Context: an optimization exercise on an open-source flow, tuned for small area. The choices shown serve that exercise and are no tape-out recipe.
Where RTL was checked, it was by simulation tests only, not by an equivalence proof against the original.
Not every run is shown, and edits may drop behaviour that the tests do not exercise.
For runs 2 and 3, only the layout was checked, not whether the RTL still works.

Fig. 1: run 1, power grid
Pins as bars on the die edge.
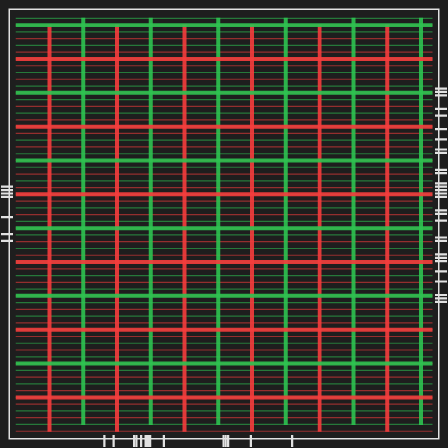
Fig. 2: run 1, logic cells by family
Scale bar: 50 um.
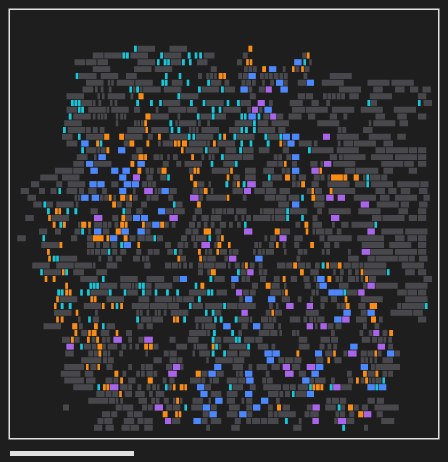
Fig. 3: run 1, clock network drawn from the DEF
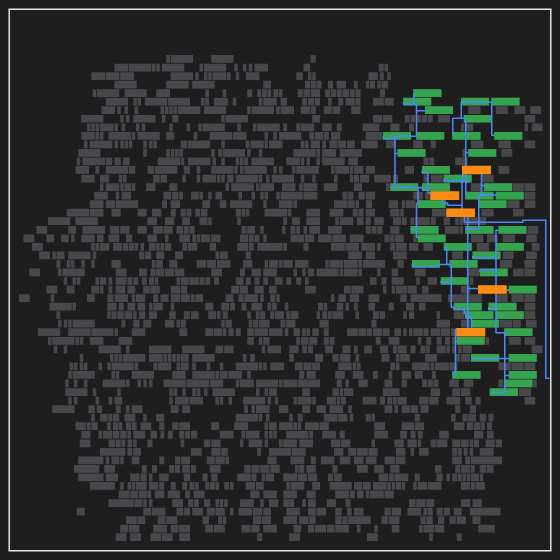
==> design/flow/design.v <==
module design_5 #(parameter width = 8, parameter cwidth =4)(
  input [width-1:0] OPA, OPB,
  input CLK, RST, CE, MODE, CIN,
  input [1:0] INP_VALID,
  input [cwidth-1:0] CMD,
  output reg [2*width:0] RES,
  output reg OFLOW,
  output reg COUT,
  output reg G,
  output reg L,
  output reg E,
  output reg ERR
);
reg [2*width:0] temp;
reg [2*width:0] next_RES;
reg next_COUT, next_OFLOW, next_G, next_L, next_E, next_ERR;
localparam CMD_ADD = 4'b0000;
localparam CMD_SUB = 4'b0001;
localparam CMD_ADD_CIN = 4'b0010;
localparam CMD_SUB_CIN = 4'b0011;
localparam CMD_EGL = 4'b1000;
localparam CMD_INC_MUL = 4'b1001;
localparam CMD_SHIFT_MUL = 4'b1010;
localparam CMD_SI_UNSI_ADD = 4'b1011;
localparam CMD_SI_UNSI_SUB = 4'b1100;
localparam CMD_INC_A = 4'b0100;
localparam CMD_DEC_A = 4'b0101;
localparam CMD_INC_B = 4'b0110;
localparam CMD_DEC_B = 4'b0111;
localparam CMD_AND = 4'b0000;
localparam CMD_NAND = 4'b0001;
localparam CMD_OR = 4'b0010;
localparam CMD_NOR = 4'b0011;
localparam CMD_XOR = 4'b0100;
localparam CMD_XNOR = 4'b0101;
localparam CMD_ROL_A_B = 4'b1100;
localparam CMD_ROR_A_B = 4'b1101;
localparam CMD_NOT_A = 4'b0110;
localparam CMD_SHR1_A = 4'b1000;
localparam CMD_SHLI_A = 4'b1001;
localparam CMD_NOT_B = 4'b0111;
localparam CMD_SHR1_B = 4'b1010;
localparam CMD_SHL1_B = 4'b1011;
wire [2:0] amount;
assign amount = OPB[2:0];
always@(posedge CLK or posedge RST)
begin
    if(RST)begin
        next_RES <= 'b0;
        next_COUT <= 1'b0;
        next_OFLOW <= 1'b0;
        next_G <= 1'b0;
        next_E <= 1'b0;
        next_L <= 1'b0;
        next_ERR <= 1'b0;
    end
    else if(CE)
    begin
        if(INP_VALID == 2'b00)
        begin
            next_RES <= 'b0;
            next_COUT <= 1'b0;
            next_OFLOW <= 1'b0;
            next_G <= 1'b0;
            next_E <= 1'b0;
            next_L <= 1'b0;
            next_ERR <= 1'b0;
        end
        else if(INP_VALID ==2'b11)
        begin
            next_RES <= 'b0;
            next_COUT <= 1'b0;
            next_OFLOW <= 1'b0;
            next_G <= 1'b0;
            next_E <= 1'b0;
            next_L <= 1'b0;
            next_ERR <= 1'b0;
            if(MODE)begin
                case(CMD)
                    CMD_ADD:
                    begin
                        temp = OPA + OPB;
                        next_RES <= temp;
                        next_COUT <= temp[width];
                    end
                    CMD_SUB:
                    begin
                        next_OFLOW <= (OPA<OPB)?1'b1:1'b0;
                        next_RES <= OPA-OPB;
                    end
                    CMD_ADD_CIN:
                    begin
                        temp = OPA + OPB + CIN;
                        next_RES <= temp;
                        next_COUT <= temp[width];
                    end
                    CMD_SUB_CIN:
                    begin
                        next_OFLOW <= (OPA<OPB)?1'b1:1'b0;
                        next_RES <= OPA-OPB-CIN;
                    end
                    CMD_EGL:
                    begin
                        next_RES <= 'b0;
                        if(OPA==OPB)
                        begin
                            next_E <= 1'b1;
                            next_G <= 1'b0;
                            next_L <= 1'b0;
                        end
                        else if(OPA>OPB)
                        begin
                            next_E <= 1'b0;
                            next_G <= 1'b1;
                            next_L <= 1'b0;
                        end
                        else
                        begin
                            next_E <= 1'b0;
                            next_G <= 1'b0;
                            next_L <= 1'b1;
                        end
                    end
                    CMD_INC_MUL:
                    begin
                        temp = (OPA+1) * (OPB+1);
                        next_RES <= temp;
                        next_COUT <= temp[2*width];
                    end
                    CMD_SHIFT_MUL:
                    begin
                        temp =(OPA<<1)*OPB;
                        next_RES <= temp;
                        next_COUT <= temp[2*width];
                    end
                    CMD_SI_UNSI_ADD:
                    begin
                        temp = $signed(OPA) + $signed(OPB);
                        next_RES <= temp;
                        next_COUT <= temp[width];
                        next_OFLOW <= ((OPA[width-1] == OPB[width-1]) && (temp[width-1] != OPA[width-1])) ? 1'b1 : 1'b0;
                        if($signed(OPA)==$signed(OPB))
                        begin
                            next_E <= 1'b1;
                            next_G <= 1'b0;
                            next_L <= 1'b0;
                        end
                        else if($signed(OPA)>$signed(OPB))
                        begin
                            next_E <= 1'b0;
                            next_G <= 1'b1;
                            next_L <= 1'b0;
                        end
                        else
                        begin
                            next_E <= 1'b0;
                            next_G <= 1'b0;
                            next_L <= 1'b1;
                        end
                    end
                    CMD_SI_UNSI_SUB:
                    begin
                        temp = $signed(OPA) - $signed(OPB);
                        next_RES<= temp;
                        next_COUT <= temp[width];
                       next_OFLOW <= ((OPA[width-1] != OPB[width-1]) && (temp[width-1] != OPA[width-1])) ? 1'b1 : 1'b0;
                        if($signed(OPA) == $signed(OPB))
                        begin
                            next_E <= 1'b1;
                            next_G <= 1'b0;
                            next_L <= 1'b0;
                        end
                        else if($signed(OPA) > $signed(OPB))
                        begin
                            next_E <= 1'b0;
                            next_G <= 1'b1;
                            next_L <= 1'b0;
                        end
                        else
                        begin
                            next_E <= 1'b0;
                            next_G <= 1'b0;
                            next_L <= 1'b1;
                        end
                    end
                    default:
                    begin
                        next_RES <= 'b0;
                        next_COUT <= 1'b0;
                        next_OFLOW <= 1'b0;
                        next_G <= 1'b0;
                        next_E <= 1'b0;
                        next_L <= 1'b0;
                        next_ERR <= 1'b0;
                    end
                endcase
            end
            else begin
                case(CMD)
                    CMD_AND:next_RES <= {{width*2-(width-1){1'b0}},OPA&OPB};
                    CMD_NAND:next_RES <= {{width*2-(width-1){1'b0}},~(OPA&OPB)};
                    CMD_OR:next_RES <= {{width*2-(width-1){1'b0}},OPA|OPB};
                    CMD_NOR:next_RES <= {{width*2-(width-1){1'b0}},~(OPA|OPB)};
                    CMD_XOR:next_RES <= {{width*2-(width-1){1'b0}},OPA^OPB};
                    CMD_XNOR:next_RES <= {{width*2-(width-1){1'b0}},~(OPA^OPB)};
                    CMD_ROL_A_B:
                    begin
                        if (amount == 0)
                            next_RES <= {{width*2-(width-1){1'b0}}, OPA};
                        else
                            next_RES <= {{width*2-(width){1'b0}}, (OPA << amount) | (OPA >> (width - amount))};
                        next_ERR <= (width > 3 && |OPB[width-1:3]) ? 1'b1 : 1'b0;
                    end
                    CMD_ROR_A_B:
                    begin
                        if (amount == 0)
                            next_RES <= {{width*2-(width-1){1'b0}}, OPA};
                        else
                            next_RES <= {{width*2-(width-1){1'b0}}, (OPA >> amount) | (OPA << (width - amount))};
                        next_ERR <= (width > 3 && |OPB[width-1:3]) ? 1'b1 : 1'b0;
                    end
                    default:
                    begin
                        next_RES <='b0;
                        next_COUT <= 1'b0;
                        next_OFLOW <= 1'b0;
                        next_G <= 1'b0;
                        next_E <= 1'b0;
                        next_L <= 1'b0;
                        next_ERR <= 1'b0;
                    end
                endcase
            end
        end
        else if(INP_VALID == 2'b01)
        begin
            next_RES <=  'b0;
            next_COUT <= 1'b0;
            next_OFLOW <= 1'b0;
            next_G <= 1'b0;
            next_E <= 1'b0;
            next_L <= 1'b0;
            next_ERR <= 1'b0;
            if(MODE)begin
                case(CMD)
                    CMD_INC_A:next_RES <= OPA+1;
                    CMD_DEC_A:next_RES <= OPA-1;
                    default:
                    begin
                        next_RES <= 'b0;
                        next_COUT <= 1'b0;
                        next_OFLOW <= 1'b0;
                        next_G <= 1'b0;
                        next_E <= 1'b0;
                        next_L <= 1'b0;
                        next_ERR <= 1'b0;
                    end
                endcase
            end
            else begin
                case(CMD)
                    CMD_NOT_A:next_RES <= {{width*2-(width-1){1'b0}},~OPA};
                    CMD_SHR1_A:next_RES <= {{width*2-(width-1){1'b0}},OPA>>1};
                    CMD_SHLI_A:next_RES <= {{width*2-(width-1){1'b0}},OPA<<1};
                    default:
                    begin
                        next_RES <= 'b0;
                        next_COUT <= 1'b0;
                        next_OFLOW <= 1'b0;
                        next_G <= 1'b0;
                        next_E <= 1'b0;
                        next_L <= 1'b0;
                        next_ERR <= 1'b0;
                    end
                endcase
            end
        end
        else if(INP_VALID == 2'b10)
            begin
                next_RES <= 'b0;
                next_COUT <= 1'b0;
                next_OFLOW <= 1'b0;
                next_G <= 1'b0;
                next_E <= 1'b0;
                next_L <= 1'b0;
                next_ERR <= 1'b0;
                if(MODE) begin
                    case(CMD)
                        CMD_INC_B: next_RES <= OPB + 1;
                        CMD_DEC_B: next_RES <= OPB - 1;
                        default:
                        begin
                            next_RES <= 'b0;
                            next_COUT <= 1'b0;
                            next_OFLOW <= 1'b0;
                            next_G <= 1'b0;
                            next_E <= 1'b0;
                            next_L <= 1'b0;
                            next_ERR <= 1'b0;
                        end
                    endcase
                end
                else begin
                    case(CMD)
                        CMD_NOT_B:next_RES <= {{width*2-(width-1){1'b0}},~OPB};
                        CMD_SHR1_B:next_RES <= {{width*2-(width-1){1'b0}},OPB>>1};
                        CMD_SHL1_B:next_RES <= {{width*2-(width-1){1'b0}},OPB<<1};
                        default:
                        begin
                            next_RES <= 'b0;
                            next_COUT <= 1'b0;
                            next_OFLOW <= 1'b0;
                            next_G <= 1'b0;
                            next_E <= 1'b0;
                            next_L <= 1'b0;
                            next_ERR <= 1'b0;
                        end
                    endcase
                end
        end
    end
end
always @(posedge CLK or posedge RST) begin
    if(RST) begin
        RES <= 'b0;
        COUT <= 1'b0;
        OFLOW <= 1'b0;
        G <= 1'b0;
        E <= 1'b0;
        L <= 1'b0;
        ERR <= 1'b0;
    end else if (CE) begin
        RES <= next_RES;
        COUT <= next_COUT;
        OFLOW <= next_OFLOW;
        G <= next_G;
        L <= next_L;
        E <= next_E;
        ERR <= next_ERR;
    end
end
endmodule
==> design/flow/run.sh <==
#!/bin/bash
# synth_recipe.tcl (not shown) runs the flow's synth.tcl, then flattens the netlist and writes it again
# the make line also repeats each setting of config.mk as NAME=value (left out here)
make -C /OpenROAD-flow-scripts/flow DESIGN_CONFIG=/design/flow/config.mk WORK_HOME=/design/flow/orfs CLKGATE_MAP_FILE= SYNTH_SCRIPT=/design/flow/synth_recipe.tcl finish
==> design/flow/config.mk <==
export PLATFORM = sky130hd
export DESIGN_NAME = design_5
export DESIGN_NICKNAME = design_5
export VERILOG_FILES = /design/flow/design.v
export SDC_FILE = /design/flow/constraint.sdc
export NUM_CORES = 4
export LEC_CHECK = 0
export CAP_MARGIN = 20
export CORE_MARGIN = 2
export CORE_UTILIZATION = 40
export SLEW_MARGIN = 20
==> design/flow/constraint.sdc <==
create_clock -name core_clock -period 8.0 [get_ports {CLK}]
set_input_delay 1.6000 -clock core_clock [delete_from_list [all_inputs] [get_ports {CLK}]]
set_output_delay 1.6000 -clock core_clock [all_outputs]
set_load 0.01 [all_outputs]
==> results.sh, run 1 <==
export IMPL_fin_crit_sh_pct=93.50
export IMPL_cts_tree="built"
export IMPL_yosys_top_cells_area="fa_1 (15%), ha_1 (12%), dfrtp_1 (10%)"
export IMPL_synth_avg_cell_area_um2=8.058
export IMPL_cp_common_cell="fa_1"
export IMPL_cts_inserted_buffers=5
export IMPL_netlist_area_leader_share_pct=15.43
export IMPL_hold_viol_final=0
export IMPL_vias_per_cell=6.046
export IMPL_floorplan_rows=61
export IMPL_hold_class="flop to flop"
export IMPL_dp_final_hpwl_um=32500
export IMPL_tightest_slew_ns=0.9285
export IMPL_detail_route_wirelength_um=41210
export IMPL_final_cell_mix="inv_1 (157), nor2_1 (148), ha_1 (111)"
export IMPL_synth_async_sr_flop_share_pct=100.0
export IMPL_net_count_after_synthesis=1626
export IMPL_initial_utilization_pct=40.64
export IMPL_critical_path_reg2reg_endpoint="next_RES[0]"
export IMPL_n_antenna_cell=0
export IMPL_path_class="input pin to flop"
export IMPL_synth_top_flop_cell="dfrtp_1"
export IMPL_fp_dieH_um=172
export IMPL_cts_sink_count=46
export IMPL_drt_first_pass_iters=8
export IMPL_r2r_start="next_RES[0]"
export IMPL_status="finished clean"
export IMPL_required_time_worst_endpoint_ns=8.17
export IMPL_worstPathArrival_ns=7.65
export IMPL_drt_iter0_markers=1325
export IMPL_placeableCoreArea_mm2=0.02778
export IMPL_multi_input_comb_area_mm2=0.009085
export IMPL_netlist_top_cells_count="inv_1 (158), nor2_1 (148), ha_1 (111)"
export IMPL_layout_area_seq_mm2=0.001151
export IMPL_grt_overflow_total=0
export IMPL_mostFrequentLayoutCell="inv_1"
export IMPL_htree_num_levels=2
export IMPL_cp_end_kind="flop"
export IMPL_timing_critical_path_from_type="input pin"
## Picture notes: Fig. 1
Key: red = VSS; green = VDD
50 signal pins sit on the boundary. 62 met1 rails follow the rows. The core has 61 rows.

## Picture notes: Fig. 2
Key: blue = xor and xnor cells [cells 81, most used xnor2_1]; cyan = inv cells [cells 166, most used inv_1]; orange = nand cells [cells 171, most used nand2_1]; purple = non-inverting ao/oa cells [cells 53, most used a21o_1]

## Picture notes: Fig. 3
Key: green = flip-flops [count 46]; orange = clock-net drivers [count 5]; blue = clock wires [length 532 um]
There are 6 routed clock nets.

-- run 1: stage by stage --
stage,instance area [um^2],hold slack [ns],worst slack (ns),util (%),instances
floorplan,11290,0.4493,1.008,-,1401
global placement,12240,0.4699,0.4552,44.05,1804
detailed placement,12240,0.4760,0.3228,44.05,1804
CTS,12400,0.4902,0.6258,44.64,1812
global route,12400,0.5063,0.2667,44.64,1812
finish,12400,0.4874,0.5197,44.64,1812
-- run 1: routing by layer --
metal,global-route usage (%),part of all wire [%],wire length [um]
met3,4.005,9.6,3949
met2,43.46,43,17620
met4,9.098,3.7,1528
met1,39.87,44,18120
met5,0,0,0
-- run 1: worst max-delay path, delay by kind of cell --
family | cells | cell delay (ns)
adders and majority gates | 6 | 2.67
xor gates and xnor gates | 2 | 0.45
and+or+nand+nor | 7 | 1.49
AOI/OAI and AO/OA | 3 | 0.56
buffers and inverters | 4 | 0.87
-- run 1: worst min path at each step --
stage | start | end | slack, ns | depth (start not counted)
after floorplan | next_OFLOW | next_OFLOW | 0.45 | 1
after global placement | next_OFLOW | next_OFLOW | 0.47 | 1
after detailed placement | next_OFLOW | next_OFLOW | 0.48 | 1
after CTS | next_OFLOW | next_OFLOW | 0.49 | 1
after global routing | next_RES[4] | next_RES[4] | 0.51 | 1
final | next_OFLOW | next_OFLOW | 0.49 | 1
-- run 1: kinds of logic after synthesis --
group,Yosys count
AO/OA/AOI/OAI,334
XOR/XNOR,81
adder cells (fa/ha/maj),198
buffers and inverters,246
flip-flops,46
multiplexers,49
AND/OR/NAND/NOR,447
-- run 1: cell type report --
| class | instances | area share [%] |
|---|---|---|
| multi-input combinational | 1109 | 73.26 |
| sequential | 46 | 9.283 |
| timing repair buffer | 105 | 7.305 |
| inverter | 166 | 5.025 |
| tap | 378 | 3.814 |
| clock buffer | 7 | 1.070 |
| clock inverter | 1 | 0.2422 |
## Run 2: files that changed since run 1, shown whole
==> design/flow/design.v <==
module design_5 #(parameter width = 8, parameter cwidth = 4)(
  input [width-1:0] OPA, OPB,
  input CLK, RST, CE, MODE, CIN,
  input [1:0] INP_VALID,
  input [cwidth-1:0] CMD,
  output [2*width:0] RES,
  output OFLOW,
  output COUT,
  output G,
  output L,
  output E,
  output ERR
);
  wire [7:0] A = OPA;
  wire [7:0] B = OPB;
  wire v11 = INP_VALID == 2'b11;
  wire v01 = INP_VALID == 2'b01;
  wire v10 = INP_VALID == 2'b10;
  wire op_add  =  MODE & v11 & (CMD == 4'b0000);
  wire op_sub  =  MODE & v11 & (CMD == 4'b0001);
  wire op_addc =  MODE & v11 & (CMD == 4'b0010);
  wire op_subc =  MODE & v11 & (CMD == 4'b0011);
  wire op_cmp  =  MODE & v11 & (CMD == 4'b1000);
  wire op_imul =  MODE & v11 & (CMD == 4'b1001);
  wire op_smul =  MODE & v11 & (CMD == 4'b1010);
  wire op_sadd =  MODE & v11 & (CMD == 4'b1011);
  wire op_ssub =  MODE & v11 & (CMD == 4'b1100);
  wire op_inca =  MODE & v01 & (CMD == 4'b0100);
  wire op_deca =  MODE & v01 & (CMD == 4'b0101);
  wire op_incb =  MODE & v10 & (CMD == 4'b0110);
  wire op_decb =  MODE & v10 & (CMD == 4'b0111);
  wire op_and  = ~MODE & v11 & (CMD == 4'b0000);
  wire op_nand = ~MODE & v11 & (CMD == 4'b0001);
  wire op_or   = ~MODE & v11 & (CMD == 4'b0010);
  wire op_nor  = ~MODE & v11 & (CMD == 4'b0011);
  wire op_xor  = ~MODE & v11 & (CMD == 4'b0100);
  wire op_xnor = ~MODE & v11 & (CMD == 4'b0101);
  wire op_rol  = ~MODE & v11 & (CMD == 4'b1100);
  wire op_ror  = ~MODE & v11 & (CMD == 4'b1101);
  wire op_nota = ~MODE & v01 & (CMD == 4'b0110);
  wire op_shra = ~MODE & v01 & (CMD == 4'b1000);
  wire op_shla = ~MODE & v01 & (CMD == 4'b1001);
  wire op_notb = ~MODE & v10 & (CMD == 4'b0111);
  wire op_shrb = ~MODE & v10 & (CMD == 4'b1010);
  wire op_shlb = ~MODE & v10 & (CMD == 4'b1011);
  wire sgn   = op_sadd | op_ssub;
  wire use_a = op_add | op_sub | op_addc | op_subc | op_sadd | op_ssub | op_inca | op_deca | op_imul;
  wire use_b = op_add | op_sub | op_addc | op_subc | op_sadd | op_ssub | op_incb | op_decb | op_imul;
  wire inv_b = op_sub | op_subc | op_ssub | op_deca;
  wire mul   = op_imul | op_smul;
  wire cin   = (op_addc & CIN) | op_sub | (op_subc & ~CIN) | op_ssub | op_inca | op_incb | op_imul;
  wire [8:0] U = ({sgn & A[7], A} & {9{use_a}}) | {9{op_decb}};
  wire [8:0] V = ({sgn & B[7], B} & {9{use_b}}) ^ {9{inv_b}};
  wire [7:0] X = A & {8{mul}};
  wire [16:0] R;
  wire pp0_0 = X[0] & B[0];
  wire pp0_1 = X[0] & B[1];
  wire pp0_2 = X[0] & B[2];
  wire pp0_3 = X[0] & B[3];
  wire pp0_4 = X[0] & B[4];
  wire pp0_5 = X[0] & B[5];
  wire pp0_6 = X[0] & B[6];
  wire pp0_7 = X[0] & B[7];
  wire pp1_0 = X[1] & B[0];
  wire pp1_1 = X[1] & B[1];
  wire pp1_2 = X[1] & B[2];
  wire pp1_3 = X[1] & B[3];
  wire pp1_4 = X[1] & B[4];
  wire pp1_5 = X[1] & B[5];
  wire pp1_6 = X[1] & B[6];
  wire pp1_7 = X[1] & B[7];
  wire pp2_0 = X[2] & B[0];
  wire pp2_1 = X[2] & B[1];
  wire pp2_2 = X[2] & B[2];
  wire pp2_3 = X[2] & B[3];
  wire pp2_4 = X[2] & B[4];
  wire pp2_5 = X[2] & B[5];
  wire pp2_6 = X[2] & B[6];
  wire pp2_7 = X[2] & B[7];
  wire pp3_0 = X[3] & B[0];
  wire pp3_1 = X[3] & B[1];
  wire pp3_2 = X[3] & B[2];
  wire pp3_3 = X[3] & B[3];
  wire pp3_4 = X[3] & B[4];
  wire pp3_5 = X[3] & B[5];
  wire pp3_6 = X[3] & B[6];
  wire pp3_7 = X[3] & B[7];
  wire pp4_0 = X[4] & B[0];
  wire pp4_1 = X[4] & B[1];
  wire pp4_2 = X[4] & B[2];
  wire pp4_3 = X[4] & B[3];
  wire pp4_4 = X[4] & B[4];
  wire pp4_5 = X[4] & B[5];
  wire pp4_6 = X[4] & B[6];
  wire pp4_7 = X[4] & B[7];
  wire pp5_0 = X[5] & B[0];
  wire pp5_1 = X[5] & B[1];
  wire pp5_2 = X[5] & B[2];
  wire pp5_3 = X[5] & B[3];
  wire pp5_4 = X[5] & B[4];
  wire pp5_5 = X[5] & B[5];
  wire pp5_6 = X[5] & B[6];
  wire pp5_7 = X[5] & B[7];
  wire pp6_0 = X[6] & B[0];
  wire pp6_1 = X[6] & B[1];
  wire pp6_2 = X[6] & B[2];
  wire pp6_3 = X[6] & B[3];
  wire pp6_4 = X[6] & B[4];
  wire pp6_5 = X[6] & B[5];
  wire pp6_6 = X[6] & B[6];
  wire pp6_7 = X[6] & B[7];
  wire pp7_0 = X[7] & B[0];
  wire pp7_1 = X[7] & B[1];
  wire pp7_2 = X[7] & B[2];
  wire pp7_3 = X[7] & B[3];
  wire pp7_4 = X[7] & B[4];
  wire pp7_5 = X[7] & B[5];
  wire pp7_6 = X[7] & B[6];
  wire pp7_7 = X[7] & B[7];
  wire hs0, hc0;
  assign hs0 = pp0_7 ^ pp1_6;
  assign hc0 = pp0_7 & pp1_6;
  wire hs1, hc1;
  assign hs1 = pp1_7 ^ pp2_6;
  assign hc1 = pp1_7 & pp2_6;
  wire hs2, hc2;
  assign hs2 = pp0_4 ^ pp1_3;
  assign hc2 = pp0_4 & pp1_3;
  wire fs3, fc3;
  assign fs3 = pp0_5 ^ pp1_4 ^ pp2_3;
  assign fc3 = (pp0_5 & pp1_4) | (pp2_3 & (pp0_5 ^ pp1_4));
  wire hs4, hc4;
  assign hs4 = pp3_2 ^ pp4_1;
  assign hc4 = pp3_2 & pp4_1;
  wire fs5, fc5;
  assign fs5 = pp0_6 ^ pp1_5 ^ pp2_4;
  assign fc5 = (pp0_6 & pp1_5) | (pp2_4 & (pp0_6 ^ pp1_5));
  wire fs6, fc6;
  assign fs6 = pp3_3 ^ pp4_2 ^ pp5_1;
  assign fc6 = (pp3_3 & pp4_2) | (pp5_1 & (pp3_3 ^ pp4_2));
  wire hs7, hc7;
  assign hs7 = pp6_0 ^ U[6];
  assign hc7 = pp6_0 & U[6];
  wire fs8, fc8;
  assign fs8 = hs0 ^ pp2_5 ^ pp3_4;
  assign fc8 = (hs0 & pp2_5) | (pp3_4 & (hs0 ^ pp2_5));
  wire fs9, fc9;
  assign fs9 = pp4_3 ^ pp5_2 ^ pp6_1;
  assign fc9 = (pp4_3 & pp5_2) | (pp6_1 & (pp4_3 ^ pp5_2));
  wire fs10, fc10;
  assign fs10 = pp7_0 ^ U[7] ^ V[7];
  assign fc10 = (pp7_0 & U[7]) | (V[7] & (pp7_0 ^ U[7]));
  wire fs11, fc11;
  assign fs11 = hs1 ^ pp3_5 ^ pp4_4;
  assign fc11 = (hs1 & pp3_5) | (pp4_4 & (hs1 ^ pp3_5));
  wire fs12, fc12;
  assign fs12 = pp5_3 ^ pp6_2 ^ pp7_1;
  assign fc12 = (pp5_3 & pp6_2) | (pp7_1 & (pp5_3 ^ pp6_2));
  wire fs13, fc13;
  assign fs13 = U[8] ^ V[8] ^ hc0;
  assign fc13 = (U[8] & V[8]) | (hc0 & (U[8] ^ V[8]));
  wire fs14, fc14;
  assign fs14 = pp2_7 ^ pp3_6 ^ pp4_5;
  assign fc14 = (pp2_7 & pp3_6) | (pp4_5 & (pp2_7 ^ pp3_6));
  wire fs15, fc15;
  assign fs15 = pp5_4 ^ pp6_3 ^ pp7_2;
  assign fc15 = (pp5_4 & pp6_3) | (pp7_2 & (pp5_4 ^ pp6_3));
  wire hs16, hc16;
  assign hs16 = pp3_7 ^ pp4_6;
  assign hc16 = pp3_7 & pp4_6;
  wire hs17, hc17;
  assign hs17 = pp0_2 ^ pp1_1;
  assign hc17 = pp0_2 & pp1_1;
  wire fs18, fc18;
  assign fs18 = pp0_3 ^ pp1_2 ^ pp2_1;
  assign fc18 = (pp0_3 & pp1_2) | (pp2_1 & (pp0_3 ^ pp1_2));
  wire hs19, hc19;
  assign hs19 = pp3_0 ^ U[3];
  assign hc19 = pp3_0 & U[3];
  wire fs20, fc20;
  assign fs20 = hs2 ^ pp2_2 ^ pp3_1;
  assign fc20 = (hs2 & pp2_2) | (pp3_1 & (hs2 ^ pp2_2));
  wire fs21, fc21;
  assign fs21 = pp4_0 ^ U[4] ^ V[4];
  assign fc21 = (pp4_0 & U[4]) | (V[4] & (pp4_0 ^ U[4]));
  wire fs22, fc22;
  assign fs22 = fs3 ^ hs4 ^ pp5_0;
  assign fc22 = (fs3 & hs4) | (pp5_0 & (fs3 ^ hs4));
  wire fs23, fc23;
  assign fs23 = U[5] ^ V[5] ^ hc2;
  assign fc23 = (U[5] & V[5]) | (hc2 & (U[5] ^ V[5]));
  wire fs24, fc24;
  assign fs24 = fs5 ^ fs6 ^ hs7;
  assign fc24 = (fs5 & fs6) | (hs7 & (fs5 ^ fs6));
  wire fs25, fc25;
  assign fs25 = V[6] ^ fc3 ^ hc4;
  assign fc25 = (V[6] & fc3) | (hc4 & (V[6] ^ fc3));
  wire fs26, fc26;
  assign fs26 = fs8 ^ fs9 ^ fs10;
  assign fc26 = (fs8 & fs9) | (fs10 & (fs8 ^ fs9));
  wire fs27, fc27;
  assign fs27 = fc5 ^ fc6 ^ hc7;
  assign fc27 = (fc5 & fc6) | (hc7 & (fc5 ^ fc6));
  wire fs28, fc28;
  assign fs28 = fs11 ^ fs12 ^ fs13;
  assign fc28 = (fs11 & fs12) | (fs13 & (fs11 ^ fs12));
  wire fs29, fc29;
  assign fs29 = fc8 ^ fc9 ^ fc10;
  assign fc29 = (fc8 & fc9) | (fc10 & (fc8 ^ fc9));
  wire fs30, fc30;
  assign fs30 = fs14 ^ fs15 ^ hc1;
  assign fc30 = (fs14 & fs15) | (hc1 & (fs14 ^ fs15));
  wire fs31, fc31;
  assign fs31 = fc11 ^ fc12 ^ fc13;
  assign fc31 = (fc11 & fc12) | (fc13 & (fc11 ^ fc12));
  wire fs32, fc32;
  assign fs32 = hs16 ^ pp5_5 ^ pp6_4;
  assign fc32 = (hs16 & pp5_5) | (pp6_4 & (hs16 ^ pp5_5));
  wire fs33, fc33;
  assign fs33 = pp7_3 ^ fc14 ^ fc15;
  assign fc33 = (pp7_3 & fc14) | (fc15 & (pp7_3 ^ fc14));
  wire fs34, fc34;
  assign fs34 = pp4_7 ^ pp5_6 ^ pp6_5;
  assign fc34 = (pp4_7 & pp5_6) | (pp6_5 & (pp4_7 ^ pp5_6));
  wire hs35, hc35;
  assign hs35 = pp7_4 ^ hc16;
  assign hc35 = pp7_4 & hc16;
  wire hs36, hc36;
  assign hs36 = pp5_7 ^ pp6_6;
  assign hc36 = pp5_7 & pp6_6;
  wire hs37, hc37;
  assign hs37 = pp0_0 ^ U[0];
  assign hc37 = pp0_0 & U[0];
  wire fs38, fc38;
  assign fs38 = pp0_1 ^ pp1_0 ^ U[1];
  assign fc38 = (pp0_1 & pp1_0) | (U[1] & (pp0_1 ^ pp1_0));
  wire fs39, fc39;
  assign fs39 = hs17 ^ pp2_0 ^ U[2];
  assign fc39 = (hs17 & pp2_0) | (U[2] & (hs17 ^ pp2_0));
  wire fs40, fc40;
  assign fs40 = fs18 ^ hs19 ^ V[3];
  assign fc40 = (fs18 & hs19) | (V[3] & (fs18 ^ hs19));
  wire fs41, fc41;
  assign fs41 = fs20 ^ fs21 ^ fc18;
  assign fc41 = (fs20 & fs21) | (fc18 & (fs20 ^ fs21));
  wire fs42, fc42;
  assign fs42 = fs22 ^ fs23 ^ fc20;
  assign fc42 = (fs22 & fs23) | (fc20 & (fs22 ^ fs23));
  wire fs43, fc43;
  assign fs43 = fs24 ^ fs25 ^ fc22;
  assign fc43 = (fs24 & fs25) | (fc22 & (fs24 ^ fs25));
  wire fs44, fc44;
  assign fs44 = fs26 ^ fs27 ^ fc24;
  assign fc44 = (fs26 & fs27) | (fc24 & (fs26 ^ fs27));
  wire fs45, fc45;
  assign fs45 = fs28 ^ fs29 ^ fc26;
  assign fc45 = (fs28 & fs29) | (fc26 & (fs28 ^ fs29));
  wire fs46, fc46;
  assign fs46 = fs30 ^ fs31 ^ fc28;
  assign fc46 = (fs30 & fs31) | (fc28 & (fs30 ^ fs31));
  wire fs47, fc47;
  assign fs47 = fs32 ^ fs33 ^ fc30;
  assign fc47 = (fs32 & fs33) | (fc30 & (fs32 ^ fs33));
  wire fs48, fc48;
  assign fs48 = fs34 ^ hs35 ^ fc32;
  assign fc48 = (fs34 & hs35) | (fc32 & (fs34 ^ hs35));
  wire fs49, fc49;
  assign fs49 = hs36 ^ pp7_5 ^ fc34;
  assign fc49 = (hs36 & pp7_5) | (fc34 & (hs36 ^ pp7_5));
  wire hs50, hc50;
  assign hs50 = pp6_7 ^ pp7_6;
  assign hc50 = pp6_7 & pp7_6;
  wire hs51, hc51;
  assign hs51 = hs37 ^ V[0];
  assign hc51 = hs37 & V[0];
  wire fs52, fc52;
  assign fs52 = fs38 ^ V[1] ^ hc37;
  assign fc52 = (fs38 & V[1]) | (hc37 & (fs38 ^ V[1]));
  wire fs53, fc53;
  assign fs53 = fs39 ^ V[2] ^ fc38;
  assign fc53 = (fs39 & V[2]) | (fc38 & (fs39 ^ V[2]));
  wire fs54, fc54;
  assign fs54 = fs40 ^ hc17 ^ fc39;
  assign fc54 = (fs40 & hc17) | (fc39 & (fs40 ^ hc17));
  wire fs55, fc55;
  assign fs55 = fs41 ^ hc19 ^ fc40;
  assign fc55 = (fs41 & hc19) | (fc40 & (fs41 ^ hc19));
  wire fs56, fc56;
  assign fs56 = fs42 ^ fc21 ^ fc41;
  assign fc56 = (fs42 & fc21) | (fc41 & (fs42 ^ fc21));
  wire fs57, fc57;
  assign fs57 = fs43 ^ fc23 ^ fc42;
  assign fc57 = (fs43 & fc23) | (fc42 & (fs43 ^ fc23));
  wire fs58, fc58;
  assign fs58 = fs44 ^ fc25 ^ fc43;
  assign fc58 = (fs44 & fc25) | (fc43 & (fs44 ^ fc25));
  wire fs59, fc59;
  assign fs59 = fs45 ^ fc27 ^ fc44;
  assign fc59 = (fs45 & fc27) | (fc44 & (fs45 ^ fc27));
  wire fs60, fc60;
  assign fs60 = fs46 ^ fc29 ^ fc45;
  assign fc60 = (fs46 & fc29) | (fc45 & (fs46 ^ fc29));
  wire fs61, fc61;
  assign fs61 = fs47 ^ fc31 ^ fc46;
  assign fc61 = (fs47 & fc31) | (fc46 & (fs47 ^ fc31));
  wire fs62, fc62;
  assign fs62 = fs48 ^ fc33 ^ fc47;
  assign fc62 = (fs48 & fc33) | (fc47 & (fs48 ^ fc33));
  wire fs63, fc63;
  assign fs63 = fs49 ^ hc35 ^ fc48;
  assign fc63 = (fs49 & hc35) | (fc48 & (fs49 ^ hc35));
  wire fs64, fc64;
  assign fs64 = hs50 ^ hc36 ^ fc49;
  assign fc64 = (hs50 & hc36) | (fc49 & (hs50 ^ hc36));
  wire hs65, hc65;
  assign hs65 = pp7_7 ^ hc50;
  assign hc65 = pp7_7 & hc50;
  wire hs66, hc66;
  assign hs66 = hs51 ^ cin;
  assign hc66 = hs51 & cin;
  assign R[0] = hs66;
  wire fs67, fc67;
  assign fs67 = fs52 ^ hc51 ^ hc66;
  assign fc67 = (fs52 & hc51) | (hc66 & (fs52 ^ hc51));
  assign R[1] = fs67;
  wire fs68, fc68;
  assign fs68 = fs53 ^ fc52 ^ fc67;
  assign fc68 = (fs53 & fc52) | (fc67 & (fs53 ^ fc52));
  assign R[2] = fs68;
  wire fs69, fc69;
  assign fs69 = fs54 ^ fc53 ^ fc68;
  assign fc69 = (fs54 & fc53) | (fc68 & (fs54 ^ fc53));
  assign R[3] = fs69;
  wire fs70, fc70;
  assign fs70 = fs55 ^ fc54 ^ fc69;
  assign fc70 = (fs55 & fc54) | (fc69 & (fs55 ^ fc54));
  assign R[4] = fs70;
  wire fs71, fc71;
  assign fs71 = fs56 ^ fc55 ^ fc70;
  assign fc71 = (fs56 & fc55) | (fc70 & (fs56 ^ fc55));
  assign R[5] = fs71;
  wire fs72, fc72;
  assign fs72 = fs57 ^ fc56 ^ fc71;
  assign fc72 = (fs57 & fc56) | (fc71 & (fs57 ^ fc56));
  assign R[6] = fs72;
  wire fs73, fc73;
  assign fs73 = fs58 ^ fc57 ^ fc72;
  assign fc73 = (fs58 & fc57) | (fc72 & (fs58 ^ fc57));
  assign R[7] = fs73;
  wire fs74, fc74;
  assign fs74 = fs59 ^ fc58 ^ fc73;
  assign fc74 = (fs59 & fc58) | (fc73 & (fs59 ^ fc58));
  assign R[8] = fs74;
  wire fs75, fc75;
  assign fs75 = fs60 ^ fc59 ^ fc74;
  assign fc75 = (fs60 & fc59) | (fc74 & (fs60 ^ fc59));
  assign R[9] = fs75;
  wire fs76, fc76;
  assign fs76 = fs61 ^ fc60 ^ fc75;
  assign fc76 = (fs61 & fc60) | (fc75 & (fs61 ^ fc60));
  assign R[10] = fs76;
  wire fs77, fc77;
  assign fs77 = fs62 ^ fc61 ^ fc76;
  assign fc77 = (fs62 & fc61) | (fc76 & (fs62 ^ fc61));
  assign R[11] = fs77;
  wire fs78, fc78;
  assign fs78 = fs63 ^ fc62 ^ fc77;
  assign fc78 = (fs63 & fc62) | (fc77 & (fs63 ^ fc62));
  assign R[12] = fs78;
  wire fs79, fc79;
  assign fs79 = fs64 ^ fc63 ^ fc78;
  assign fc79 = (fs64 & fc63) | (fc78 & (fs64 ^ fc63));
  assign R[13] = fs79;
  wire fs80, fc80;
  assign fs80 = hs65 ^ fc64 ^ fc79;
  assign fc80 = (hs65 & fc64) | (fc79 & (hs65 ^ fc64));
  assign R[14] = fs80;
  wire hs81, hc81;
  assign hs81 = hc65 ^ fc80;
  assign hc81 = hc65 & fc80;
  assign R[15] = hs81;
  assign R[16] = hc81;
  wire [7:0] ca = {A[7] ^ sgn, A[6:0]};
  wire [7:0] cb = {B[7] ^ sgn, B[6:0]};
  wire lt = ca < cb;
  wire eq = A == B;
  reg [3:0] tt;
  always @* begin
    tt = 4'b0000;
    if (op_and)  tt = 4'b1000;
    if (op_nand) tt = 4'b0111;
    if (op_or)   tt = 4'b1110;
    if (op_nor)  tt = 4'b0001;
    if (op_xor)  tt = 4'b0110;
    if (op_xnor) tt = 4'b1001;
    if (op_nota) tt = 4'b0011;
    if (op_notb) tt = 4'b0101;
  end
  reg [7:0] f2;
  integer i;
  always @* for (i = 0; i < 8; i = i + 1) f2[i] = tt[{A[i], B[i]}];
  wire [15:0] rl = {A, A} << B[2:0];
  wire [15:0] rr = {A, A} >> B[2:0];
  wire [7:0] lres = f2
    | ({8{op_shra}} & {1'b0, A[7:1]}) | ({8{op_shla}} & {A[6:0], 1'b0})
    | ({8{op_shrb}} & {1'b0, B[7:1]}) | ({8{op_shlb}} & {B[6:0], 1'b0})
    | ({8{op_rol}} & rl[15:8]) | ({8{op_ror}} & rr[7:0]);
  wire arith9 = op_add | op_sub | op_addc | op_subc | op_sadd | op_ssub | op_inca | op_deca | op_incb | op_decb;
  wire sx     = op_sub | op_subc | op_sadd | op_ssub | op_deca | op_decb;
  wire cf     = op_add | op_addc | op_sadd | op_ssub;
  wire [8:0] val = arith9 ? R[8:0] : {1'b0, lres};
  wire f_of = ((op_sub | op_subc) & lt)
            | (op_sadd & (A[7] == B[7]) & (R[7] != A[7]))
            | (op_ssub & (A[7] != B[7]) & (R[7] != A[7]));
  wire cmpop = op_cmp | sgn;
  wire f_e = cmpop & eq;
  wire f_l = cmpop & lt;
  wire f_g = cmpop & ~lt & ~eq;
  wire f_err = (op_rol | op_ror) & (|B[7:3]);
  wire [17:0] enc = mul ? {1'b1, op_imul ? R[16:0] : {R[15:0], 1'b0}}
                        : {1'b0, cf, 1'b0, f_err, f_e, f_l, f_g, f_of, sx, val};
  reg [17:0] s1, s2;
  always @(posedge CLK or posedge RST) begin
    if (RST) begin
      s1 <= 18'b0;
      s2 <= 18'b0;
    end else if (CE) begin
      s1 <= enc;
      s2 <= s1;
    end
  end
  wire m = s2[17];
  wire sext = s2[8] & s2[9];
  assign RES   = {m ? s2[16:9] : {8{sext}}, s2[8:0]};
  assign COUT  = s2[16] & (m | s2[8]);
  assign OFLOW = ~m & s2[10];
  assign G     = ~m & s2[11];
  assign L     = ~m & s2[12];
  assign E     = ~m & s2[13];
  assign ERR   = ~m & s2[14];
endmodule
==> design/flow/config.mk <==
export PLATFORM = sky130hd
export DESIGN_NAME = design_5
export DESIGN_NICKNAME = design_5
export VERILOG_FILES = /design/flow/design.v
export SDC_FILE = /design/flow/constraint.sdc
export NUM_CORES = 4
export LEC_CHECK = 0
export ABC_AREA = 1
export CAP_MARGIN = 20
export CORE_MARGIN = 2
export CORE_UTILIZATION = 40
export SLEW_MARGIN = 20
Fig. 4: run 2, power grid
Pins as bars on the die edge.
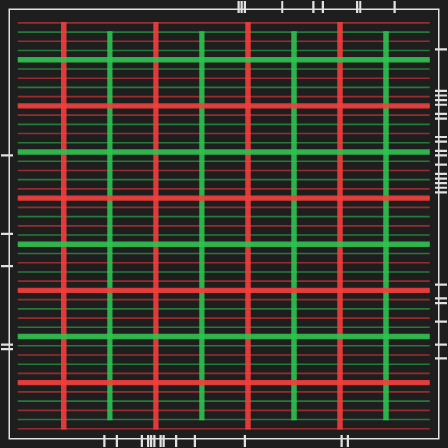
Key: green = VDD; red = VSS
8 straps on met4. 45 met1 rails follow the rows. The core has 44 rows. 8 straps on met5. 50 signal pins sit on the boundary.
Die W: 126.2 um
total core area: 0.01453 mm^2
height of the die: 126.2 um

Fig. 5: run 2, routing view
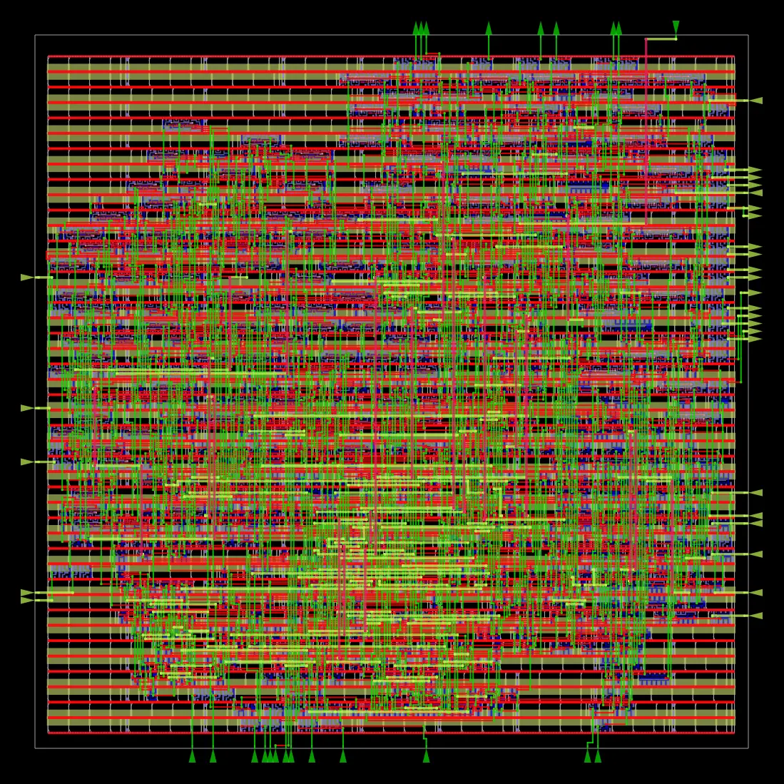
drt wl/cell: 16.45 um
GRT Total Usage: 26.55%
total number of vias: 6413
length of routed met3 wiring: 1477 um
Met2 Routed Length: 9640 um

==> run 2 against run 1 <==
Effect of this change:
- the layout now fails its checks (setup timing)
- global-route usage fell by 1.4 points
- non-clock buffer count rose by 90
- sequential share of layout area rose by 1.9 points
- fmax fell by 11%
- die area fell by 46%
- critical path depth rose by 19
- hold slack got worse by 0.019 ns
- first-iteration DRC count fell by 64%
- design area fell by 35%
- count of clock-buffer cells in the layout fell by 2
- critical endpoint is now s1[16]
- largest cell class unchanged
- highest routed layer unchanged
==> results.sh, run 2 <==
export IMPL_synth_avg_cell_area_um2=6.673
export IMPL_finalWorstSetupSlack_ns=-0.4222
export IMPL_clock_path_buffers=2
export IMPL_cp_end_kind="flop"
export IMPL_status="finished with violations"
export IMPL_drt_iter0_markers=475
export IMPL_hold_ws_ns=0.4687
export IMPL_placed_cells_incl_taps=1222
export IMPL_floorplan_rows=44
export IMPL_yosys_top_cells_area="fa_1 (22%), nand2_1 (15%), dfrtp_1 (15%)"
export IMPL_final_max_slew_viols=0
export IMPL_worstPathArrival_ns=8.61
export IMPL_cts_tree="built"
export IMPL_netlist_top_cells_count="nand2_1 (241), inv_1 (128), nor2_1 (115)"
export IMPL_post_synth_instance_area_mm2=0.005972
export IMPL_share_of_layout_cells_above_drive_strength_1_pct=24.53
export IMPL_check_faults="setup timing"
export IMPL_cts_inserted_buffers=5
export IMPL_tightest_slew_ns=0.7741
export IMPL_hold_class="flop to flop"
export IMPL_wirelength_met1_um=8773
export IMPL_final_cell_mix="nand2_1 (233), buf_4 (140), inv_1 (110)"
export IMPL_net_count_after_synthesis=1013
export IMPL_initial_utilization_pct=41.09
export IMPL_netlist_area_leader_share_pct=22.12
export IMPL_hold_viol_final=0
export IMPL_mostFrequentLayoutCell="nand2_1"
export IMPL_report_final_setup_viol=4
export IMPL_detail_route_wirelength_um=20460
export IMPL_dr_max_layer_used="met4"
export IMPL_seq_area_frac_synth_pct=15.08
export IMPL_grt_overflow_total=0
export IMPL_synth_top_flop_cell="dfrtp_1"
export IMPL_timing_critical_path_from_type="input pin"
export IMPL_path_delay_family="adder cells"
export IMPL_required_time_worst_endpoint_ns=8.19
export IMPL_drt_first_pass_iters=5
export IMPL_path_class="input pin to flop"
export IMPL_cp_common_cell="fa_2"
export IMPL_fin_crit_sh_pct=105.3
export IMPL_critical_path_buf_inv_count=15
export IMPL_synth_async_sr_flop_share_pct=100.0
export IMPL_htree_num_levels=2
export IMPL_num_nets_final=1177
export IMPL_dp_final_hpwl_um=16690
export IMPL_vias_per_cell=5.155
export IMPL_cts_sink_count=36
export IMPL_final_instance_count_excl_fill=1244
export IMPL_n_antenna_cell=0
Fig. 6: run 2, clock network drawn from the DEF
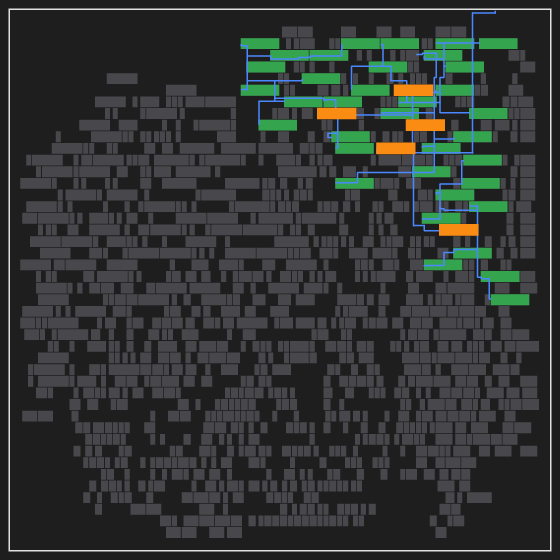
Key: orange = clock-net drivers [count 5]; blue = clock wires [length 472 um]; green = flip-flops [count 36]
There are 6 routed clock nets.

==> run 2: final timing paths <==
| check | cells after the start | from | slack [ns] | endpoint |
|---|---|---|---|---|
| worst max register to register | 2 | s2[17] | 7.11 | s2[17] |
| min in group asynchronous | 3 | RST | 1.74 | s2[12] |
| worst min register to register | 2 | s2[5] | 0.47 | s2[5] |
| max in group asynchronous | 3 | RST | 5.94 | s2[8] |
| worst max-delay path | 41 | INP_VALID[1] | -0.42 | s1[16] |
| worst min-delay path | 2 | s2[5] | 0.47 | s2[5] |
==> run 2: cell type report <==
| cell class | instances | area (um^2) |
|---|---|---|
| Fill cell | 1432 | 6486 |
| Sequential cell | 36 | 900.9 |
| Inverter | 141 | 554.3 |
| Clock buffer | 5 | 125.1 |
| Clock inverter | 3 | 18.77 |
| Tap cell | 184 | 230.2 |
| Multi-Input combinational cell | 680 | 4603 |
| Timing Repair Buffer | 195 | 1615 |
==> run 2: worst reg2reg max path, cell delays in order (launching register included) <==
cell and delay (ns):
dfrtp_1 0.42, inv_1 0.22, o21ai_0 0.11
==> run 2: repair_timing <==
item	4_1_cts	5_1_grt
setup endpoints to repair	6	5
resized for setup	75	33
pin swaps	41	18
gates cloned	0	0
endpoints found under the hold margin	0	0
buffers inserted	10	7
==> run 2: cells by family (layout without fill, tap and decap cells) <==
family,Yosys count,after routing
compound gates,97,97
xor+xnor,10,10
fa+ha+maj,91,91
buf+inv,179,344
flops,36,36
simple gates,482,482
==> run 2: metal layers <==
metal | track usage, % | vias to the layer above
li1 | - | 3117
met5 | 0 | -
met3 | 4.545 | 46
met2 | 44.72 | 283
met1 | 35.10 | 2967
met4 | 7.886 | 0
==> run 2: metrics by stage <==
step / cell area [um^2] / setup TNS [ns] / worst slack (ns) / util [%]
2_1_floorplan: 6077 / -1.553 / -0.5689 / -
3_3_place_gp: 7571 / -5.191 / -1.155 / 52.09
3_5_place_dp: 7571 / -6.081 / -1.293 / 52.09
4_1_cts: 7909 / -1.219 / -0.5154 / 54.42
5_1_grt: 8048 / -2.124 / -0.6943 / 55.37
6_report: 8048 / -1.010 / -0.4222 / 55.37
## Run 3: files that changed since run 2, shown whole
==> design/flow/design.v <==
module design_5 #(parameter width = 8, parameter cwidth = 4)(
  input [width-1:0] OPA, OPB,
  input CLK, RST, CE, MODE, CIN,
  input [1:0] INP_VALID,
  input [cwidth-1:0] CMD,
  output [2*width:0] RES,
  output OFLOW,
  output COUT,
  output G,
  output L,
  output E,
  output ERR
);
  localparam [4:0] C_ZERO = 5'b00000;
  localparam [4:0] C_AND  = 5'b01000, C_NAND = 5'b00111, C_OR   = 5'b01110, C_NOR = 5'b00001;
  localparam [4:0] C_XOR  = 5'b00110, C_XNOR = 5'b01001, C_NOTA = 5'b00011, C_NOTB = 5'b00101;
  localparam [4:0] C_ADD  = 5'b10000, C_ADD1 = 5'b10001, C_SUB1 = 5'b10010, C_SUB  = 5'b10011;
  localparam [4:0] C_SADD = 5'b10100, C_SSUB = 5'b10111, C_IDA  = 5'b10110, C_IDB  = 5'b10101;
  localparam [4:0] C_IMUL = 5'b11000, C_SMUL = 5'b11001, C_SHB  = 5'b11010, C_CMP  = 5'b11011;
  localparam [4:0] C_ROL  = 5'b11100, C_ROR  = 5'b11101, C_SHA  = 5'b11110;
  reg [4:0] code;
  always @* begin
    code = C_ZERO;
    case ({INP_VALID, MODE, CMD})
      7'b11_1_0000: code = C_ADD;
      7'b11_1_0001: code = C_SUB;
      7'b11_1_0010: code = CIN ? C_ADD1 : C_ADD;
      7'b11_1_0011: code = CIN ? C_SUB1 : C_SUB;
      7'b11_1_1000: code = C_CMP;
      7'b11_1_1001: code = C_IMUL;
      7'b11_1_1010: code = C_SMUL;
      7'b11_1_1011: code = C_SADD;
      7'b11_1_1100: code = C_SSUB;
      7'b01_1_0100: code = C_IDA;
      7'b01_1_0101: code = C_IDA;
      7'b10_1_0110: code = C_IDB;
      7'b10_1_0111: code = C_IDB;
      7'b11_0_0000: code = C_AND;
      7'b11_0_0001: code = C_NAND;
      7'b11_0_0010: code = C_OR;
      7'b11_0_0011: code = C_NOR;
      7'b11_0_0100: code = C_XOR;
      7'b11_0_0101: code = C_XNOR;
      7'b11_0_1100: code = C_ROL;
      7'b11_0_1101: code = C_ROR;
      7'b01_0_0110: code = C_NOTA;
      7'b01_0_1000: code = C_SHA;
      7'b01_0_1001: code = C_SHA;
      7'b10_0_0111: code = C_NOTB;
      7'b10_0_1010: code = C_SHB;
      7'b10_0_1011: code = C_SHB;
      default:      code = C_ZERO;
    endcase
  end
  wire [7:0] a_in = {OPA[7:1], INP_VALID == 2'b10 ? CMD[0] : OPA[0]};
  wire [7:0] b_in = {OPB[7:1], INP_VALID == 2'b01 ? CMD[0] : OPB[0]};
  reg [7:0] A, B;
  reg [4:0] op;
  reg [17:0] s2;
  wire [17:0] enc;
  always @(posedge CLK or posedge RST) begin
    if (RST) begin
      A  <= 8'b0;
      B  <= 8'b0;
      op <= 5'b0;
      s2 <= 18'b0;
    end else if (CE) begin
      A  <= a_in;
      B  <= b_in;
      op <= code;
      s2 <= enc;
    end
  end
  wire o_add  = op == C_ADD,  o_add1 = op == C_ADD1, o_sub  = op == C_SUB,  o_sub1 = op == C_SUB1;
  wire o_sadd = op == C_SADD, o_ssub = op == C_SSUB, o_ida  = op == C_IDA,  o_idb  = op == C_IDB;
  wire o_imul = op == C_IMUL, o_smul = op == C_SMUL, o_shb  = op == C_SHB,  o_cmp  = op == C_CMP;
  wire o_rol  = op == C_ROL,  o_ror  = op == C_ROR,  o_sha  = op == C_SHA;
  wire fgrp   = ~op[4];
  wire sgn   = o_sadd | o_ssub;
  wire use_a = o_add | o_add1 | o_sub | o_sub1 | sgn | o_ida | o_imul;
  wire use_b = o_add | o_add1 | o_sub | o_sub1 | sgn | o_idb | o_imul;
  wire inv_b = o_sub | o_sub1 | o_ssub | (o_ida & B[0]);
  wire ones_a = o_idb & A[0];
  wire mul   = o_imul | o_smul;
  wire cin   = o_add1 | o_sub | o_ssub | (o_ida & ~B[0]) | (o_idb & ~A[0]) | o_imul;
  wire rot   = o_rol | o_ror;
  wire sa    = o_sha | rot;             
  wire shl   = (o_sha & B[0]) | (o_shb & A[0]);
  wire shr   = (o_sha & ~B[0]) | (o_shb & ~A[0]);
  wire [2:0] k = o_ror ? 3'd0 - B[2:0] : B[2:0];
  wire [7:0] oh;
  genvar gj;
  generate for (gj = 0; gj < 8; gj = gj + 1) begin : g_oh
    if (gj == 1)      assign oh[gj] = (rot & (k == gj)) | shl;
    else if (gj == 7) assign oh[gj] = (rot & (k == gj)) | shr;
    else              assign oh[gj] = rot & (k == gj);
  end endgenerate
  wire [8:0] U = ({sgn & A[7], A} & {9{use_a}}) | {9{ones_a}};
  wire [8:0] V = ({sgn & B[7], B} & {9{use_b}}) ^ {9{inv_b}};
  wire [7:0] X = (A & {8{mul | sa}}) | (oh & {8{o_shb}});
  wire [7:0] Y = (B & {8{mul | o_shb}}) | (oh & {8{sa}});
  wire [16:0] R;
  wire pp0_0 = X[0] & Y[0];
  wire pp0_1 = X[0] & Y[1];
  wire pp0_2 = X[0] & Y[2];
  wire pp0_3 = X[0] & Y[3];
  wire pp0_4 = X[0] & Y[4];
  wire pp0_5 = X[0] & Y[5];
  wire pp0_6 = X[0] & Y[6];
  wire pp0_7 = X[0] & Y[7];
  wire pp1_0 = X[1] & Y[0];
  wire pp1_1 = X[1] & Y[1];
  wire pp1_2 = X[1] & Y[2];
  wire pp1_3 = X[1] & Y[3];
  wire pp1_4 = X[1] & Y[4];
  wire pp1_5 = X[1] & Y[5];
  wire pp1_6 = X[1] & Y[6];
  wire pp1_7 = X[1] & Y[7];
  wire pp2_0 = X[2] & Y[0];
  wire pp2_1 = X[2] & Y[1];
  wire pp2_2 = X[2] & Y[2];
  wire pp2_3 = X[2] & Y[3];
  wire pp2_4 = X[2] & Y[4];
  wire pp2_5 = X[2] & Y[5];
  wire pp2_6 = X[2] & Y[6];
  wire pp2_7 = X[2] & Y[7];
  wire pp3_0 = X[3] & Y[0];
  wire pp3_1 = X[3] & Y[1];
  wire pp3_2 = X[3] & Y[2];
  wire pp3_3 = X[3] & Y[3];
  wire pp3_4 = X[3] & Y[4];
  wire pp3_5 = X[3] & Y[5];
  wire pp3_6 = X[3] & Y[6];
  wire pp3_7 = X[3] & Y[7];
  wire pp4_0 = X[4] & Y[0];
  wire pp4_1 = X[4] & Y[1];
  wire pp4_2 = X[4] & Y[2];
  wire pp4_3 = X[4] & Y[3];
  wire pp4_4 = X[4] & Y[4];
  wire pp4_5 = X[4] & Y[5];
  wire pp4_6 = X[4] & Y[6];
  wire pp4_7 = X[4] & Y[7];
  wire pp5_0 = X[5] & Y[0];
  wire pp5_1 = X[5] & Y[1];
  wire pp5_2 = X[5] & Y[2];
  wire pp5_3 = X[5] & Y[3];
  wire pp5_4 = X[5] & Y[4];
  wire pp5_5 = X[5] & Y[5];
  wire pp5_6 = X[5] & Y[6];
  wire pp5_7 = X[5] & Y[7];
  wire pp6_0 = X[6] & Y[0];
  wire pp6_1 = X[6] & Y[1];
  wire pp6_2 = X[6] & Y[2];
  wire pp6_3 = X[6] & Y[3];
  wire pp6_4 = X[6] & Y[4];
  wire pp6_5 = X[6] & Y[5];
  wire pp6_6 = X[6] & Y[6];
  wire pp6_7 = X[6] & Y[7];
  wire pp7_0 = X[7] & Y[0];
  wire pp7_1 = X[7] & Y[1];
  wire pp7_2 = X[7] & Y[2];
  wire pp7_3 = X[7] & Y[3];
  wire pp7_4 = X[7] & Y[4];
  wire pp7_5 = X[7] & Y[5];
  wire pp7_6 = X[7] & Y[6];
  wire pp7_7 = X[7] & Y[7];
  wire hs0, hc0;
  ha_cell u_h0 (.a(pp0_7), .b(pp1_6), .s(hs0), .co(hc0));
  wire hs1, hc1;
  ha_cell u_h1 (.a(pp1_7), .b(pp2_6), .s(hs1), .co(hc1));
  wire hs2, hc2;
  ha_cell u_h2 (.a(pp0_4), .b(pp1_3), .s(hs2), .co(hc2));
  wire fs3, fc3;
  fa_cell u_f3 (.a(pp0_5), .b(pp1_4), .c(pp2_3), .s(fs3), .co(fc3));
  wire hs4, hc4;
  ha_cell u_h4 (.a(pp3_2), .b(pp4_1), .s(hs4), .co(hc4));
  wire fs5, fc5;
  fa_cell u_f5 (.a(pp0_6), .b(pp1_5), .c(pp2_4), .s(fs5), .co(fc5));
  wire fs6, fc6;
  fa_cell u_f6 (.a(pp3_3), .b(pp4_2), .c(pp5_1), .s(fs6), .co(fc6));
  wire hs7, hc7;
  ha_cell u_h7 (.a(pp6_0), .b(U[6]), .s(hs7), .co(hc7));
  wire fs8, fc8;
  fa_cell u_f8 (.a(hs0), .b(pp2_5), .c(pp3_4), .s(fs8), .co(fc8));
  wire fs9, fc9;
  fa_cell u_f9 (.a(pp4_3), .b(pp5_2), .c(pp6_1), .s(fs9), .co(fc9));
  wire fs10, fc10;
  fa_cell u_f10 (.a(pp7_0), .b(U[7]), .c(V[7]), .s(fs10), .co(fc10));
  wire fs11, fc11;
  fa_cell u_f11 (.a(hs1), .b(pp3_5), .c(pp4_4), .s(fs11), .co(fc11));
  wire fs12, fc12;
  fa_cell u_f12 (.a(pp5_3), .b(pp6_2), .c(pp7_1), .s(fs12), .co(fc12));
  wire fs13, fc13;
  fa_cell u_f13 (.a(U[8]), .b(V[8]), .c(hc0), .s(fs13), .co(fc13));
  wire fs14, fc14;
  fa_cell u_f14 (.a(pp2_7), .b(pp3_6), .c(pp4_5), .s(fs14), .co(fc14));
  wire fs15, fc15;
  fa_cell u_f15 (.a(pp5_4), .b(pp6_3), .c(pp7_2), .s(fs15), .co(fc15));
  wire hs16, hc16;
  ha_cell u_h16 (.a(pp3_7), .b(pp4_6), .s(hs16), .co(hc16));
  wire hs17, hc17;
  ha_cell u_h17 (.a(pp0_2), .b(pp1_1), .s(hs17), .co(hc17));
  wire fs18, fc18;
  fa_cell u_f18 (.a(pp0_3), .b(pp1_2), .c(pp2_1), .s(fs18), .co(fc18));
  wire hs19, hc19;
  ha_cell u_h19 (.a(pp3_0), .b(U[3]), .s(hs19), .co(hc19));
  wire fs20, fc20;
  fa_cell u_f20 (.a(hs2), .b(pp2_2), .c(pp3_1), .s(fs20), .co(fc20));
  wire fs21, fc21;
  fa_cell u_f21 (.a(pp4_0), .b(U[4]), .c(V[4]), .s(fs21), .co(fc21));
  wire fs22, fc22;
  fa_cell u_f22 (.a(fs3), .b(hs4), .c(pp5_0), .s(fs22), .co(fc22));
  wire fs23, fc23;
  fa_cell u_f23 (.a(U[5]), .b(V[5]), .c(hc2), .s(fs23), .co(fc23));
  wire fs24, fc24;
  fa_cell u_f24 (.a(fs5), .b(fs6), .c(hs7), .s(fs24), .co(fc24));
  wire fs25, fc25;
  fa_cell u_f25 (.a(V[6]), .b(fc3), .c(hc4), .s(fs25), .co(fc25));
  wire fs26, fc26;
  fa_cell u_f26 (.a(fs8), .b(fs9), .c(fs10), .s(fs26), .co(fc26));
  wire fs27, fc27;
  fa_cell u_f27 (.a(fc5), .b(fc6), .c(hc7), .s(fs27), .co(fc27));
  wire fs28, fc28;
  fa_cell u_f28 (.a(fs11), .b(fs12), .c(fs13), .s(fs28), .co(fc28));
  wire fs29, fc29;
  fa_cell u_f29 (.a(fc8), .b(fc9), .c(fc10), .s(fs29), .co(fc29));
  wire fs30, fc30;
  fa_cell u_f30 (.a(fs14), .b(fs15), .c(hc1), .s(fs30), .co(fc30));
  wire fs31, fc31;
  fa_cell u_f31 (.a(fc11), .b(fc12), .c(fc13), .s(fs31), .co(fc31));
  wire fs32, fc32;
  fa_cell u_f32 (.a(hs16), .b(pp5_5), .c(pp6_4), .s(fs32), .co(fc32));
  wire fs33, fc33;
  fa_cell u_f33 (.a(pp7_3), .b(fc14), .c(fc15), .s(fs33), .co(fc33));
  wire fs34, fc34;
  fa_cell u_f34 (.a(pp4_7), .b(pp5_6), .c(pp6_5), .s(fs34), .co(fc34));
  wire hs35, hc35;
  ha_cell u_h35 (.a(pp7_4), .b(hc16), .s(hs35), .co(hc35));
  wire hs36, hc36;
  ha_cell u_h36 (.a(pp5_7), .b(pp6_6), .s(hs36), .co(hc36));
  wire hs37, hc37;
  ha_cell u_h37 (.a(pp0_0), .b(U[0]), .s(hs37), .co(hc37));
  wire fs38, fc38;
  fa_cell u_f38 (.a(pp0_1), .b(pp1_0), .c(U[1]), .s(fs38), .co(fc38));
  wire fs39, fc39;
  fa_cell u_f39 (.a(hs17), .b(pp2_0), .c(U[2]), .s(fs39), .co(fc39));
  wire fs40, fc40;
  fa_cell u_f40 (.a(fs18), .b(hs19), .c(V[3]), .s(fs40), .co(fc40));
  wire fs41, fc41;
  fa_cell u_f41 (.a(fs20), .b(fs21), .c(fc18), .s(fs41), .co(fc41));
  wire fs42, fc42;
  fa_cell u_f42 (.a(fs22), .b(fs23), .c(fc20), .s(fs42), .co(fc42));
  wire fs43, fc43;
  fa_cell u_f43 (.a(fs24), .b(fs25), .c(fc22), .s(fs43), .co(fc43));
  wire fs44, fc44;
  fa_cell u_f44 (.a(fs26), .b(fs27), .c(fc24), .s(fs44), .co(fc44));
  wire fs45, fc45;
  fa_cell u_f45 (.a(fs28), .b(fs29), .c(fc26), .s(fs45), .co(fc45));
  wire fs46, fc46;
  fa_cell u_f46 (.a(fs30), .b(fs31), .c(fc28), .s(fs46), .co(fc46));
  wire fs47, fc47;
  fa_cell u_f47 (.a(fs32), .b(fs33), .c(fc30), .s(fs47), .co(fc47));
  wire fs48, fc48;
  fa_cell u_f48 (.a(fs34), .b(hs35), .c(fc32), .s(fs48), .co(fc48));
  wire fs49, fc49;
  fa_cell u_f49 (.a(hs36), .b(pp7_5), .c(fc34), .s(fs49), .co(fc49));
  wire hs50, hc50;
  ha_cell u_h50 (.a(pp6_7), .b(pp7_6), .s(hs50), .co(hc50));
  wire hs51, hc51;
  ha_cell u_h51 (.a(hs37), .b(V[0]), .s(hs51), .co(hc51));
  wire fs52, fc52;
  fa_cell u_f52 (.a(fs38), .b(V[1]), .c(hc37), .s(fs52), .co(fc52));
  wire fs53, fc53;
  fa_cell u_f53 (.a(fs39), .b(V[2]), .c(fc38), .s(fs53), .co(fc53));
  wire fs54, fc54;
  fa_cell u_f54 (.a(fs40), .b(hc17), .c(fc39), .s(fs54), .co(fc54));
  wire fs55, fc55;
  fa_cell u_f55 (.a(fs41), .b(hc19), .c(fc40), .s(fs55), .co(fc55));
  wire fs56, fc56;
  fa_cell u_f56 (.a(fs42), .b(fc21), .c(fc41), .s(fs56), .co(fc56));
  wire fs57, fc57;
  fa_cell u_f57 (.a(fs43), .b(fc23), .c(fc42), .s(fs57), .co(fc57));
  wire fs58, fc58;
  fa_cell u_f58 (.a(fs44), .b(fc25), .c(fc43), .s(fs58), .co(fc58));
  wire fs59, fc59;
  fa_cell u_f59 (.a(fs45), .b(fc27), .c(fc44), .s(fs59), .co(fc59));
  wire fs60, fc60;
  fa_cell u_f60 (.a(fs46), .b(fc29), .c(fc45), .s(fs60), .co(fc60));
  wire fs61, fc61;
  fa_cell u_f61 (.a(fs47), .b(fc31), .c(fc46), .s(fs61), .co(fc61));
  wire fs62, fc62;
  fa_cell u_f62 (.a(fs48), .b(fc33), .c(fc47), .s(fs62), .co(fc62));
  wire fs63, fc63;
  fa_cell u_f63 (.a(fs49), .b(hc35), .c(fc48), .s(fs63), .co(fc63));
  wire fs64, fc64;
  fa_cell u_f64 (.a(hs50), .b(hc36), .c(fc49), .s(fs64), .co(fc64));
  wire hs65, hc65;
  ha_cell u_h65 (.a(pp7_7), .b(hc50), .s(hs65), .co(hc65));
  wire hs66, hc66;
  ha_cell u_h66 (.a(hs51), .b(cin), .s(hs66), .co(hc66));
  assign R[0] = hs66;
  wire fs67, fc67;
  fa_cell u_f67 (.a(fs52), .b(hc51), .c(hc66), .s(fs67), .co(fc67));
  assign R[1] = fs67;
  wire fs68, fc68;
  fa_cell u_f68 (.a(fs53), .b(fc52), .c(fc67), .s(fs68), .co(fc68));
  assign R[2] = fs68;
  wire fs69, fc69;
  fa_cell u_f69 (.a(fs54), .b(fc53), .c(fc68), .s(fs69), .co(fc69));
  assign R[3] = fs69;
  wire fs70, fc70;
  fa_cell u_f70 (.a(fs55), .b(fc54), .c(fc69), .s(fs70), .co(fc70));
  assign R[4] = fs70;
  wire fs71, fc71;
  fa_cell u_f71 (.a(fs56), .b(fc55), .c(fc70), .s(fs71), .co(fc71));
  assign R[5] = fs71;
  wire fs72, fc72;
  fa_cell u_f72 (.a(fs57), .b(fc56), .c(fc71), .s(fs72), .co(fc72));
  assign R[6] = fs72;
  wire fs73, fc73;
  fa_cell u_f73 (.a(fs58), .b(fc57), .c(fc72), .s(fs73), .co(fc73));
  assign R[7] = fs73;
  wire fs74, fc74;
  fa_cell u_f74 (.a(fs59), .b(fc58), .c(fc73), .s(fs74), .co(fc74));
  assign R[8] = fs74;
  wire fs75, fc75;
  fa_cell u_f75 (.a(fs60), .b(fc59), .c(fc74), .s(fs75), .co(fc75));
  assign R[9] = fs75;
  wire fs76, fc76;
  fa_cell u_f76 (.a(fs61), .b(fc60), .c(fc75), .s(fs76), .co(fc76));
  assign R[10] = fs76;
  wire fs77, fc77;
  fa_cell u_f77 (.a(fs62), .b(fc61), .c(fc76), .s(fs77), .co(fc77));
  assign R[11] = fs77;
  wire fs78, fc78;
  fa_cell u_f78 (.a(fs63), .b(fc62), .c(fc77), .s(fs78), .co(fc78));
  assign R[12] = fs78;
  wire fs79, fc79;
  fa_cell u_f79 (.a(fs64), .b(fc63), .c(fc78), .s(fs79), .co(fc79));
  assign R[13] = fs79;
  wire fs80, fc80;
  fa_cell u_f80 (.a(hs65), .b(fc64), .c(fc79), .s(fs80), .co(fc80));
  assign R[14] = fs80;
  wire hs81, hc81;
  ha_cell u_h81 (.a(hc65), .b(fc80), .s(hs81), .co(hc81));
  assign R[15] = hs81;
  assign R[16] = hc81;
  wire [7:0] ca = {A[7] ^ sgn, A[6:0]};
  wire [7:0] cb = {B[7] ^ sgn, B[6:0]};
  reg gt;
  integer ci;
  always @* begin
    gt = 1'b0;
    for (ci = 0; ci < 8; ci = ci + 1)
      gt = (ca[ci] ^ cb[ci]) ? ca[ci] : gt;
  end
  wire eq = A == B;
  wire lt = ~gt & ~eq;
  reg [7:0] f2;
  integer i;
  always @* for (i = 0; i < 8; i = i + 1) f2[i] = fgrp & op[{A[i], B[i]}];
  wire arith9 = o_add | o_add1 | o_sub | o_sub1 | sgn | o_ida | o_idb;
  wire lo_en  = arith9 | rot | shl;
  wire hi_en  = rot | shr;
  wire sx     = o_sub | o_sub1 | sgn | (o_ida & B[0]) | (o_idb & A[0]);
  wire cf     = o_add | o_add1 | sgn;
  wire [8:0] val = ({R[8] & arith9, R[7:0] & {8{lo_en}}}) | {1'b0, R[15:8] & {8{hi_en}}} | {1'b0, f2};
  wire f_of = ((o_sub | o_sub1) & lt)
            | (o_sadd & (A[7] == B[7]) & (R[7] != A[7]))
            | (o_ssub & (A[7] != B[7]) & (R[7] != A[7]));
  wire cmpop = o_cmp | sgn;
  wire f_e = cmpop & eq;
  wire f_l = cmpop & lt;
  wire f_g = cmpop & gt;
  wire f_err = rot & (|B[7:3]);
  assign enc = mul ? {1'b1, o_imul ? R[16:0] : {R[15:0], 1'b0}}
                   : {1'b0, cf, 1'b0, f_err, f_e, f_l, f_g, f_of, sx, val};
  wire m = s2[17];
  wire sext = s2[8] & s2[9];
  assign RES   = {m ? s2[16:9] : {8{sext}}, s2[8:0]};
  assign COUT  = s2[16] & (m | s2[8]);
  assign OFLOW = ~m & s2[10];
  assign G     = ~m & s2[11];
  assign L     = ~m & s2[12];
  assign E     = ~m & s2[13];
  assign ERR   = ~m & s2[14];
endmodule
module fa_cell(input a, input b, input c, output s, output co);
  assign s = a ^ b ^ c;
  assign co = (a & b) | (c & (a ^ b));
endmodule
module ha_cell(input a, input b, output s, output co);
  assign s = a ^ b;
  assign co = a & b;
endmodule
==> design/flow/config.mk <==
export PLATFORM = sky130hd
export DESIGN_NAME = design_5
export DESIGN_NICKNAME = design_5
export VERILOG_FILES = /design/flow/design.v
export SDC_FILE = /design/flow/constraint.sdc
export NUM_CORES = 4
export LEC_CHECK = 0
export ABC_AREA = 1
export CAP_MARGIN = 20
export CORE_MARGIN = 2
export CORE_UTILIZATION = 40
export SLEW_MARGIN = 20
export SYNTH_HIERARCHICAL = 1
export SYNTH_MINIMUM_KEEP_SIZE = 0
Fig. 7: run 3, where the registers sit
Scale bar: 20 um. Other sequential cells in the stronger grey, the rest of the logic in the fainter grey.
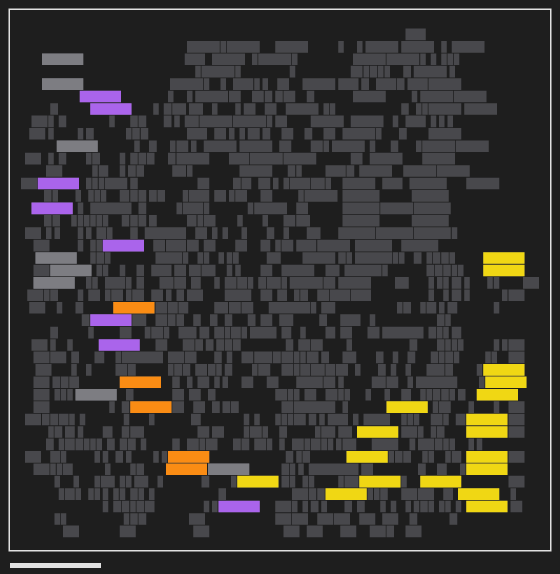
Key: purple = B [sequential cells 8]; yellow = s2 [sequential cells 18, where lower right]; orange = op [sequential cells 5, where lower left]
Another 8 sequential cells are not coloured.
combined flip-flop and latch cell area: 975.9 um^2
Seq area share: 14.42%

Fig. 8: run 3, cell sizes after repair
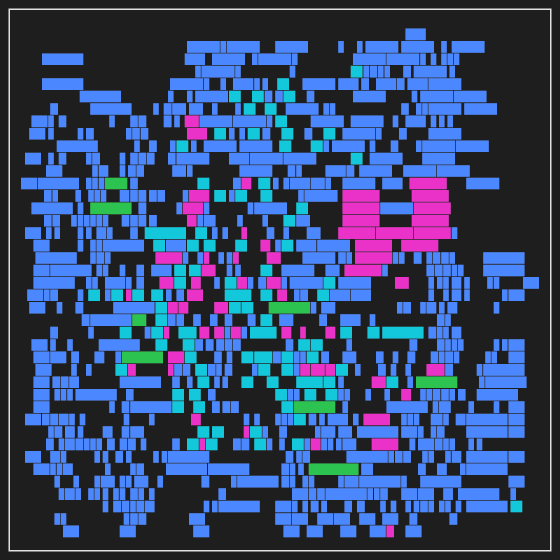
Key: green = x6 and larger [cells 8, share 0.98%, most used clkbuf_16]; cyan = x3 and x4 [cells 92, share 11%, most used buf_4]; blue = x1 and smaller [cells 653, share 80%, most used nand2_1]; magenta = x2 [cells 61, share 7.5%, most used fa_2]

==> run 3 against run 2 <==
Effect of this change:
- still fails the layout checks on setup timing
- synthesized cell count down 22%
- critical path depth decreased by 13
- highest routed layer unchanged
- sequential share of layout area up 3.2 points
- wire length fell by 17%
==> results.sh, run 3 <==
export IMPL_seq_area_frac_synth_pct=18.70
export IMPL_floorplan_rows=41
export IMPL_cts_resized=10
export IMPL_worstPathArrival_ns=8.24
export IMPL_totalNegativeSetupSlack_ns=-0.1177
export IMPL_grt_overflow_total=0
export IMPL_critical_path_buf_inv_count=2
export IMPL_fin_crit_sh_pct=100.9
export IMPL_placed_cells_incl_taps=972
export IMPL_path_class="flop to flop"
export IMPL_net_count_after_synthesis=814
export IMPL_placeableCoreArea_mm2=0.01267
export IMPL_share_of_layout_cells_above_drive_strength_1_pct=19.78
export IMPL_cts_sink_count=39
export IMPL_cts_hold_repair_buffers=0
export IMPL_netlist_top_cells_count="nand2_1 (146), nor2_1 (107), fa_1 (66)"
export IMPL_clock_path_buffers=2
export IMPL_fp_dieH_um=118.2
export IMPL_number_of_fillers_in_the_final_layout=1231
export IMPL_yosys_top_cells_area="fa_1 (25%), dfrtp_1 (19%), nand2_1 (11%)"
export IMPL_status="finished with violations"
export IMPL_required_time_worst_endpoint_ns=8.17
export IMPL_final_instance_count_excl_fill=986
export IMPL_drt_first_pass_iters=5
export IMPL_path_delay_family="adder cells"
export IMPL_design_area_mm2=0.006770
export IMPL_synth_top_flop_cell="dfrtp_1"
export IMPL_htree_num_levels=2
export IMPL_initial_utilization_pct=41.19
export IMPL_biggestRegsByFlops="s2: 18 flops, A: 8 flops, B: 8 flops"
export IMPL_cts_repair_timing_setup_buffer_count=4
export IMPL_tightest_slew_ns=0.8888
export IMPL_num_nets_final=927
export IMPL_finalWorstSetupSlack_ns=-0.06838
export IMPL_hold_class="flop to flop"
export IMPL_dp_slack_ns=-0.2881
export IMPL_grt_total_usage_pct=24.31
export IMPL_crit_slowest_cell="fa_1"
export IMPL_timing_critical_path_from_type="flop"
export IMPL_drt_wl_cell_um=17.15
export IMPL_check_faults="setup timing"
export IMPL_drt_iter0_markers=409
export IMPL_report_final_setup_viol=2
export IMPL_synth_enable_flop_cells=0
export IMPL_critPathMaxFanout=4
export IMPL_die_w_um=118.2
export IMPL_cp_common_cell="fa_2"
export IMPL_final_max_slew_viols=0
export IMPL_source_to_sink_clock_delay_at_the_later_pin_of_the_worst_skew_pair_ns=0.29
export IMPL_worst_clock_skew_ns=0.001577
export IMPL_post_synth_instance_area_mm2=0.005219
export IMPL_n_antenna_cell=0
export IMPL_cts_inserted_buffers=5
export IMPL_vias_per_cell=5.316
export IMPL_ant_nets=0
export IMPL_hold_viol_final=0
export IMPL_cp_end_kind="flop"
export IMPL_dp_final_hpwl_um=14010
export IMPL_final_cell_mix="nand2_1 (140), nor2_1 (100), buf_4 (85)"
export IMPL_detail_route_wirelength_um=16910
export IMPL_multi_input_comb_area_mm2=0.004018
export IMPL_cts_tree="built"
export IMPL_synth_async_sr_flop_share_pct=100.0
export IMPL_post_placement_cell_area_mm2=0.006431
export IMPL_synth_avg_cell_area_um2=7.455
export IMPL_route_vias_total=5242
Fig. 9: run 3, logic cells by family
Scale bar: 20 um.
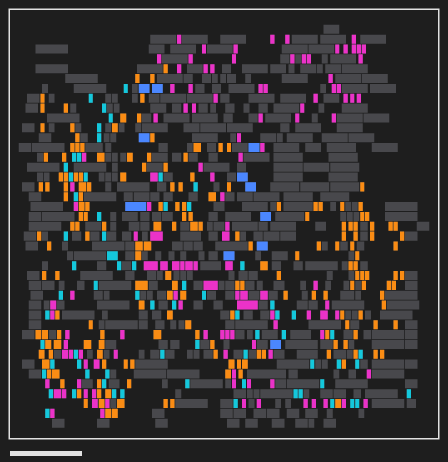
Key: orange = nand cells [cells 183, most used nand2_1]; blue = xor and xnor cells [cells 11, most used xnor2_1]; cyan = inv cells [cells 69, most used inv_1]; magenta = nor cells [cells 118, most used nor2_1, where widely spread]
most frequent standard cell in the layout excluding fill and tap cells: nand2_1
fraction of area in multi-input gates: 59.34%

## run 3: cell types whose count changed after synthesis, sizes merged, moves of 6 or more
cell,previous run,this run
nor2,123,111
nand3,88,28
a21oi,22,60
xnor2,0,8
nand2,251,148
xor2,10,3
inv,135,68
o21ai,53,71
clkbuf,22,16
## run 3: metal layers
metal	vias up	part of all wire, %	global-route usage (%)
li1	2514	-	-
met1	2528	45	33.71
met2	171	47	39.52
met3	29	5.9	4.054
met4	0	2.1	6.175
met5	-	0	0
## run 3: worst min-delay path, stage by stage (launching register included)
cell	delay, ns
dfrtp_1	0.34
nand2_1	0.05
nand2_1	0.05
## run 3: layout make-up
type | instances | area share (%)
clock buffer | 6 | 2.051
clock inverter | 2 | 0.5175
inverter | 69 | 3.899
multi-input combinational | 564 | 59.34
sequential | 39 | 14.42
tap | 172 | 3.179
timing repair buffer | 134 | 16.60
## run 3: cell families after synthesis
logic type	after synthesis	synth area share, %
and+or+nand+nor	302	23.45
DFF	39	18.70
muxes	3	0.5994
adders and majority gates	87	30.35
buffers and inverters	97	7.792
AOI/OAI and AO/OA	161	17.26
xor gates and xnor gates	11	1.846
## run 3: path summary, 6_finish.rpt
| check | from | endpoint | slack (ns) | cells past startpoint |
|---|---|---|---|---|
| worst max-delay path | B[0] | s2[16] | -0.07 | 28 |
| worst max register to register | B[0] | s2[16] | -0.07 | 28 |
| max in group asynchronous | RST | B[5] | 5.92 | 3 |
| worst min-delay path | s2[4] | s2[4] | 0.48 | 2 |
| worst min register to register | s2[4] | s2[4] | 0.48 | 2 |
| min in group asynchronous | RST | s2[17] | 1.73 | 3 |
## run 3: metrics by stage
step                hold WS, ns  util (%)
finish                   0.4765     53.43
global route             0.4951     53.43
CTS                      0.4809     52.76
detailed placement       0.4654     50.76
global placement         0.4610     50.76
floorplan                0.4500         -
## run 3: modules after synthesis, one instance, submodules excluded
| module | times used | area (um^2) |
|---|---|---|
| design_5 | 1 | 3697 |
| fa_cell | 66 | 20.02 |
| ha_cell | 16 | 12.51 |
## Run 4: what changed since run 3
--- a/design/flow/design.v
+++ b/design/flow/design.v
@@ -17,7 +17,7 @@
   localparam [4:0] C_ADD  = 5'b10000, C_ADD1 = 5'b10001, C_SUB1 = 5'b10010, C_SUB  = 5'b10011;
   localparam [4:0] C_SADD = 5'b10100, C_SSUB = 5'b10111, C_IDA  = 5'b10110, C_IDB  = 5'b10101;
   localparam [4:0] C_IMUL = 5'b11000, C_SMUL = 5'b11001, C_SHB  = 5'b11010, C_CMP  = 5'b11011;
-  localparam [4:0] C_ROL  = 5'b11100, C_ROR  = 5'b11101, C_SHA  = 5'b11110;
+  localparam [4:0] C_ROT  = 5'b11100, C_SHA  = 5'b11110;
   reg [4:0] code;
   always @* begin
     code = C_ZERO;
@@ -41,8 +41,8 @@
       7'b11_0_0011: code = C_NOR;
       7'b11_0_0100: code = C_XOR;
       7'b11_0_0101: code = C_XNOR;
-      7'b11_0_1100: code = C_ROL;
-      7'b11_0_1101: code = C_ROR;
+      7'b11_0_1100: code = C_ROT;
+      7'b11_0_1101: code = C_ROT;
       7'b01_0_0110: code = C_NOTA;
       7'b01_0_1000: code = C_SHA;
       7'b01_0_1001: code = C_SHA;
@@ -53,17 +53,19 @@
     endcase
   end
   wire [7:0] a_in = {OPA[7:1], INP_VALID == 2'b10 ? CMD[0] : OPA[0]};
-  wire [7:0] b_in = {OPB[7:1], INP_VALID == 2'b01 ? CMD[0] : OPB[0]};
+  wire ror_in = {INP_VALID, MODE, CMD} == 7'b11_0_1101;
+  wire [7:0] b_in = {OPB[7:3], OPB[2] ^ (ror_in & (OPB[1] | OPB[0])), OPB[1] ^ (ror_in & OPB[0]),
+                     INP_VALID == 2'b01 ? CMD[0] : OPB[0]};
   reg [7:0] A, B;
   reg [4:0] op;
-  reg [17:0] s2;
-  wire [17:0] enc;
+  reg [18:0] s2;
+  wire [18:0] enc;
   always @(posedge CLK or posedge RST) begin
     if (RST) begin
       A  <= 8'b0;
       B  <= 8'b0;
       op <= 5'b0;
-      s2 <= 18'b0;
+      s2 <= 19'b0;
     end else if (CE) begin
       A  <= a_in;
       B  <= b_in;
@@ -74,7 +76,7 @@
   wire o_add  = op == C_ADD,  o_add1 = op == C_ADD1, o_sub  = op == C_SUB,  o_sub1 = op == C_SUB1;
   wire o_sadd = op == C_SADD, o_ssub = op == C_SSUB, o_ida  = op == C_IDA,  o_idb  = op == C_IDB;
   wire o_imul = op == C_IMUL, o_smul = op == C_SMUL, o_shb  = op == C_SHB,  o_cmp  = op == C_CMP;
-  wire o_rol  = op == C_ROL,  o_ror  = op == C_ROR,  o_sha  = op == C_SHA;
+  wire o_rot  = op == C_ROT,  o_sha  = op == C_SHA;
   wire fgrp   = ~op[4];
   wire sgn   = o_sadd | o_ssub;
   wire use_a = o_add | o_add1 | o_sub | o_sub1 | sgn | o_ida | o_imul;
@@ -83,11 +85,11 @@
   wire ones_a = o_idb & A[0];
   wire mul   = o_imul | o_smul;
   wire cin   = o_add1 | o_sub | o_ssub | (o_ida & ~B[0]) | (o_idb & ~A[0]) | o_imul;
-  wire rot   = o_rol | o_ror;
+  wire rot   = o_rot;
   wire sa    = o_sha | rot;             
   wire shl   = (o_sha & B[0]) | (o_shb & A[0]);
   wire shr   = (o_sha & ~B[0]) | (o_shb & ~A[0]);
-  wire [2:0] k = o_ror ? 3'd0 - B[2:0] : B[2:0];
+  wire [2:0] k = B[2:0];
   wire [7:0] oh;
   genvar gj;
   generate for (gj = 0; gj < 8; gj = gj + 1) begin : g_oh
@@ -99,7 +101,9 @@
   wire [8:0] V = ({sgn & B[7], B} & {9{use_b}}) ^ {9{inv_b}};
   wire [7:0] X = (A & {8{mul | sa}}) | (oh & {8{o_shb}});
   wire [7:0] Y = (B & {8{mul | o_shb}}) | (oh & {8{sa}});
-  wire [16:0] R;
+  wire [16:0] R;      
+  wire c_split;
+  wire r8 = R[8] ^ c_split;
   wire pp0_0 = X[0] & Y[0];
   wire pp0_1 = X[0] & Y[1];
   wire pp0_2 = X[0] & Y[2];
@@ -320,11 +324,12 @@
   wire fs73, fc73;
   fa_cell u_f73 (.a(fs58), .b(fc57), .c(fc72), .s(fs73), .co(fc73));
   assign R[7] = fs73;
-  wire fs74, fc74;
-  fa_cell u_f74 (.a(fs59), .b(fc58), .c(fc73), .s(fs74), .co(fc74));
-  assign R[8] = fs74;
+  assign c_split = fc73;
+  wire hs74, hc74;
+  ha_cell u_h74 (.a(fs59), .b(fc58), .s(hs74), .co(hc74));
+  assign R[8] = hs74;
   wire fs75, fc75;
-  fa_cell u_f75 (.a(fs60), .b(fc59), .c(fc74), .s(fs75), .co(fc75));
+  fa_cell u_f75 (.a(fs60), .b(fc59), .c(hc74), .s(fs75), .co(fc75));
   assign R[9] = fs75;
   wire fs76, fc76;
   fa_cell u_f76 (.a(fs61), .b(fc60), .c(fc75), .s(fs76), .co(fc76));
@@ -364,7 +369,7 @@
   wire hi_en  = rot | shr;
   wire sx     = o_sub | o_sub1 | sgn | (o_ida & B[0]) | (o_idb & A[0]);
   wire cf     = o_add | o_add1 | sgn;
-  wire [8:0] val = ({R[8] & arith9, R[7:0] & {8{lo_en}}}) | {1'b0, R[15:8] & {8{hi_en}}} | {1'b0, f2};
+  wire [8:0] val = ({r8 & arith9, R[7:0] & {8{lo_en}}}) | {1'b0, R[15:8] & {8{hi_en}}} | {1'b0, f2};
   wire f_of = ((o_sub | o_sub1) & lt)
             | (o_sadd & (A[7] == B[7]) & (R[7] != A[7]))
             | (o_ssub & (A[7] != B[7]) & (R[7] != A[7]));
@@ -373,12 +378,14 @@
   wire f_l = cmpop & lt;
   wire f_g = cmpop & gt;
   wire f_err = rot & (|B[7:3]);
-  assign enc = mul ? {1'b1, o_imul ? R[16:0] : {R[15:0], 1'b0}}
-                   : {1'b0, cf, 1'b0, f_err, f_e, f_l, f_g, f_of, sx, val};
-  wire m = s2[17];
+  assign enc = mul ? (o_imul ? {1'b1, R[8] & c_split, R[16:9], r8, R[7:0]}
+                             : {1'b1, c_split, R[15:8], R[7:0], 1'b0})
+                   : {2'b00, cf, 1'b0, f_err, f_e, f_l, f_g, f_of, sx, val};
+  wire m = s2[18];
   wire sext = s2[8] & s2[9];
-  assign RES   = {m ? s2[16:9] : {8{sext}}, s2[8:0]};
-  assign COUT  = s2[16] & (m | s2[8]);
+  wire [7:0] hi = s2[16:9] + s2[17];
+  assign RES   = {m ? hi : {8{sext}}, s2[8:0]};
+  assign COUT  = m ? hi[7] : s2[16] & s2[8];
   assign OFLOW = ~m & s2[10];
   assign G     = ~m & s2[11];
   assign L     = ~m & s2[12];
Fig. 10: run 4, routing view
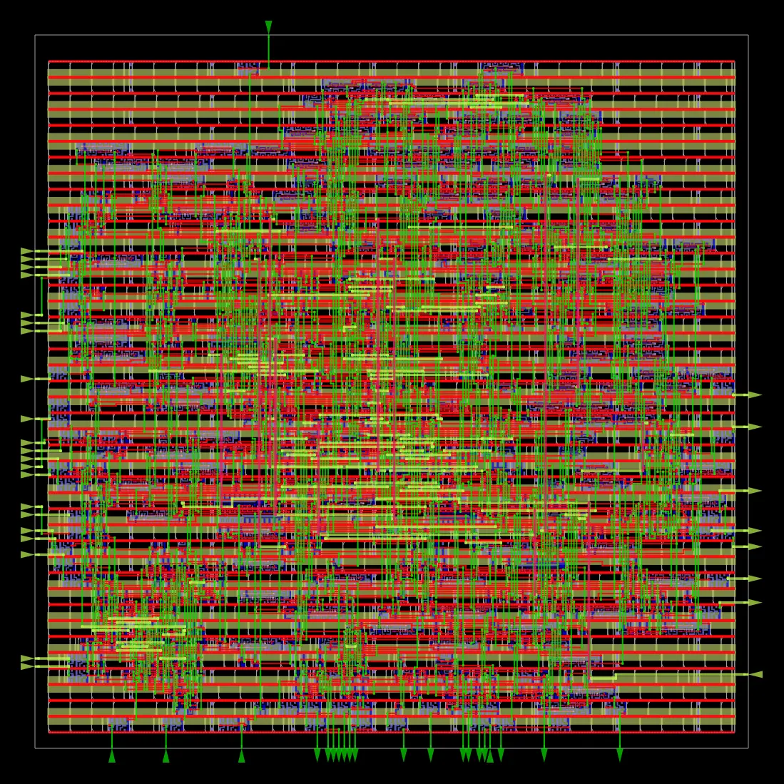
highest signal layer in the routed design: met4
Met2 Routed Length: 7835 um
M1 WL: 7665 um
drt wl/cell: 17.20 um
GRT Total Usage: 24.04%

Fig. 11: run 4, clock network drawn from the DEF
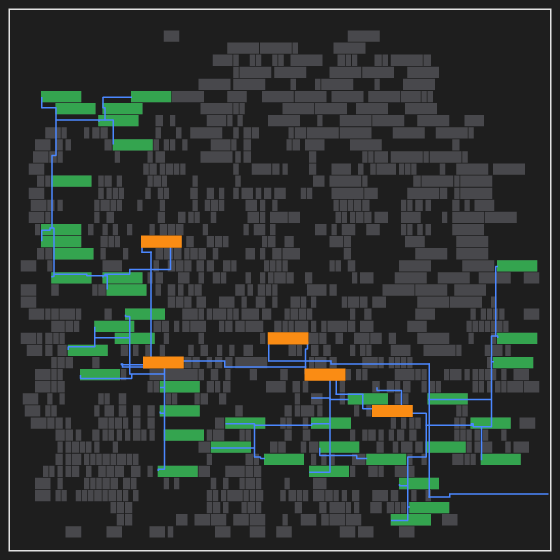
Key: blue = clock wires [length 629 um]; orange = clock-net drivers [count 5]; green = flip-flops [count 40]
There are 6 routed clock nets.

==> run 4 against run 3 <==
Effect of this change:
- now clean on timing, DRC and antenna
- sequential share of layout area grew 1.4 points
- register-to-register slack gained 0.43 ns
- synthesized cell count grew 10%
- critical path type unchanged
==> results.sh, run 4 <==
export IMPL_timing_critical_path_from_type="flop"
export IMPL_netlist_top_cells_count="nand2_1 (184), nor2_1 (116), o21ai_0 (72)"
export IMPL_portBuffers=49
export IMPL_cp_end_kind="flop"
export IMPL_post_placement_cell_area_mm2=0.006132
export IMPL_largest_reg_flops=19
export IMPL_final_instance_count_excl_fill=981
export IMPL_seq_area_frac_synth_pct=18.14
export IMPL_first_global_vias=5258
export IMPL_worst_clock_skew_ns=0.006406
export IMPL_synthXorXnorAreaFrac_pct=1.746
export IMPL_path_delay_family="adder cells"
export IMPL_drv_max_cap_violation_count=0
export IMPL_ant_nets=0
export IMPL_drt_iter0_markers=401
export IMPL_clock_path_buffers=2
export IMPL_worstPathArrival_ns=7.81
export IMPL_synth_avg_cell_area_um2=7.168
export IMPL_finalWorstSetupSlack_ns=0.3648
export IMPL_synth_top_flop_cell="dfrtp_1"
export IMPL_synth_enable_flop_cells=0
export IMPL_number_of_fillers_in_the_final_layout=1380
export IMPL_synthMuxAreaShare_pct=0
export IMPL_status="finished clean"
export IMPL_ys_seq_elements=40
export IMPL_drc_errors=0
export IMPL_maxSlewHeadroom_pct=41.54
export IMPL_synth_simple_gate_area_share_pct=27.86
export IMPL_net_count_after_synthesis=884
export IMPL_clk_root_buffer_cell="clkbuf_16"
export IMPL_hold_class="flop to flop"
export IMPL_areaGrowthSynthToFinish_pct=14.37
export IMPL_cts_repair_timing_setup_buffer_count=0
export IMPL_netlist_area_leader_share_pct=23.58
export IMPL_hold_viol_final=0
export IMPL_fin_crit_sh_pct=95.44
export IMPL_dp_final_hpwl_um=13960
export IMPL_initial_utilization_pct=41.35
export IMPL_cts_tree="built"
export IMPL_dominant_combinational_cell_family_by_area_after_synthesis="adder cells"
export IMPL_source_to_sink_clock_delay_at_the_later_pin_of_the_worst_skew_pair_ns=0.29
export IMPL_final_cell_mix="nand2_1 (184), nor2_1 (115), o21ai_0 (72)"
export IMPL_compound_gate_fraction_of_synth_area_pct=15.46
export IMPL_report_final_setup_viol=0
export IMPL_vias_per_cell=5.496
export IMPL_htree_num_levels=2
export IMPL_num_nets_final=918
export IMPL_grt_overflow_total=0
export IMPL_fp_dieH_um=121.5
export IMPL_tightest_slew_ns=0.8737
export IMPL_design_area_mm2=0.006312
export IMPL_cp_common_cell="fa_1"
export IMPL_share_of_layout_cells_above_drive_strength_1_pct=5.217
export IMPL_mostFrequentLayoutCell="nand2_1"
export IMPL_detail_route_wirelength_um=16880
export IMPL_floorplan_rows=42
export IMPL_path_class="flop to flop"
export IMPL_synthDistinctLibCells=40
export IMPL_synth_largest_area_cell="fa_1"
export IMPL_route_vias_total=5392
export IMPL_totalNegativeSetupSlack_ns=0
export IMPL_finalWeightedCongestion=1.044
export IMPL_n_antenna_cell=0
export IMPL_placeableCoreArea_mm2=0.01335
export IMPL_fp_dieArea_mm2=0.01475
export IMPL_dp_slack_ns=0.3529
export IMPL_die_w_um=121.5
export IMPL_required_time_worst_endpoint_ns=8.18
export IMPL_final_max_slew_viols=0
export IMPL_critical_path_buf_inv_count=0
export IMPL_synth_adder_area_share_pct=28.56
export IMPL_rsz0062_at_grt="no"
export IMPL_grt_max_degree=46
export IMPL_cts_inserted_buffers=5
export IMPL_post_synth_inst_count=770
export IMPL_yosys_top_cells_area="fa_1 (24%), dfrtp_1 (18%), nand2_1 (13%)"
export IMPL_placed_cells_incl_taps=973
export IMPL_critPathMaxFanout=14
export IMPL_clkTransAtPathRegs_ns=0.06
export IMPL_number_of_antenna_violations_at_the_first_check_in_global_routing=0
export IMPL_drt_first_pass_iters=5
export IMPL_synth_async_sr_flop_share_pct=100.0
export IMPL_post_synth_instance_area_mm2=0.005519
export IMPL_cp_slowest_stage_delay_ns=0.68
export IMPL_biggestRegsByFlops="s2: 19 flops, A: 8 flops, B: 8 flops"
export IMPL_boundaryPins=50
export IMPL_yosysWarnings=7
export IMPL_fmax_mhz=131.0
export IMPL_crit_slowest_cell="dfrtp_1"
export IMPL_largest_register="s2"
export IMPL_cts_sink_count=40
Fig. 12: run 4, where the registers sit
Scale bar: 20 um. Other sequential cells in the stronger grey, the rest of the logic in the fainter grey.
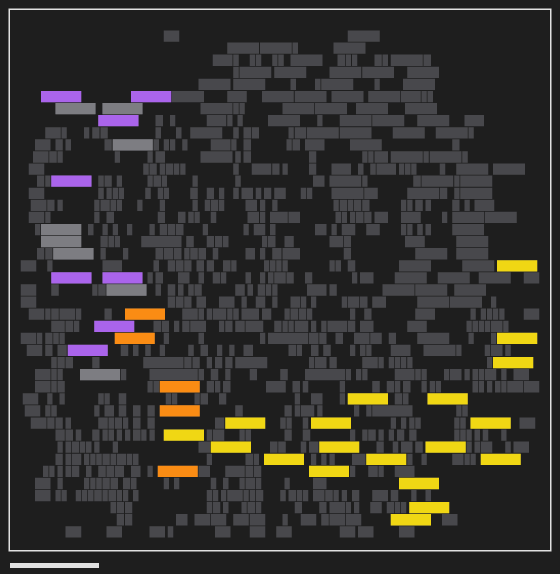
Key: purple = B [sequential cells 8]; yellow = s2 [sequential cells 19]; orange = op [sequential cells 5]
Another 8 sequential cells are not coloured.
Post-Route Utilization: 47.29%
combined flip-flop and latch cell area: 0.001001 mm^2
Seq area share: 15.86%

[run 4: worst paths after layout]
kind / from / end / slack, ns / cells past startpoint
max in group asynchronous: RST / s2[8] / 5.90 / 3
hold / removal: s2[0] / s2[0] / 0.48 / 2
min in group asynchronous: RST / op[0] / 1.75 / 3
hold reg to reg: s2[0] / s2[0] / 0.48 / 2
setup / recovery: op[1] / s2[7] / 0.36 / 24
setup reg to reg: op[1] / s2[7] / 0.36 / 24
[run 4: kinds of logic (layout without fill, tap and decap cells)]
kind of cell | after synthesis | after routing
compound gates | 156 | 156
xor+xnor | 11 | 11
fa+ha+maj | 87 | 87
buf+inv | 106 | 141
flops | 40 | 40
simple gates | 370 | 370
[run 4: per-stage QoR]
| stage | util (%) | hold WS, ns |
|---|---|---|
| after global placement | 45.94 | 0.4702 |
| after global routing | 47.29 | 0.5138 |
| after floorplan | - | 0.4500 |
| after CTS | 47.20 | 0.4877 |
| after detailed placement | 45.94 | 0.4707 |
| final | 47.29 | 0.4827 |
[run 4: timing repair]
item                                    4_1_cts  5_1_grt
endpoints found under the setup margin        0        2
resized for setup                             0        3
hold buffers                                  0        0
[run 4: area by class of cell]
class / instances / area [um^2] / share of cell area, %
Inverter: 73 / 274.0 / 4.341
Multi-Input combinational cell: 624 / 4076 / 64.58
Timing Repair Buffer: 60 / 573.1 / 9.078
Sequential cell: 40 / 1001 / 15.86
Tap cell: 176 / 220.2 / 3.489
Clock inverter: 3 / 42.54 / 0.6739
Clock buffer: 5 / 125.1 / 1.982
[run 4: Yosys stat by module (local to each module, per instance)]
module | cells inside | area, um^2 | flip-flops and latches
design_5 | 688 | 4005 | 40
ha_cell | 1 | 12.51 | 0
fa_cell | 1 | 20.02 | 0
[run 4: layer usage]
metal	part of all wire [%]	GRT usage, %	up-vias	routed length, um
met1	45	35.07	2590	7665
met3	5.8	2.820	24	976
met2	46	38.06	208	7835
met4	2.4	6.034	0	401
li1	-	-	2570	-
met5	0	0	-	0
## Run 5: large edit since run 4, in outline
design/flow/design.v: 402 -> 401 lines; modules unchanged: 2
  design_5: edited, 394 -> 393 lines
Fig. 13: run 5, logic cells by family
Scale bar: 20 um.
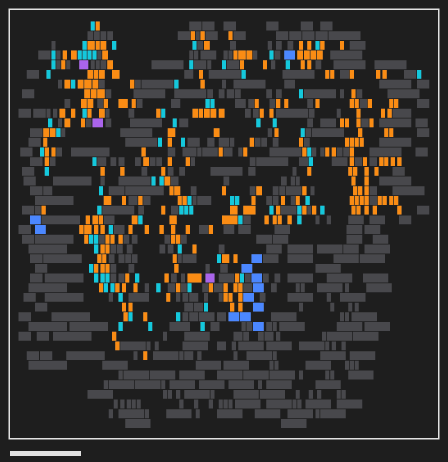
Key: blue = xor and xnor cells [cells 12, most used xor2_1]; purple = non-inverting ao/oa cells [cells 3, most used o21a_1]; cyan = inv cells [cells 78, most used inv_1]; orange = nand cells [cells 229, most used nand2_1]

Fig. 14: run 5, where the registers sit
Scale bar: 20 um. Other sequential cells in the stronger grey, the rest of the logic in the fainter grey.
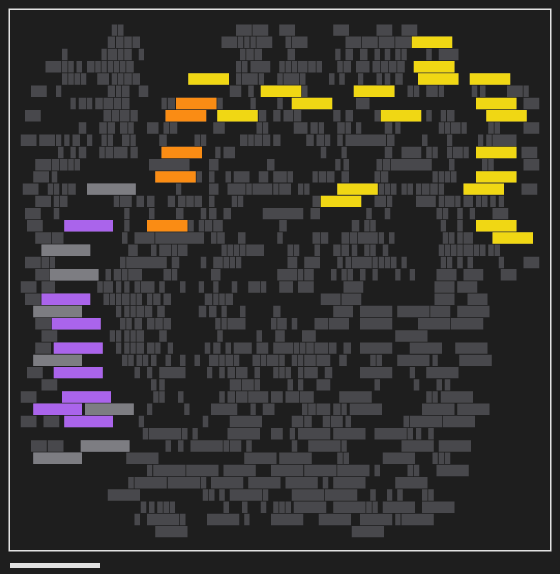
Key: purple = B [sequential cells 8]; orange = op [sequential cells 5]; yellow = s2 [sequential cells 19]
Another 8 sequential cells are not coloured.

==> run 5 against run 4 <==
Effect of this change:
- synthesized area fell by 2.4%
- first-iteration DRC count is 16% higher
- synthesized cell count shrank 6.5%
- sequential share of layout area rose by 1.5 points
- utilization decreased by 0.14 points
- highest routed layer unchanged
==> results.sh, run 5 <==
export IMPL_route_vias_total=4916
export IMPL_final_max_slew_viols=0
export IMPL_netlist_area_leader_share_pct=24.15
export IMPL_cts_tree="built"
export IMPL_r2r_cells=27
export IMPL_cts_resized=0
export IMPL_fin_crit_sh_pct=94.32
export IMPL_synth_enable_flop_cells=16
export IMPL_first_global_vias=5071
export IMPL_drt_first_pass_iters=7
export IMPL_min_to="s2[7]"
export IMPL_yosysWarnings=7
export IMPL_totalNegativeSetupSlack_ns=0
export IMPL_required_time_worst_endpoint_ns=8.15
export IMPL_status="finished clean"
export IMPL_critical_path_reg2reg_endpoint="s2[16]"
export IMPL_drt_wl_cell_um=16.96
export IMPL_vias_per_cell=5.230
export IMPL_grt_overflow_total=0
export IMPL_biggestRegsByFlops="s2: 19 flops, A: 8 flops, B: 8 flops"
export IMPL_timing_critical_path_from_type="flop"
export IMPL_worstPathArrival_ns=7.70
export IMPL_final_instance_count_excl_fill=940
export IMPL_dp_final_hpwl_um=13060
export IMPL_cts_hold_repair_buffers=0
export IMPL_tightest_slew_ns=0.4741
export IMPL_cts_repair_timing_setup_buffer_count=0
export IMPL_grt_total_usage_pct=23.66
export IMPL_share_of_layout_cells_above_drive_strength_1_pct=6.414
export IMPL_drv_max_cap_violation_count=0
export IMPL_synthDistinctLibCells=44
export IMPL_floorplan_rows=42
export IMPL_n_antenna_cell=0
export IMPL_hold_ws_ns=0.4760
export IMPL_post_synth_instance_area_mm2=0.005389
export IMPL_portBuffers=49
export IMPL_boundaryPins=50
export IMPL_number_of_fillers_in_the_final_layout=1320
export IMPL_timing_hold_worst_path_depth=2
export IMPL_net_count_after_synthesis=832
export IMPL_source_to_sink_clock_delay_at_the_later_pin_of_the_worst_skew_pair_ns=0.29
export IMPL_ff_to_ff_setup_slack_ns=0.45
export IMPL_report_final_setup_viol=0
export IMPL_yosys_top_cells_area="fa_1 (24%), nand2_1 (12%), dfrtp_1 (11%)"
export IMPL_finalWeightedCongestion=1.001
export IMPL_grt_max_degree=36
export IMPL_hold_viol_final=0
export IMPL_number_of_antenna_violations_at_the_first_check_in_global_routing=0
export IMPL_path_class="flop to flop"
export IMPL_clk_root_buffer_cell="clkbuf_16"
export IMPL_dp_slack_ns=0.4897
export IMPL_initial_utilization_pct=40.86
export IMPL_fp_dieArea_mm2=0.01442
export IMPL_fp_dieH_um=120.1
export IMPL_rsz0062_at_grt="no"
export IMPL_detail_route_wirelength_um=15940
export IMPL_fmax_mhz=132.5
Fig. 15: run 5, cell sizes after repair
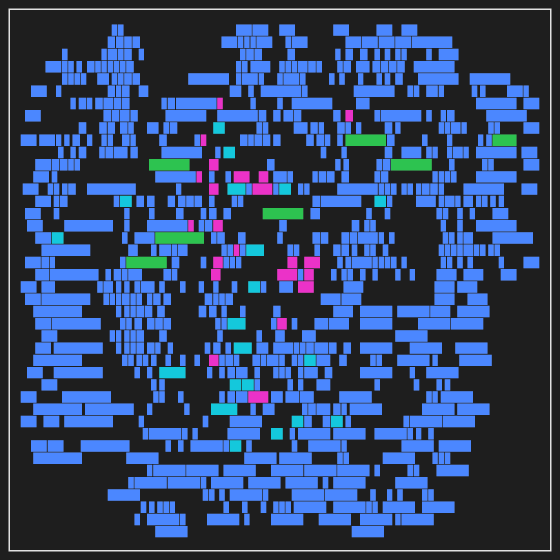
Key: green = x6 and larger [cells 7, share 0.92%, most used clkbuf_16]; cyan = x3 and x4 [cells 20, share 2.6%, most used buf_4]; magenta = x2 [cells 22, share 2.9%]; blue = x1 and smaller [cells 715, share 94%, most used nand2_1]
setup ws final: 0.4543 ns
growth of design area from synthesis to finish: 15.42%
number of buffers other than clock buffers in the final layout: 63
Final Instance Area: 0.006220 mm^2

run 5: worst max path at each step:
stage	from	endpoint	slack, ns
floorplan	op[2]	s2[16]	1.22
global placement	op[3]	s2[16]	0.65
detailed placement	op[3]	s2[16]	0.49
CTS	op[3]	s2[16]	0.48
global route	op[3]	s2[16]	0.07
finish	op[3]	s2[16]	0.45
run 5: cell families after synthesis:
kind of cell	share of synthesized area, %
AO/OA/AOI/OAI	12.51
buffers and inverters	8.405
adder cells (fa/ha/maj)	28.79
flip-flops	20.06
AND/OR/NAND/NOR	28.28
XOR/XNOR	1.950
run 5: final cells by class:
cell class,instances,area (um^2),share of cell area (%)
clock buffer,5,125.1,2.012
tap,176,220.2,3.541
timing repair buffer,63,603.1,9.696
multi-input combinational,575,3855,61.98
sequential,40,1081,17.38
inverter,78,292.8,4.707
clock inverter,3,42.54,0.6840
run 5: critical path, cell delays in order, from the launching register on:
cell and delay (ns):
dfrtp_1 0.56, inv_1 0.15, nand2_1 0.18, nor3_2 0.11, nor2_4 0.16, nand2_2 0.08, nor3_2 0.36, o21ai_0 0.21
fa_1 0.47, fa_1 0.47, fa_1 0.43, fa_1 0.39, fa_1 0.39, fa_1 0.39, fa_1 0.38, fa_1 0.38
fa_1 0.37, ha_1 0.19, ha_1 0.18, ha_1 0.18, ha_1 0.18, ha_1 0.18, ha_1 0.18, ha_1 0.30
nor2_1 0.11, nor3_1 0.06, nor4_1 0.27, a21oi_1 0.07
run 5: Yosys stat by module, one instance, submodules excluded:
module,cells inside,flops+latches,times used
design_5,640,40,1
fa_cell,1,0,65
ha_cell,1,0,15
run 5: per-stage QoR:
stage,util [%],instance area [um^2]
floorplan,-,5389
global placement,45.77,6037
detailed placement,45.77,6037
CTS,47.04,6205
global route,47.15,6220
finish,47.15,6220
run 5: per-layer routing:
| metal | wire, um | global-route usage (%) | share of wire, % |
|---|---|---|---|
| met5 | 0 | 0 | 0 |
| met2 | 7630 | 38.81 | 48 |
| met3 | 845 | 3.850 | 5.3 |
| met1 | 7334 | 33.49 | 46 |
| met4 | 127 | 3.971 | 0.80 |
## Run 6: what changed since run 5
==> design/flow/flow/run.sh (new file) <==
#!/bin/bash
# Layout flow: the standard flow (standard.sh) with two changes:
#  - synthesis is the standard synthesis script (synth_recipe.tcl) with only
#    the ABC mapping script replaced by flow/area.abc (area-oriented mapping);
#  - the port buffers that placement inserts use sky130_fd_sc_hd__buf_1.
# Each tool's full output goes to a log file in this folder.
set -euo pipefail
W=$(pwd)
export MY_ABC_SCRIPT="$W/flow/area.abc"
{
  cat <<'TCL'
proc abc {args} {
  set i [lsearch -exact $args -script]
  if { $i >= 0 } { lset args [expr {$i + 1}] $::env(MY_ABC_SCRIPT) }
  yosys abc {*}$args
}
TCL
  cat "$W/synth_recipe.tcl"
} > "$W/own_synth.tcl"
bash "$W/standard.sh" finish "SYNTH_SCRIPT=$W/own_synth.tcl" \
  "BUFFER_PORTS_ARGS=-buffer_cell sky130_fd_sc_hd__buf_1" > "$W/flow_make.log" 2>&1
==> design/flow/flow/area.abc (new file) <==
&get -n
&st
&dc2
&dch -f
&nf -a
&put
topo
==> design/flow/standard.sh (new file) <==
#!/bin/bash
# synth_recipe.tcl (not shown) runs the flow's synth.tcl, then flattens the netlist and writes it again
# the make line also repeats each setting of config.mk as NAME=value (left out here)
make -C /OpenROAD-flow-scripts/flow DESIGN_CONFIG=/design/flow/config.mk WORK_HOME=/design/flow/orfs CLKGATE_MAP_FILE= SYNTH_SCRIPT=/design/flow/synth_recipe.tcl "${@:-finish}"
removed: design/flow/run.sh
Fig. 16: run 6, routing view
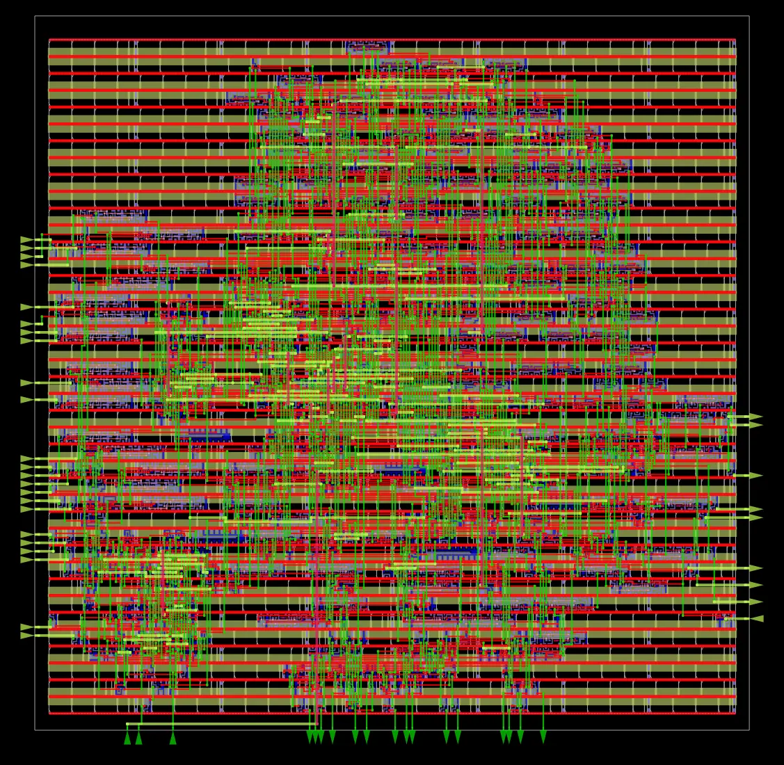
drt wl/cell: 19.04 um
Total Wirelength: 13990 um
M1 WL: 5991 um
total number of vias: 4545

Fig. 17: run 6, clock network drawn from the DEF
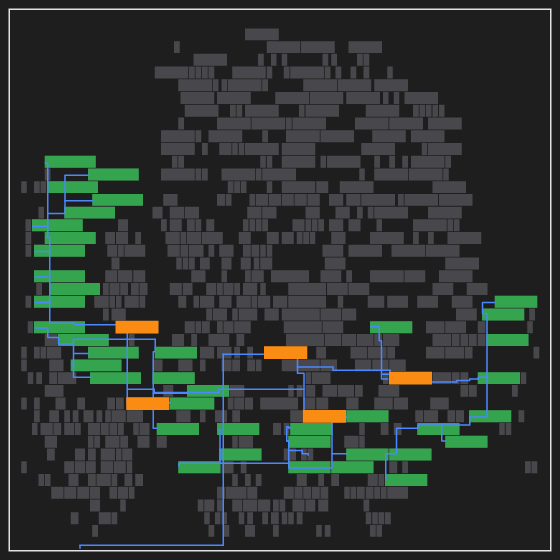
Key: blue = clock wires [length 519 um]; orange = clock-net drivers [count 5]; green = flip-flops [count 40]
There are 6 routed clock nets.
source-to-sink clock delay at the later pin of the worst-skew pair: 0.28 ns
worst clock skew on the final layout: 0.005166 ns

==> run 6 against run 5 <==
Effect of this change:
- worst setup slack got worse by 0.13 ns
- still clean
- final cell count decreased by 22%
- wire length decreased by 12%
- fmax decreased by 1.7%
- via count decreased by 7.5%
==> results.sh, run 6 <==
export IMPL_worstPathArrival_ns=7.83
export IMPL_portBuffers=49
export IMPL_dp_final_hpwl_um=10950
export IMPL_drc_errors=0
export IMPL_report_final_setup_viol=0
export IMPL_fin_crit_sh_pct=96.00
export IMPL_seq_area_frac_synth_pct=21.79
export IMPL_mostFrequentLayoutCell="nor2_1"
export IMPL_floorplan_rows=40
export IMPL_post_route_utilization_pct=45.63
export IMPL_rsz0062_at_grt="no"
export IMPL_cp_end_kind="flop"
export IMPL_synth_top_flop_cell="dfrtp_1"
export IMPL_fmax_mhz=130.2
export IMPL_synthDistinctLibCells=53
export IMPL_path_class="flop to flop"
export IMPL_critPathMaxFanout=15
export IMPL_timing_critical_path_from_type="flop"
export IMPL_fp_dieArea_mm2=0.01331
export IMPL_cts_tree="built"
export IMPL_fp_dieH_um=115.4
export IMPL_post_placement_cell_area_mm2=0.005348
export IMPL_grt_max_degree=33
export IMPL_netlist_area_leader_share_pct=26.23
export IMPL_required_time_worst_endpoint_ns=8.15
export IMPL_critPathLaunch="op[3]"
export IMPL_n_antenna_cell=0
export IMPL_boundaryPins=50
export IMPL_tightest_slew_ns=1.025
export IMPL_synth_avg_cell_area_um2=9.708
export IMPL_clock_path_buffers=2
export IMPL_totalNegativeSetupSlack_ns=0
export IMPL_status="finished clean"
export IMPL_areaGrowthSynthToFinish_pct=10.95
export IMPL_post_synth_instance_area_mm2=0.004961
export IMPL_ant_nets=0
export IMPL_num_nets_final=678
export IMPL_hold_viol_final=0
export IMPL_biggestRegsByFlops="s2: 19 flops, A: 8 flops, B: 8 flops"
export IMPL_largest_reg_flops=19
export IMPL_synth_enable_flop_cells=16
export IMPL_cts_repair_timing_setup_buffer_count=0
export IMPL_grt_total_usage_pct=21.77
export IMPL_initial_utilization_pct=41.13
export IMPL_clk_root_buffer_cell="clkbuf_16"
export IMPL_finalWeightedCongestion=0.9429
export IMPL_drt_iter0_markers=674
export IMPL_vias_per_cell=6.184
export IMPL_synth_largest_area_cell="fa_1"
export IMPL_hold_ws_ns=0.5040
export IMPL_htree_num_levels=2
export IMPL_placeableCoreArea_mm2=0.01206
export IMPL_design_area_mm2=0.005504
export IMPL_final_period_minus_worst_setup_slack_ns=7.680
export IMPL_hold_start="s2[4]"
export IMPL_drv_max_cap_violation_count=0
export IMPL_die_w_um=115.4
export IMPL_post_synth_inst_count=511
export IMPL_net_count_after_synthesis=623
export IMPL_number_of_antenna_violations_at_the_first_check_in_global_routing=0
export IMPL_grt_overflow_total=0
export IMPL_ys_seq_elements=40
export IMPL_largest_register="s2"
export IMPL_final_cell_mix="nor2_1 (93), fa_1 (65), buf_1 (49)"
export IMPL_yosysWarnings=7
export IMPL_grt_pass1_wl_um=22420
export IMPL_yosys_top_cells_area="fa_1 (26%), dfrtp_1 (12%), edfxtp_1 (9.7%)"
export IMPL_hold_class="flop to flop"
export IMPL_first_global_vias=4315
export IMPL_share_of_layout_cells_above_drive_strength_1_pct=4.762
export IMPL_clkTransAtPathRegs_ns=0.06
export IMPL_final_max_slew_viols=0
export IMPL_drt_first_pass_iters=9
Fig. 18: run 6, clock wiring as the flow saved it
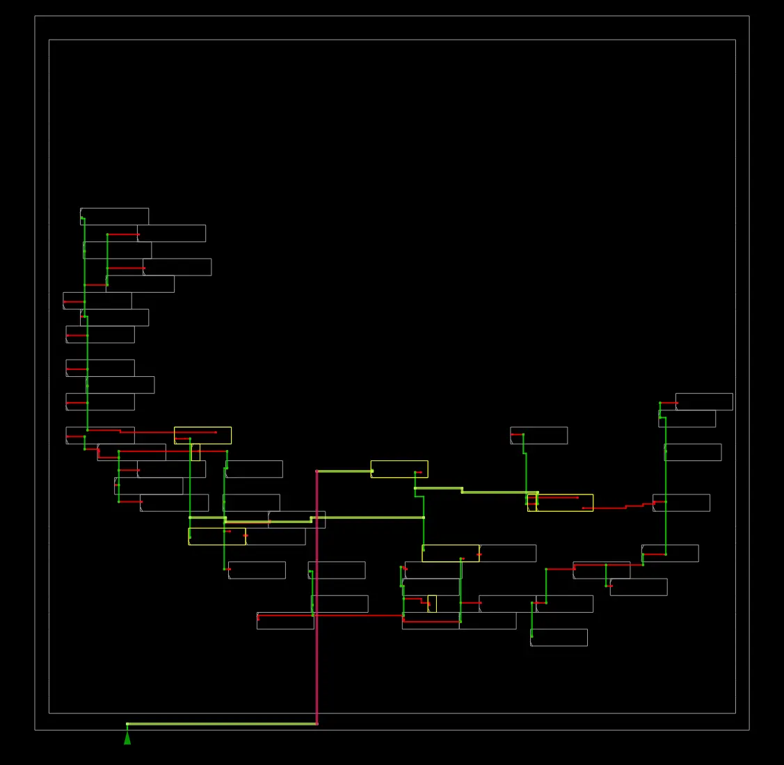
number of sequential cells: 40
number of clock buffers in the layout: 7
Clock Sinks: 40
TritonCTS Buffers: 5

## run 6: kinds of logic after synthesis
family | count (synthesis) | share of synthesized area (%)
AND/OR/NAND/NOR | 214 | 19.75
AO/OA/AOI/OAI | 118 | 17.38
adder cells (fa/ha/maj) | 85 | 31.27
flip-flops | 40 | 21.79
buffers and inverters | 28 | 2.799
XOR/XNOR | 13 | 2.295
multiplexers | 13 | 4.716
## run 6: metrics by stage
stage / setup slack, ns / std cells
6_report: 0.3201 / 735
5_1_grt: 0.004412 / 735
4_1_cts: 0.3981 / 735
3_5_place_dp: 0.4029 / 727
3_3_place_gp: 0.5741 / 727
2_1_floorplan: 0.5888 / 511
## run 6: cell type report
| class | count | area, um^2 |
|---|---|---|
| clock buffer | 7 | 132.6 |
| clock inverter | 1 | 3.754 |
| fill | 1153 | 6558 |
| inverter | 19 | 71.32 |
| multi-input combinational | 443 | 3760 |
| sequential | 40 | 1082 |
| tap | 168 | 210.2 |
| timing repair buffer | 57 | 244.0 |
## run 6: worst paths after layout
check	to	slack (ns)	depth (start not counted)
setup reg to reg	s2[7]	0.32	25
setup / recovery	s2[7]	0.32	25
hold / removal	s2[4]	0.50	2
min in group asynchronous	s2[2]	1.36	2
hold reg to reg	s2[4]	0.50	2
max in group asynchronous	op[2]	6.19	2
## run 6: repair_timing
action / in CTS / in global routing
gates resized for setup: 0 / 6
endpoints found under the setup margin: 0 / 1
hold buffers: 0 / 0
## run 6: critical path, cell delays in order, from the launching register on
cell,delay (ns)
dfrtp_1,0.53
nor2b_1,0.34
nand4_1,0.23
nand2_1,0.26
nor2_1,0.10
nand3_1,0.23
nand2_1,0.12
xnor2_1,0.24
fa_1,0.48
fa_1,0.40
fa_1,0.39
fa_1,0.40
fa_1,0.39
fa_1,0.39
fa_1,0.38
fa_1,0.38
fa_1,0.37
ha_1,0.19
ha_1,0.18
ha_1,0.18
ha_1,0.18
ha_1,0.19
ha_1,0.19
ha_1,0.31
a222oi_1,0.36
o21ai_0,0.12
## run 6: layer usage
layer	track usage [%]	share of wire, %	up-vias
li1	-	-	1995
met1	32.00	43	2243
met2	34.15	47	275
met3	3.532	8.4	32
met4	4.578	1.7	0
met5	0	0	-
## run 6: Yosys stat by module (local to each module, per instance)
module	cells	flops+latches	times used	area (um^2)
ha_cell	1	0	15	12.51
fa_cell	1	0	65	20.02
design_5	431	40	1	3472

==> layout pictures side by side <==
Clock wiring as the flow saved it.
(a)
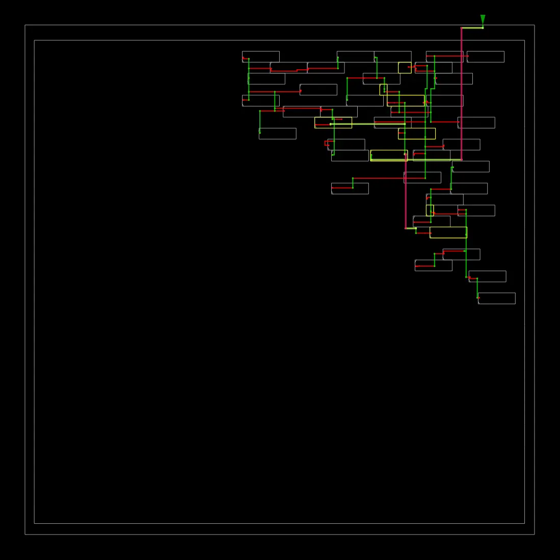
(b)
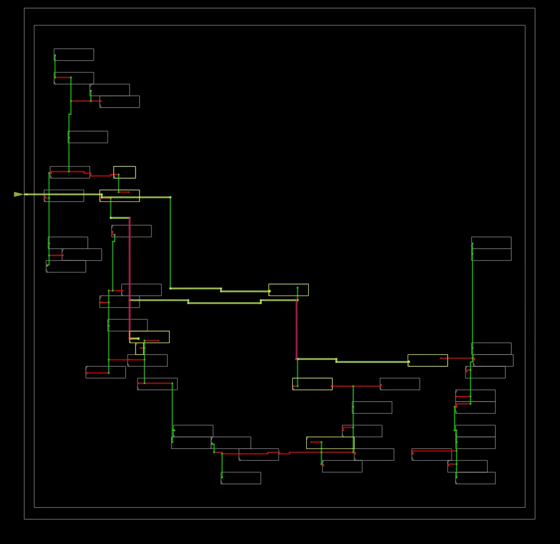
(c)
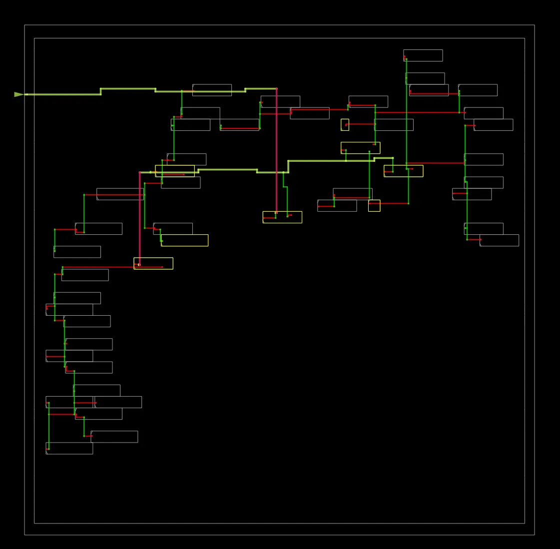
(d)
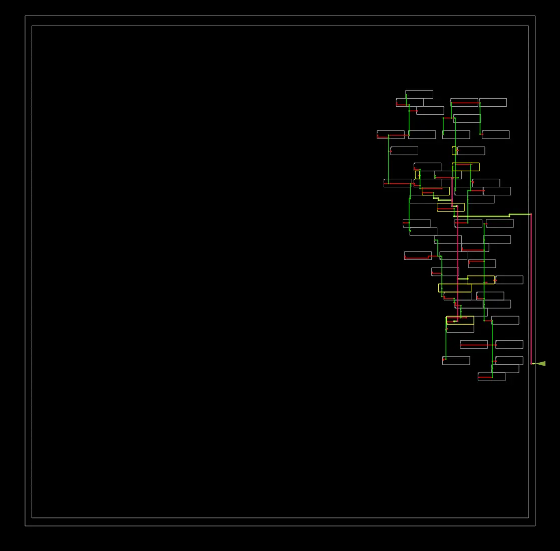
| picture | from |
|---|---|
| (b) | run 3 |
| (c) | run 5 |
| (a) | run 2 |
| (d) | run 1 |


==> notes/layouts.md <==
Pictures saved along the way, in no particular order.

Routing view.
picture 1
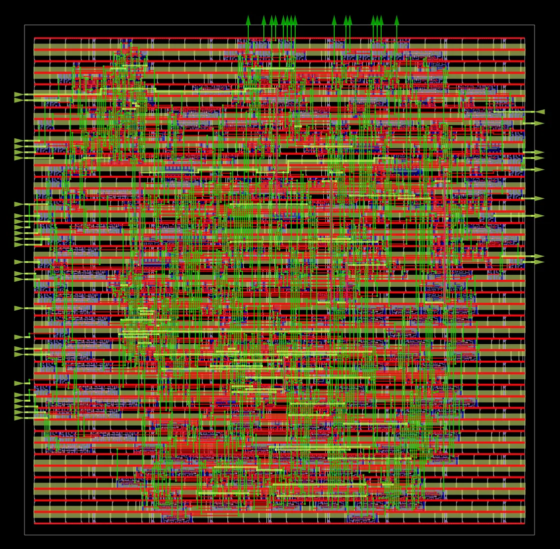
picture 2
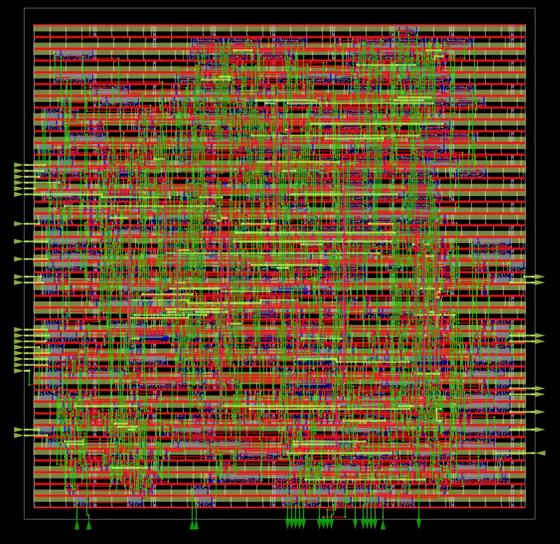
picture 3
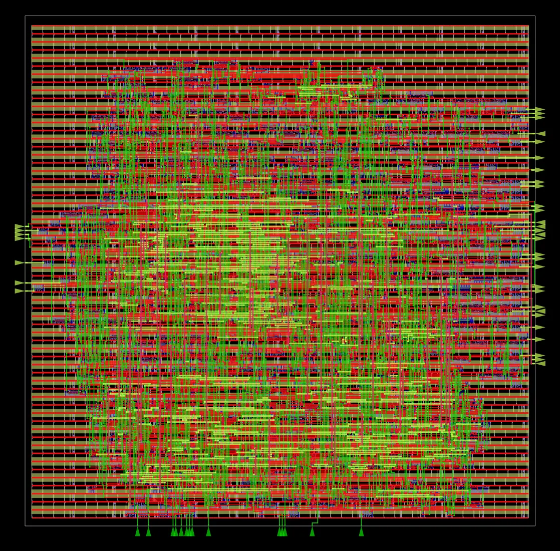
- most wire per cell: picture 3
run 3 -> picture 2
run 5 -> picture 1
run 1 -> picture 3

what the ideal ports hide:
Ports are ideal in the flow. The routed layouts listed here were re-timed in OpenROAD. Step 1 (the two cells are an assumption about what drives the block):
set clk [get_ports {CLK}]
set_driving_cell -lib_cell sky130_fd_sc_hd__clkbuf_16 $clk
set_driving_cell -lib_cell sky130_fd_sc_hd__buf_2 [delete_from_list [all_inputs] $clk]
Step 2 also shifts input and output timing later by t, the mid clock arrival at the registers, as if the neighbouring blocks saw the same clock. a / b / c = ideal ports / drivers / drivers and shift; a / b = the first two.
run | t, ns | slack for setup (ns) | worst setup path after step 2 | latest minus earliest clock arrival (ns)
run 1 | 0.311 | 0.520 / 0.530 / 0.219 | input to register | 0.004 / 0.004
run 2 | 0.304 | -0.422 / -0.434 / -0.738 | input to register | 0.004 / 0.004
run 3 | 0.322 | -0.068 / -0.068 / -0.068 | register to register | 0.001 / 0.001
run 4 | 0.326 | 0.365 / 0.365 / 0.365 | register to register | 0.006 / 0.007
run 5 | 0.325 | 0.454 / 0.454 / 0.454 | register to register | 0.007 / 0.007
run 6 | 0.311 | 0.320 / 0.320 / 0.320 | register to register | 0.007 / 0.007
The setup slack of run 2, which loses most, moves by -0.012 ns with the drivers and by -0.316 ns with both steps.
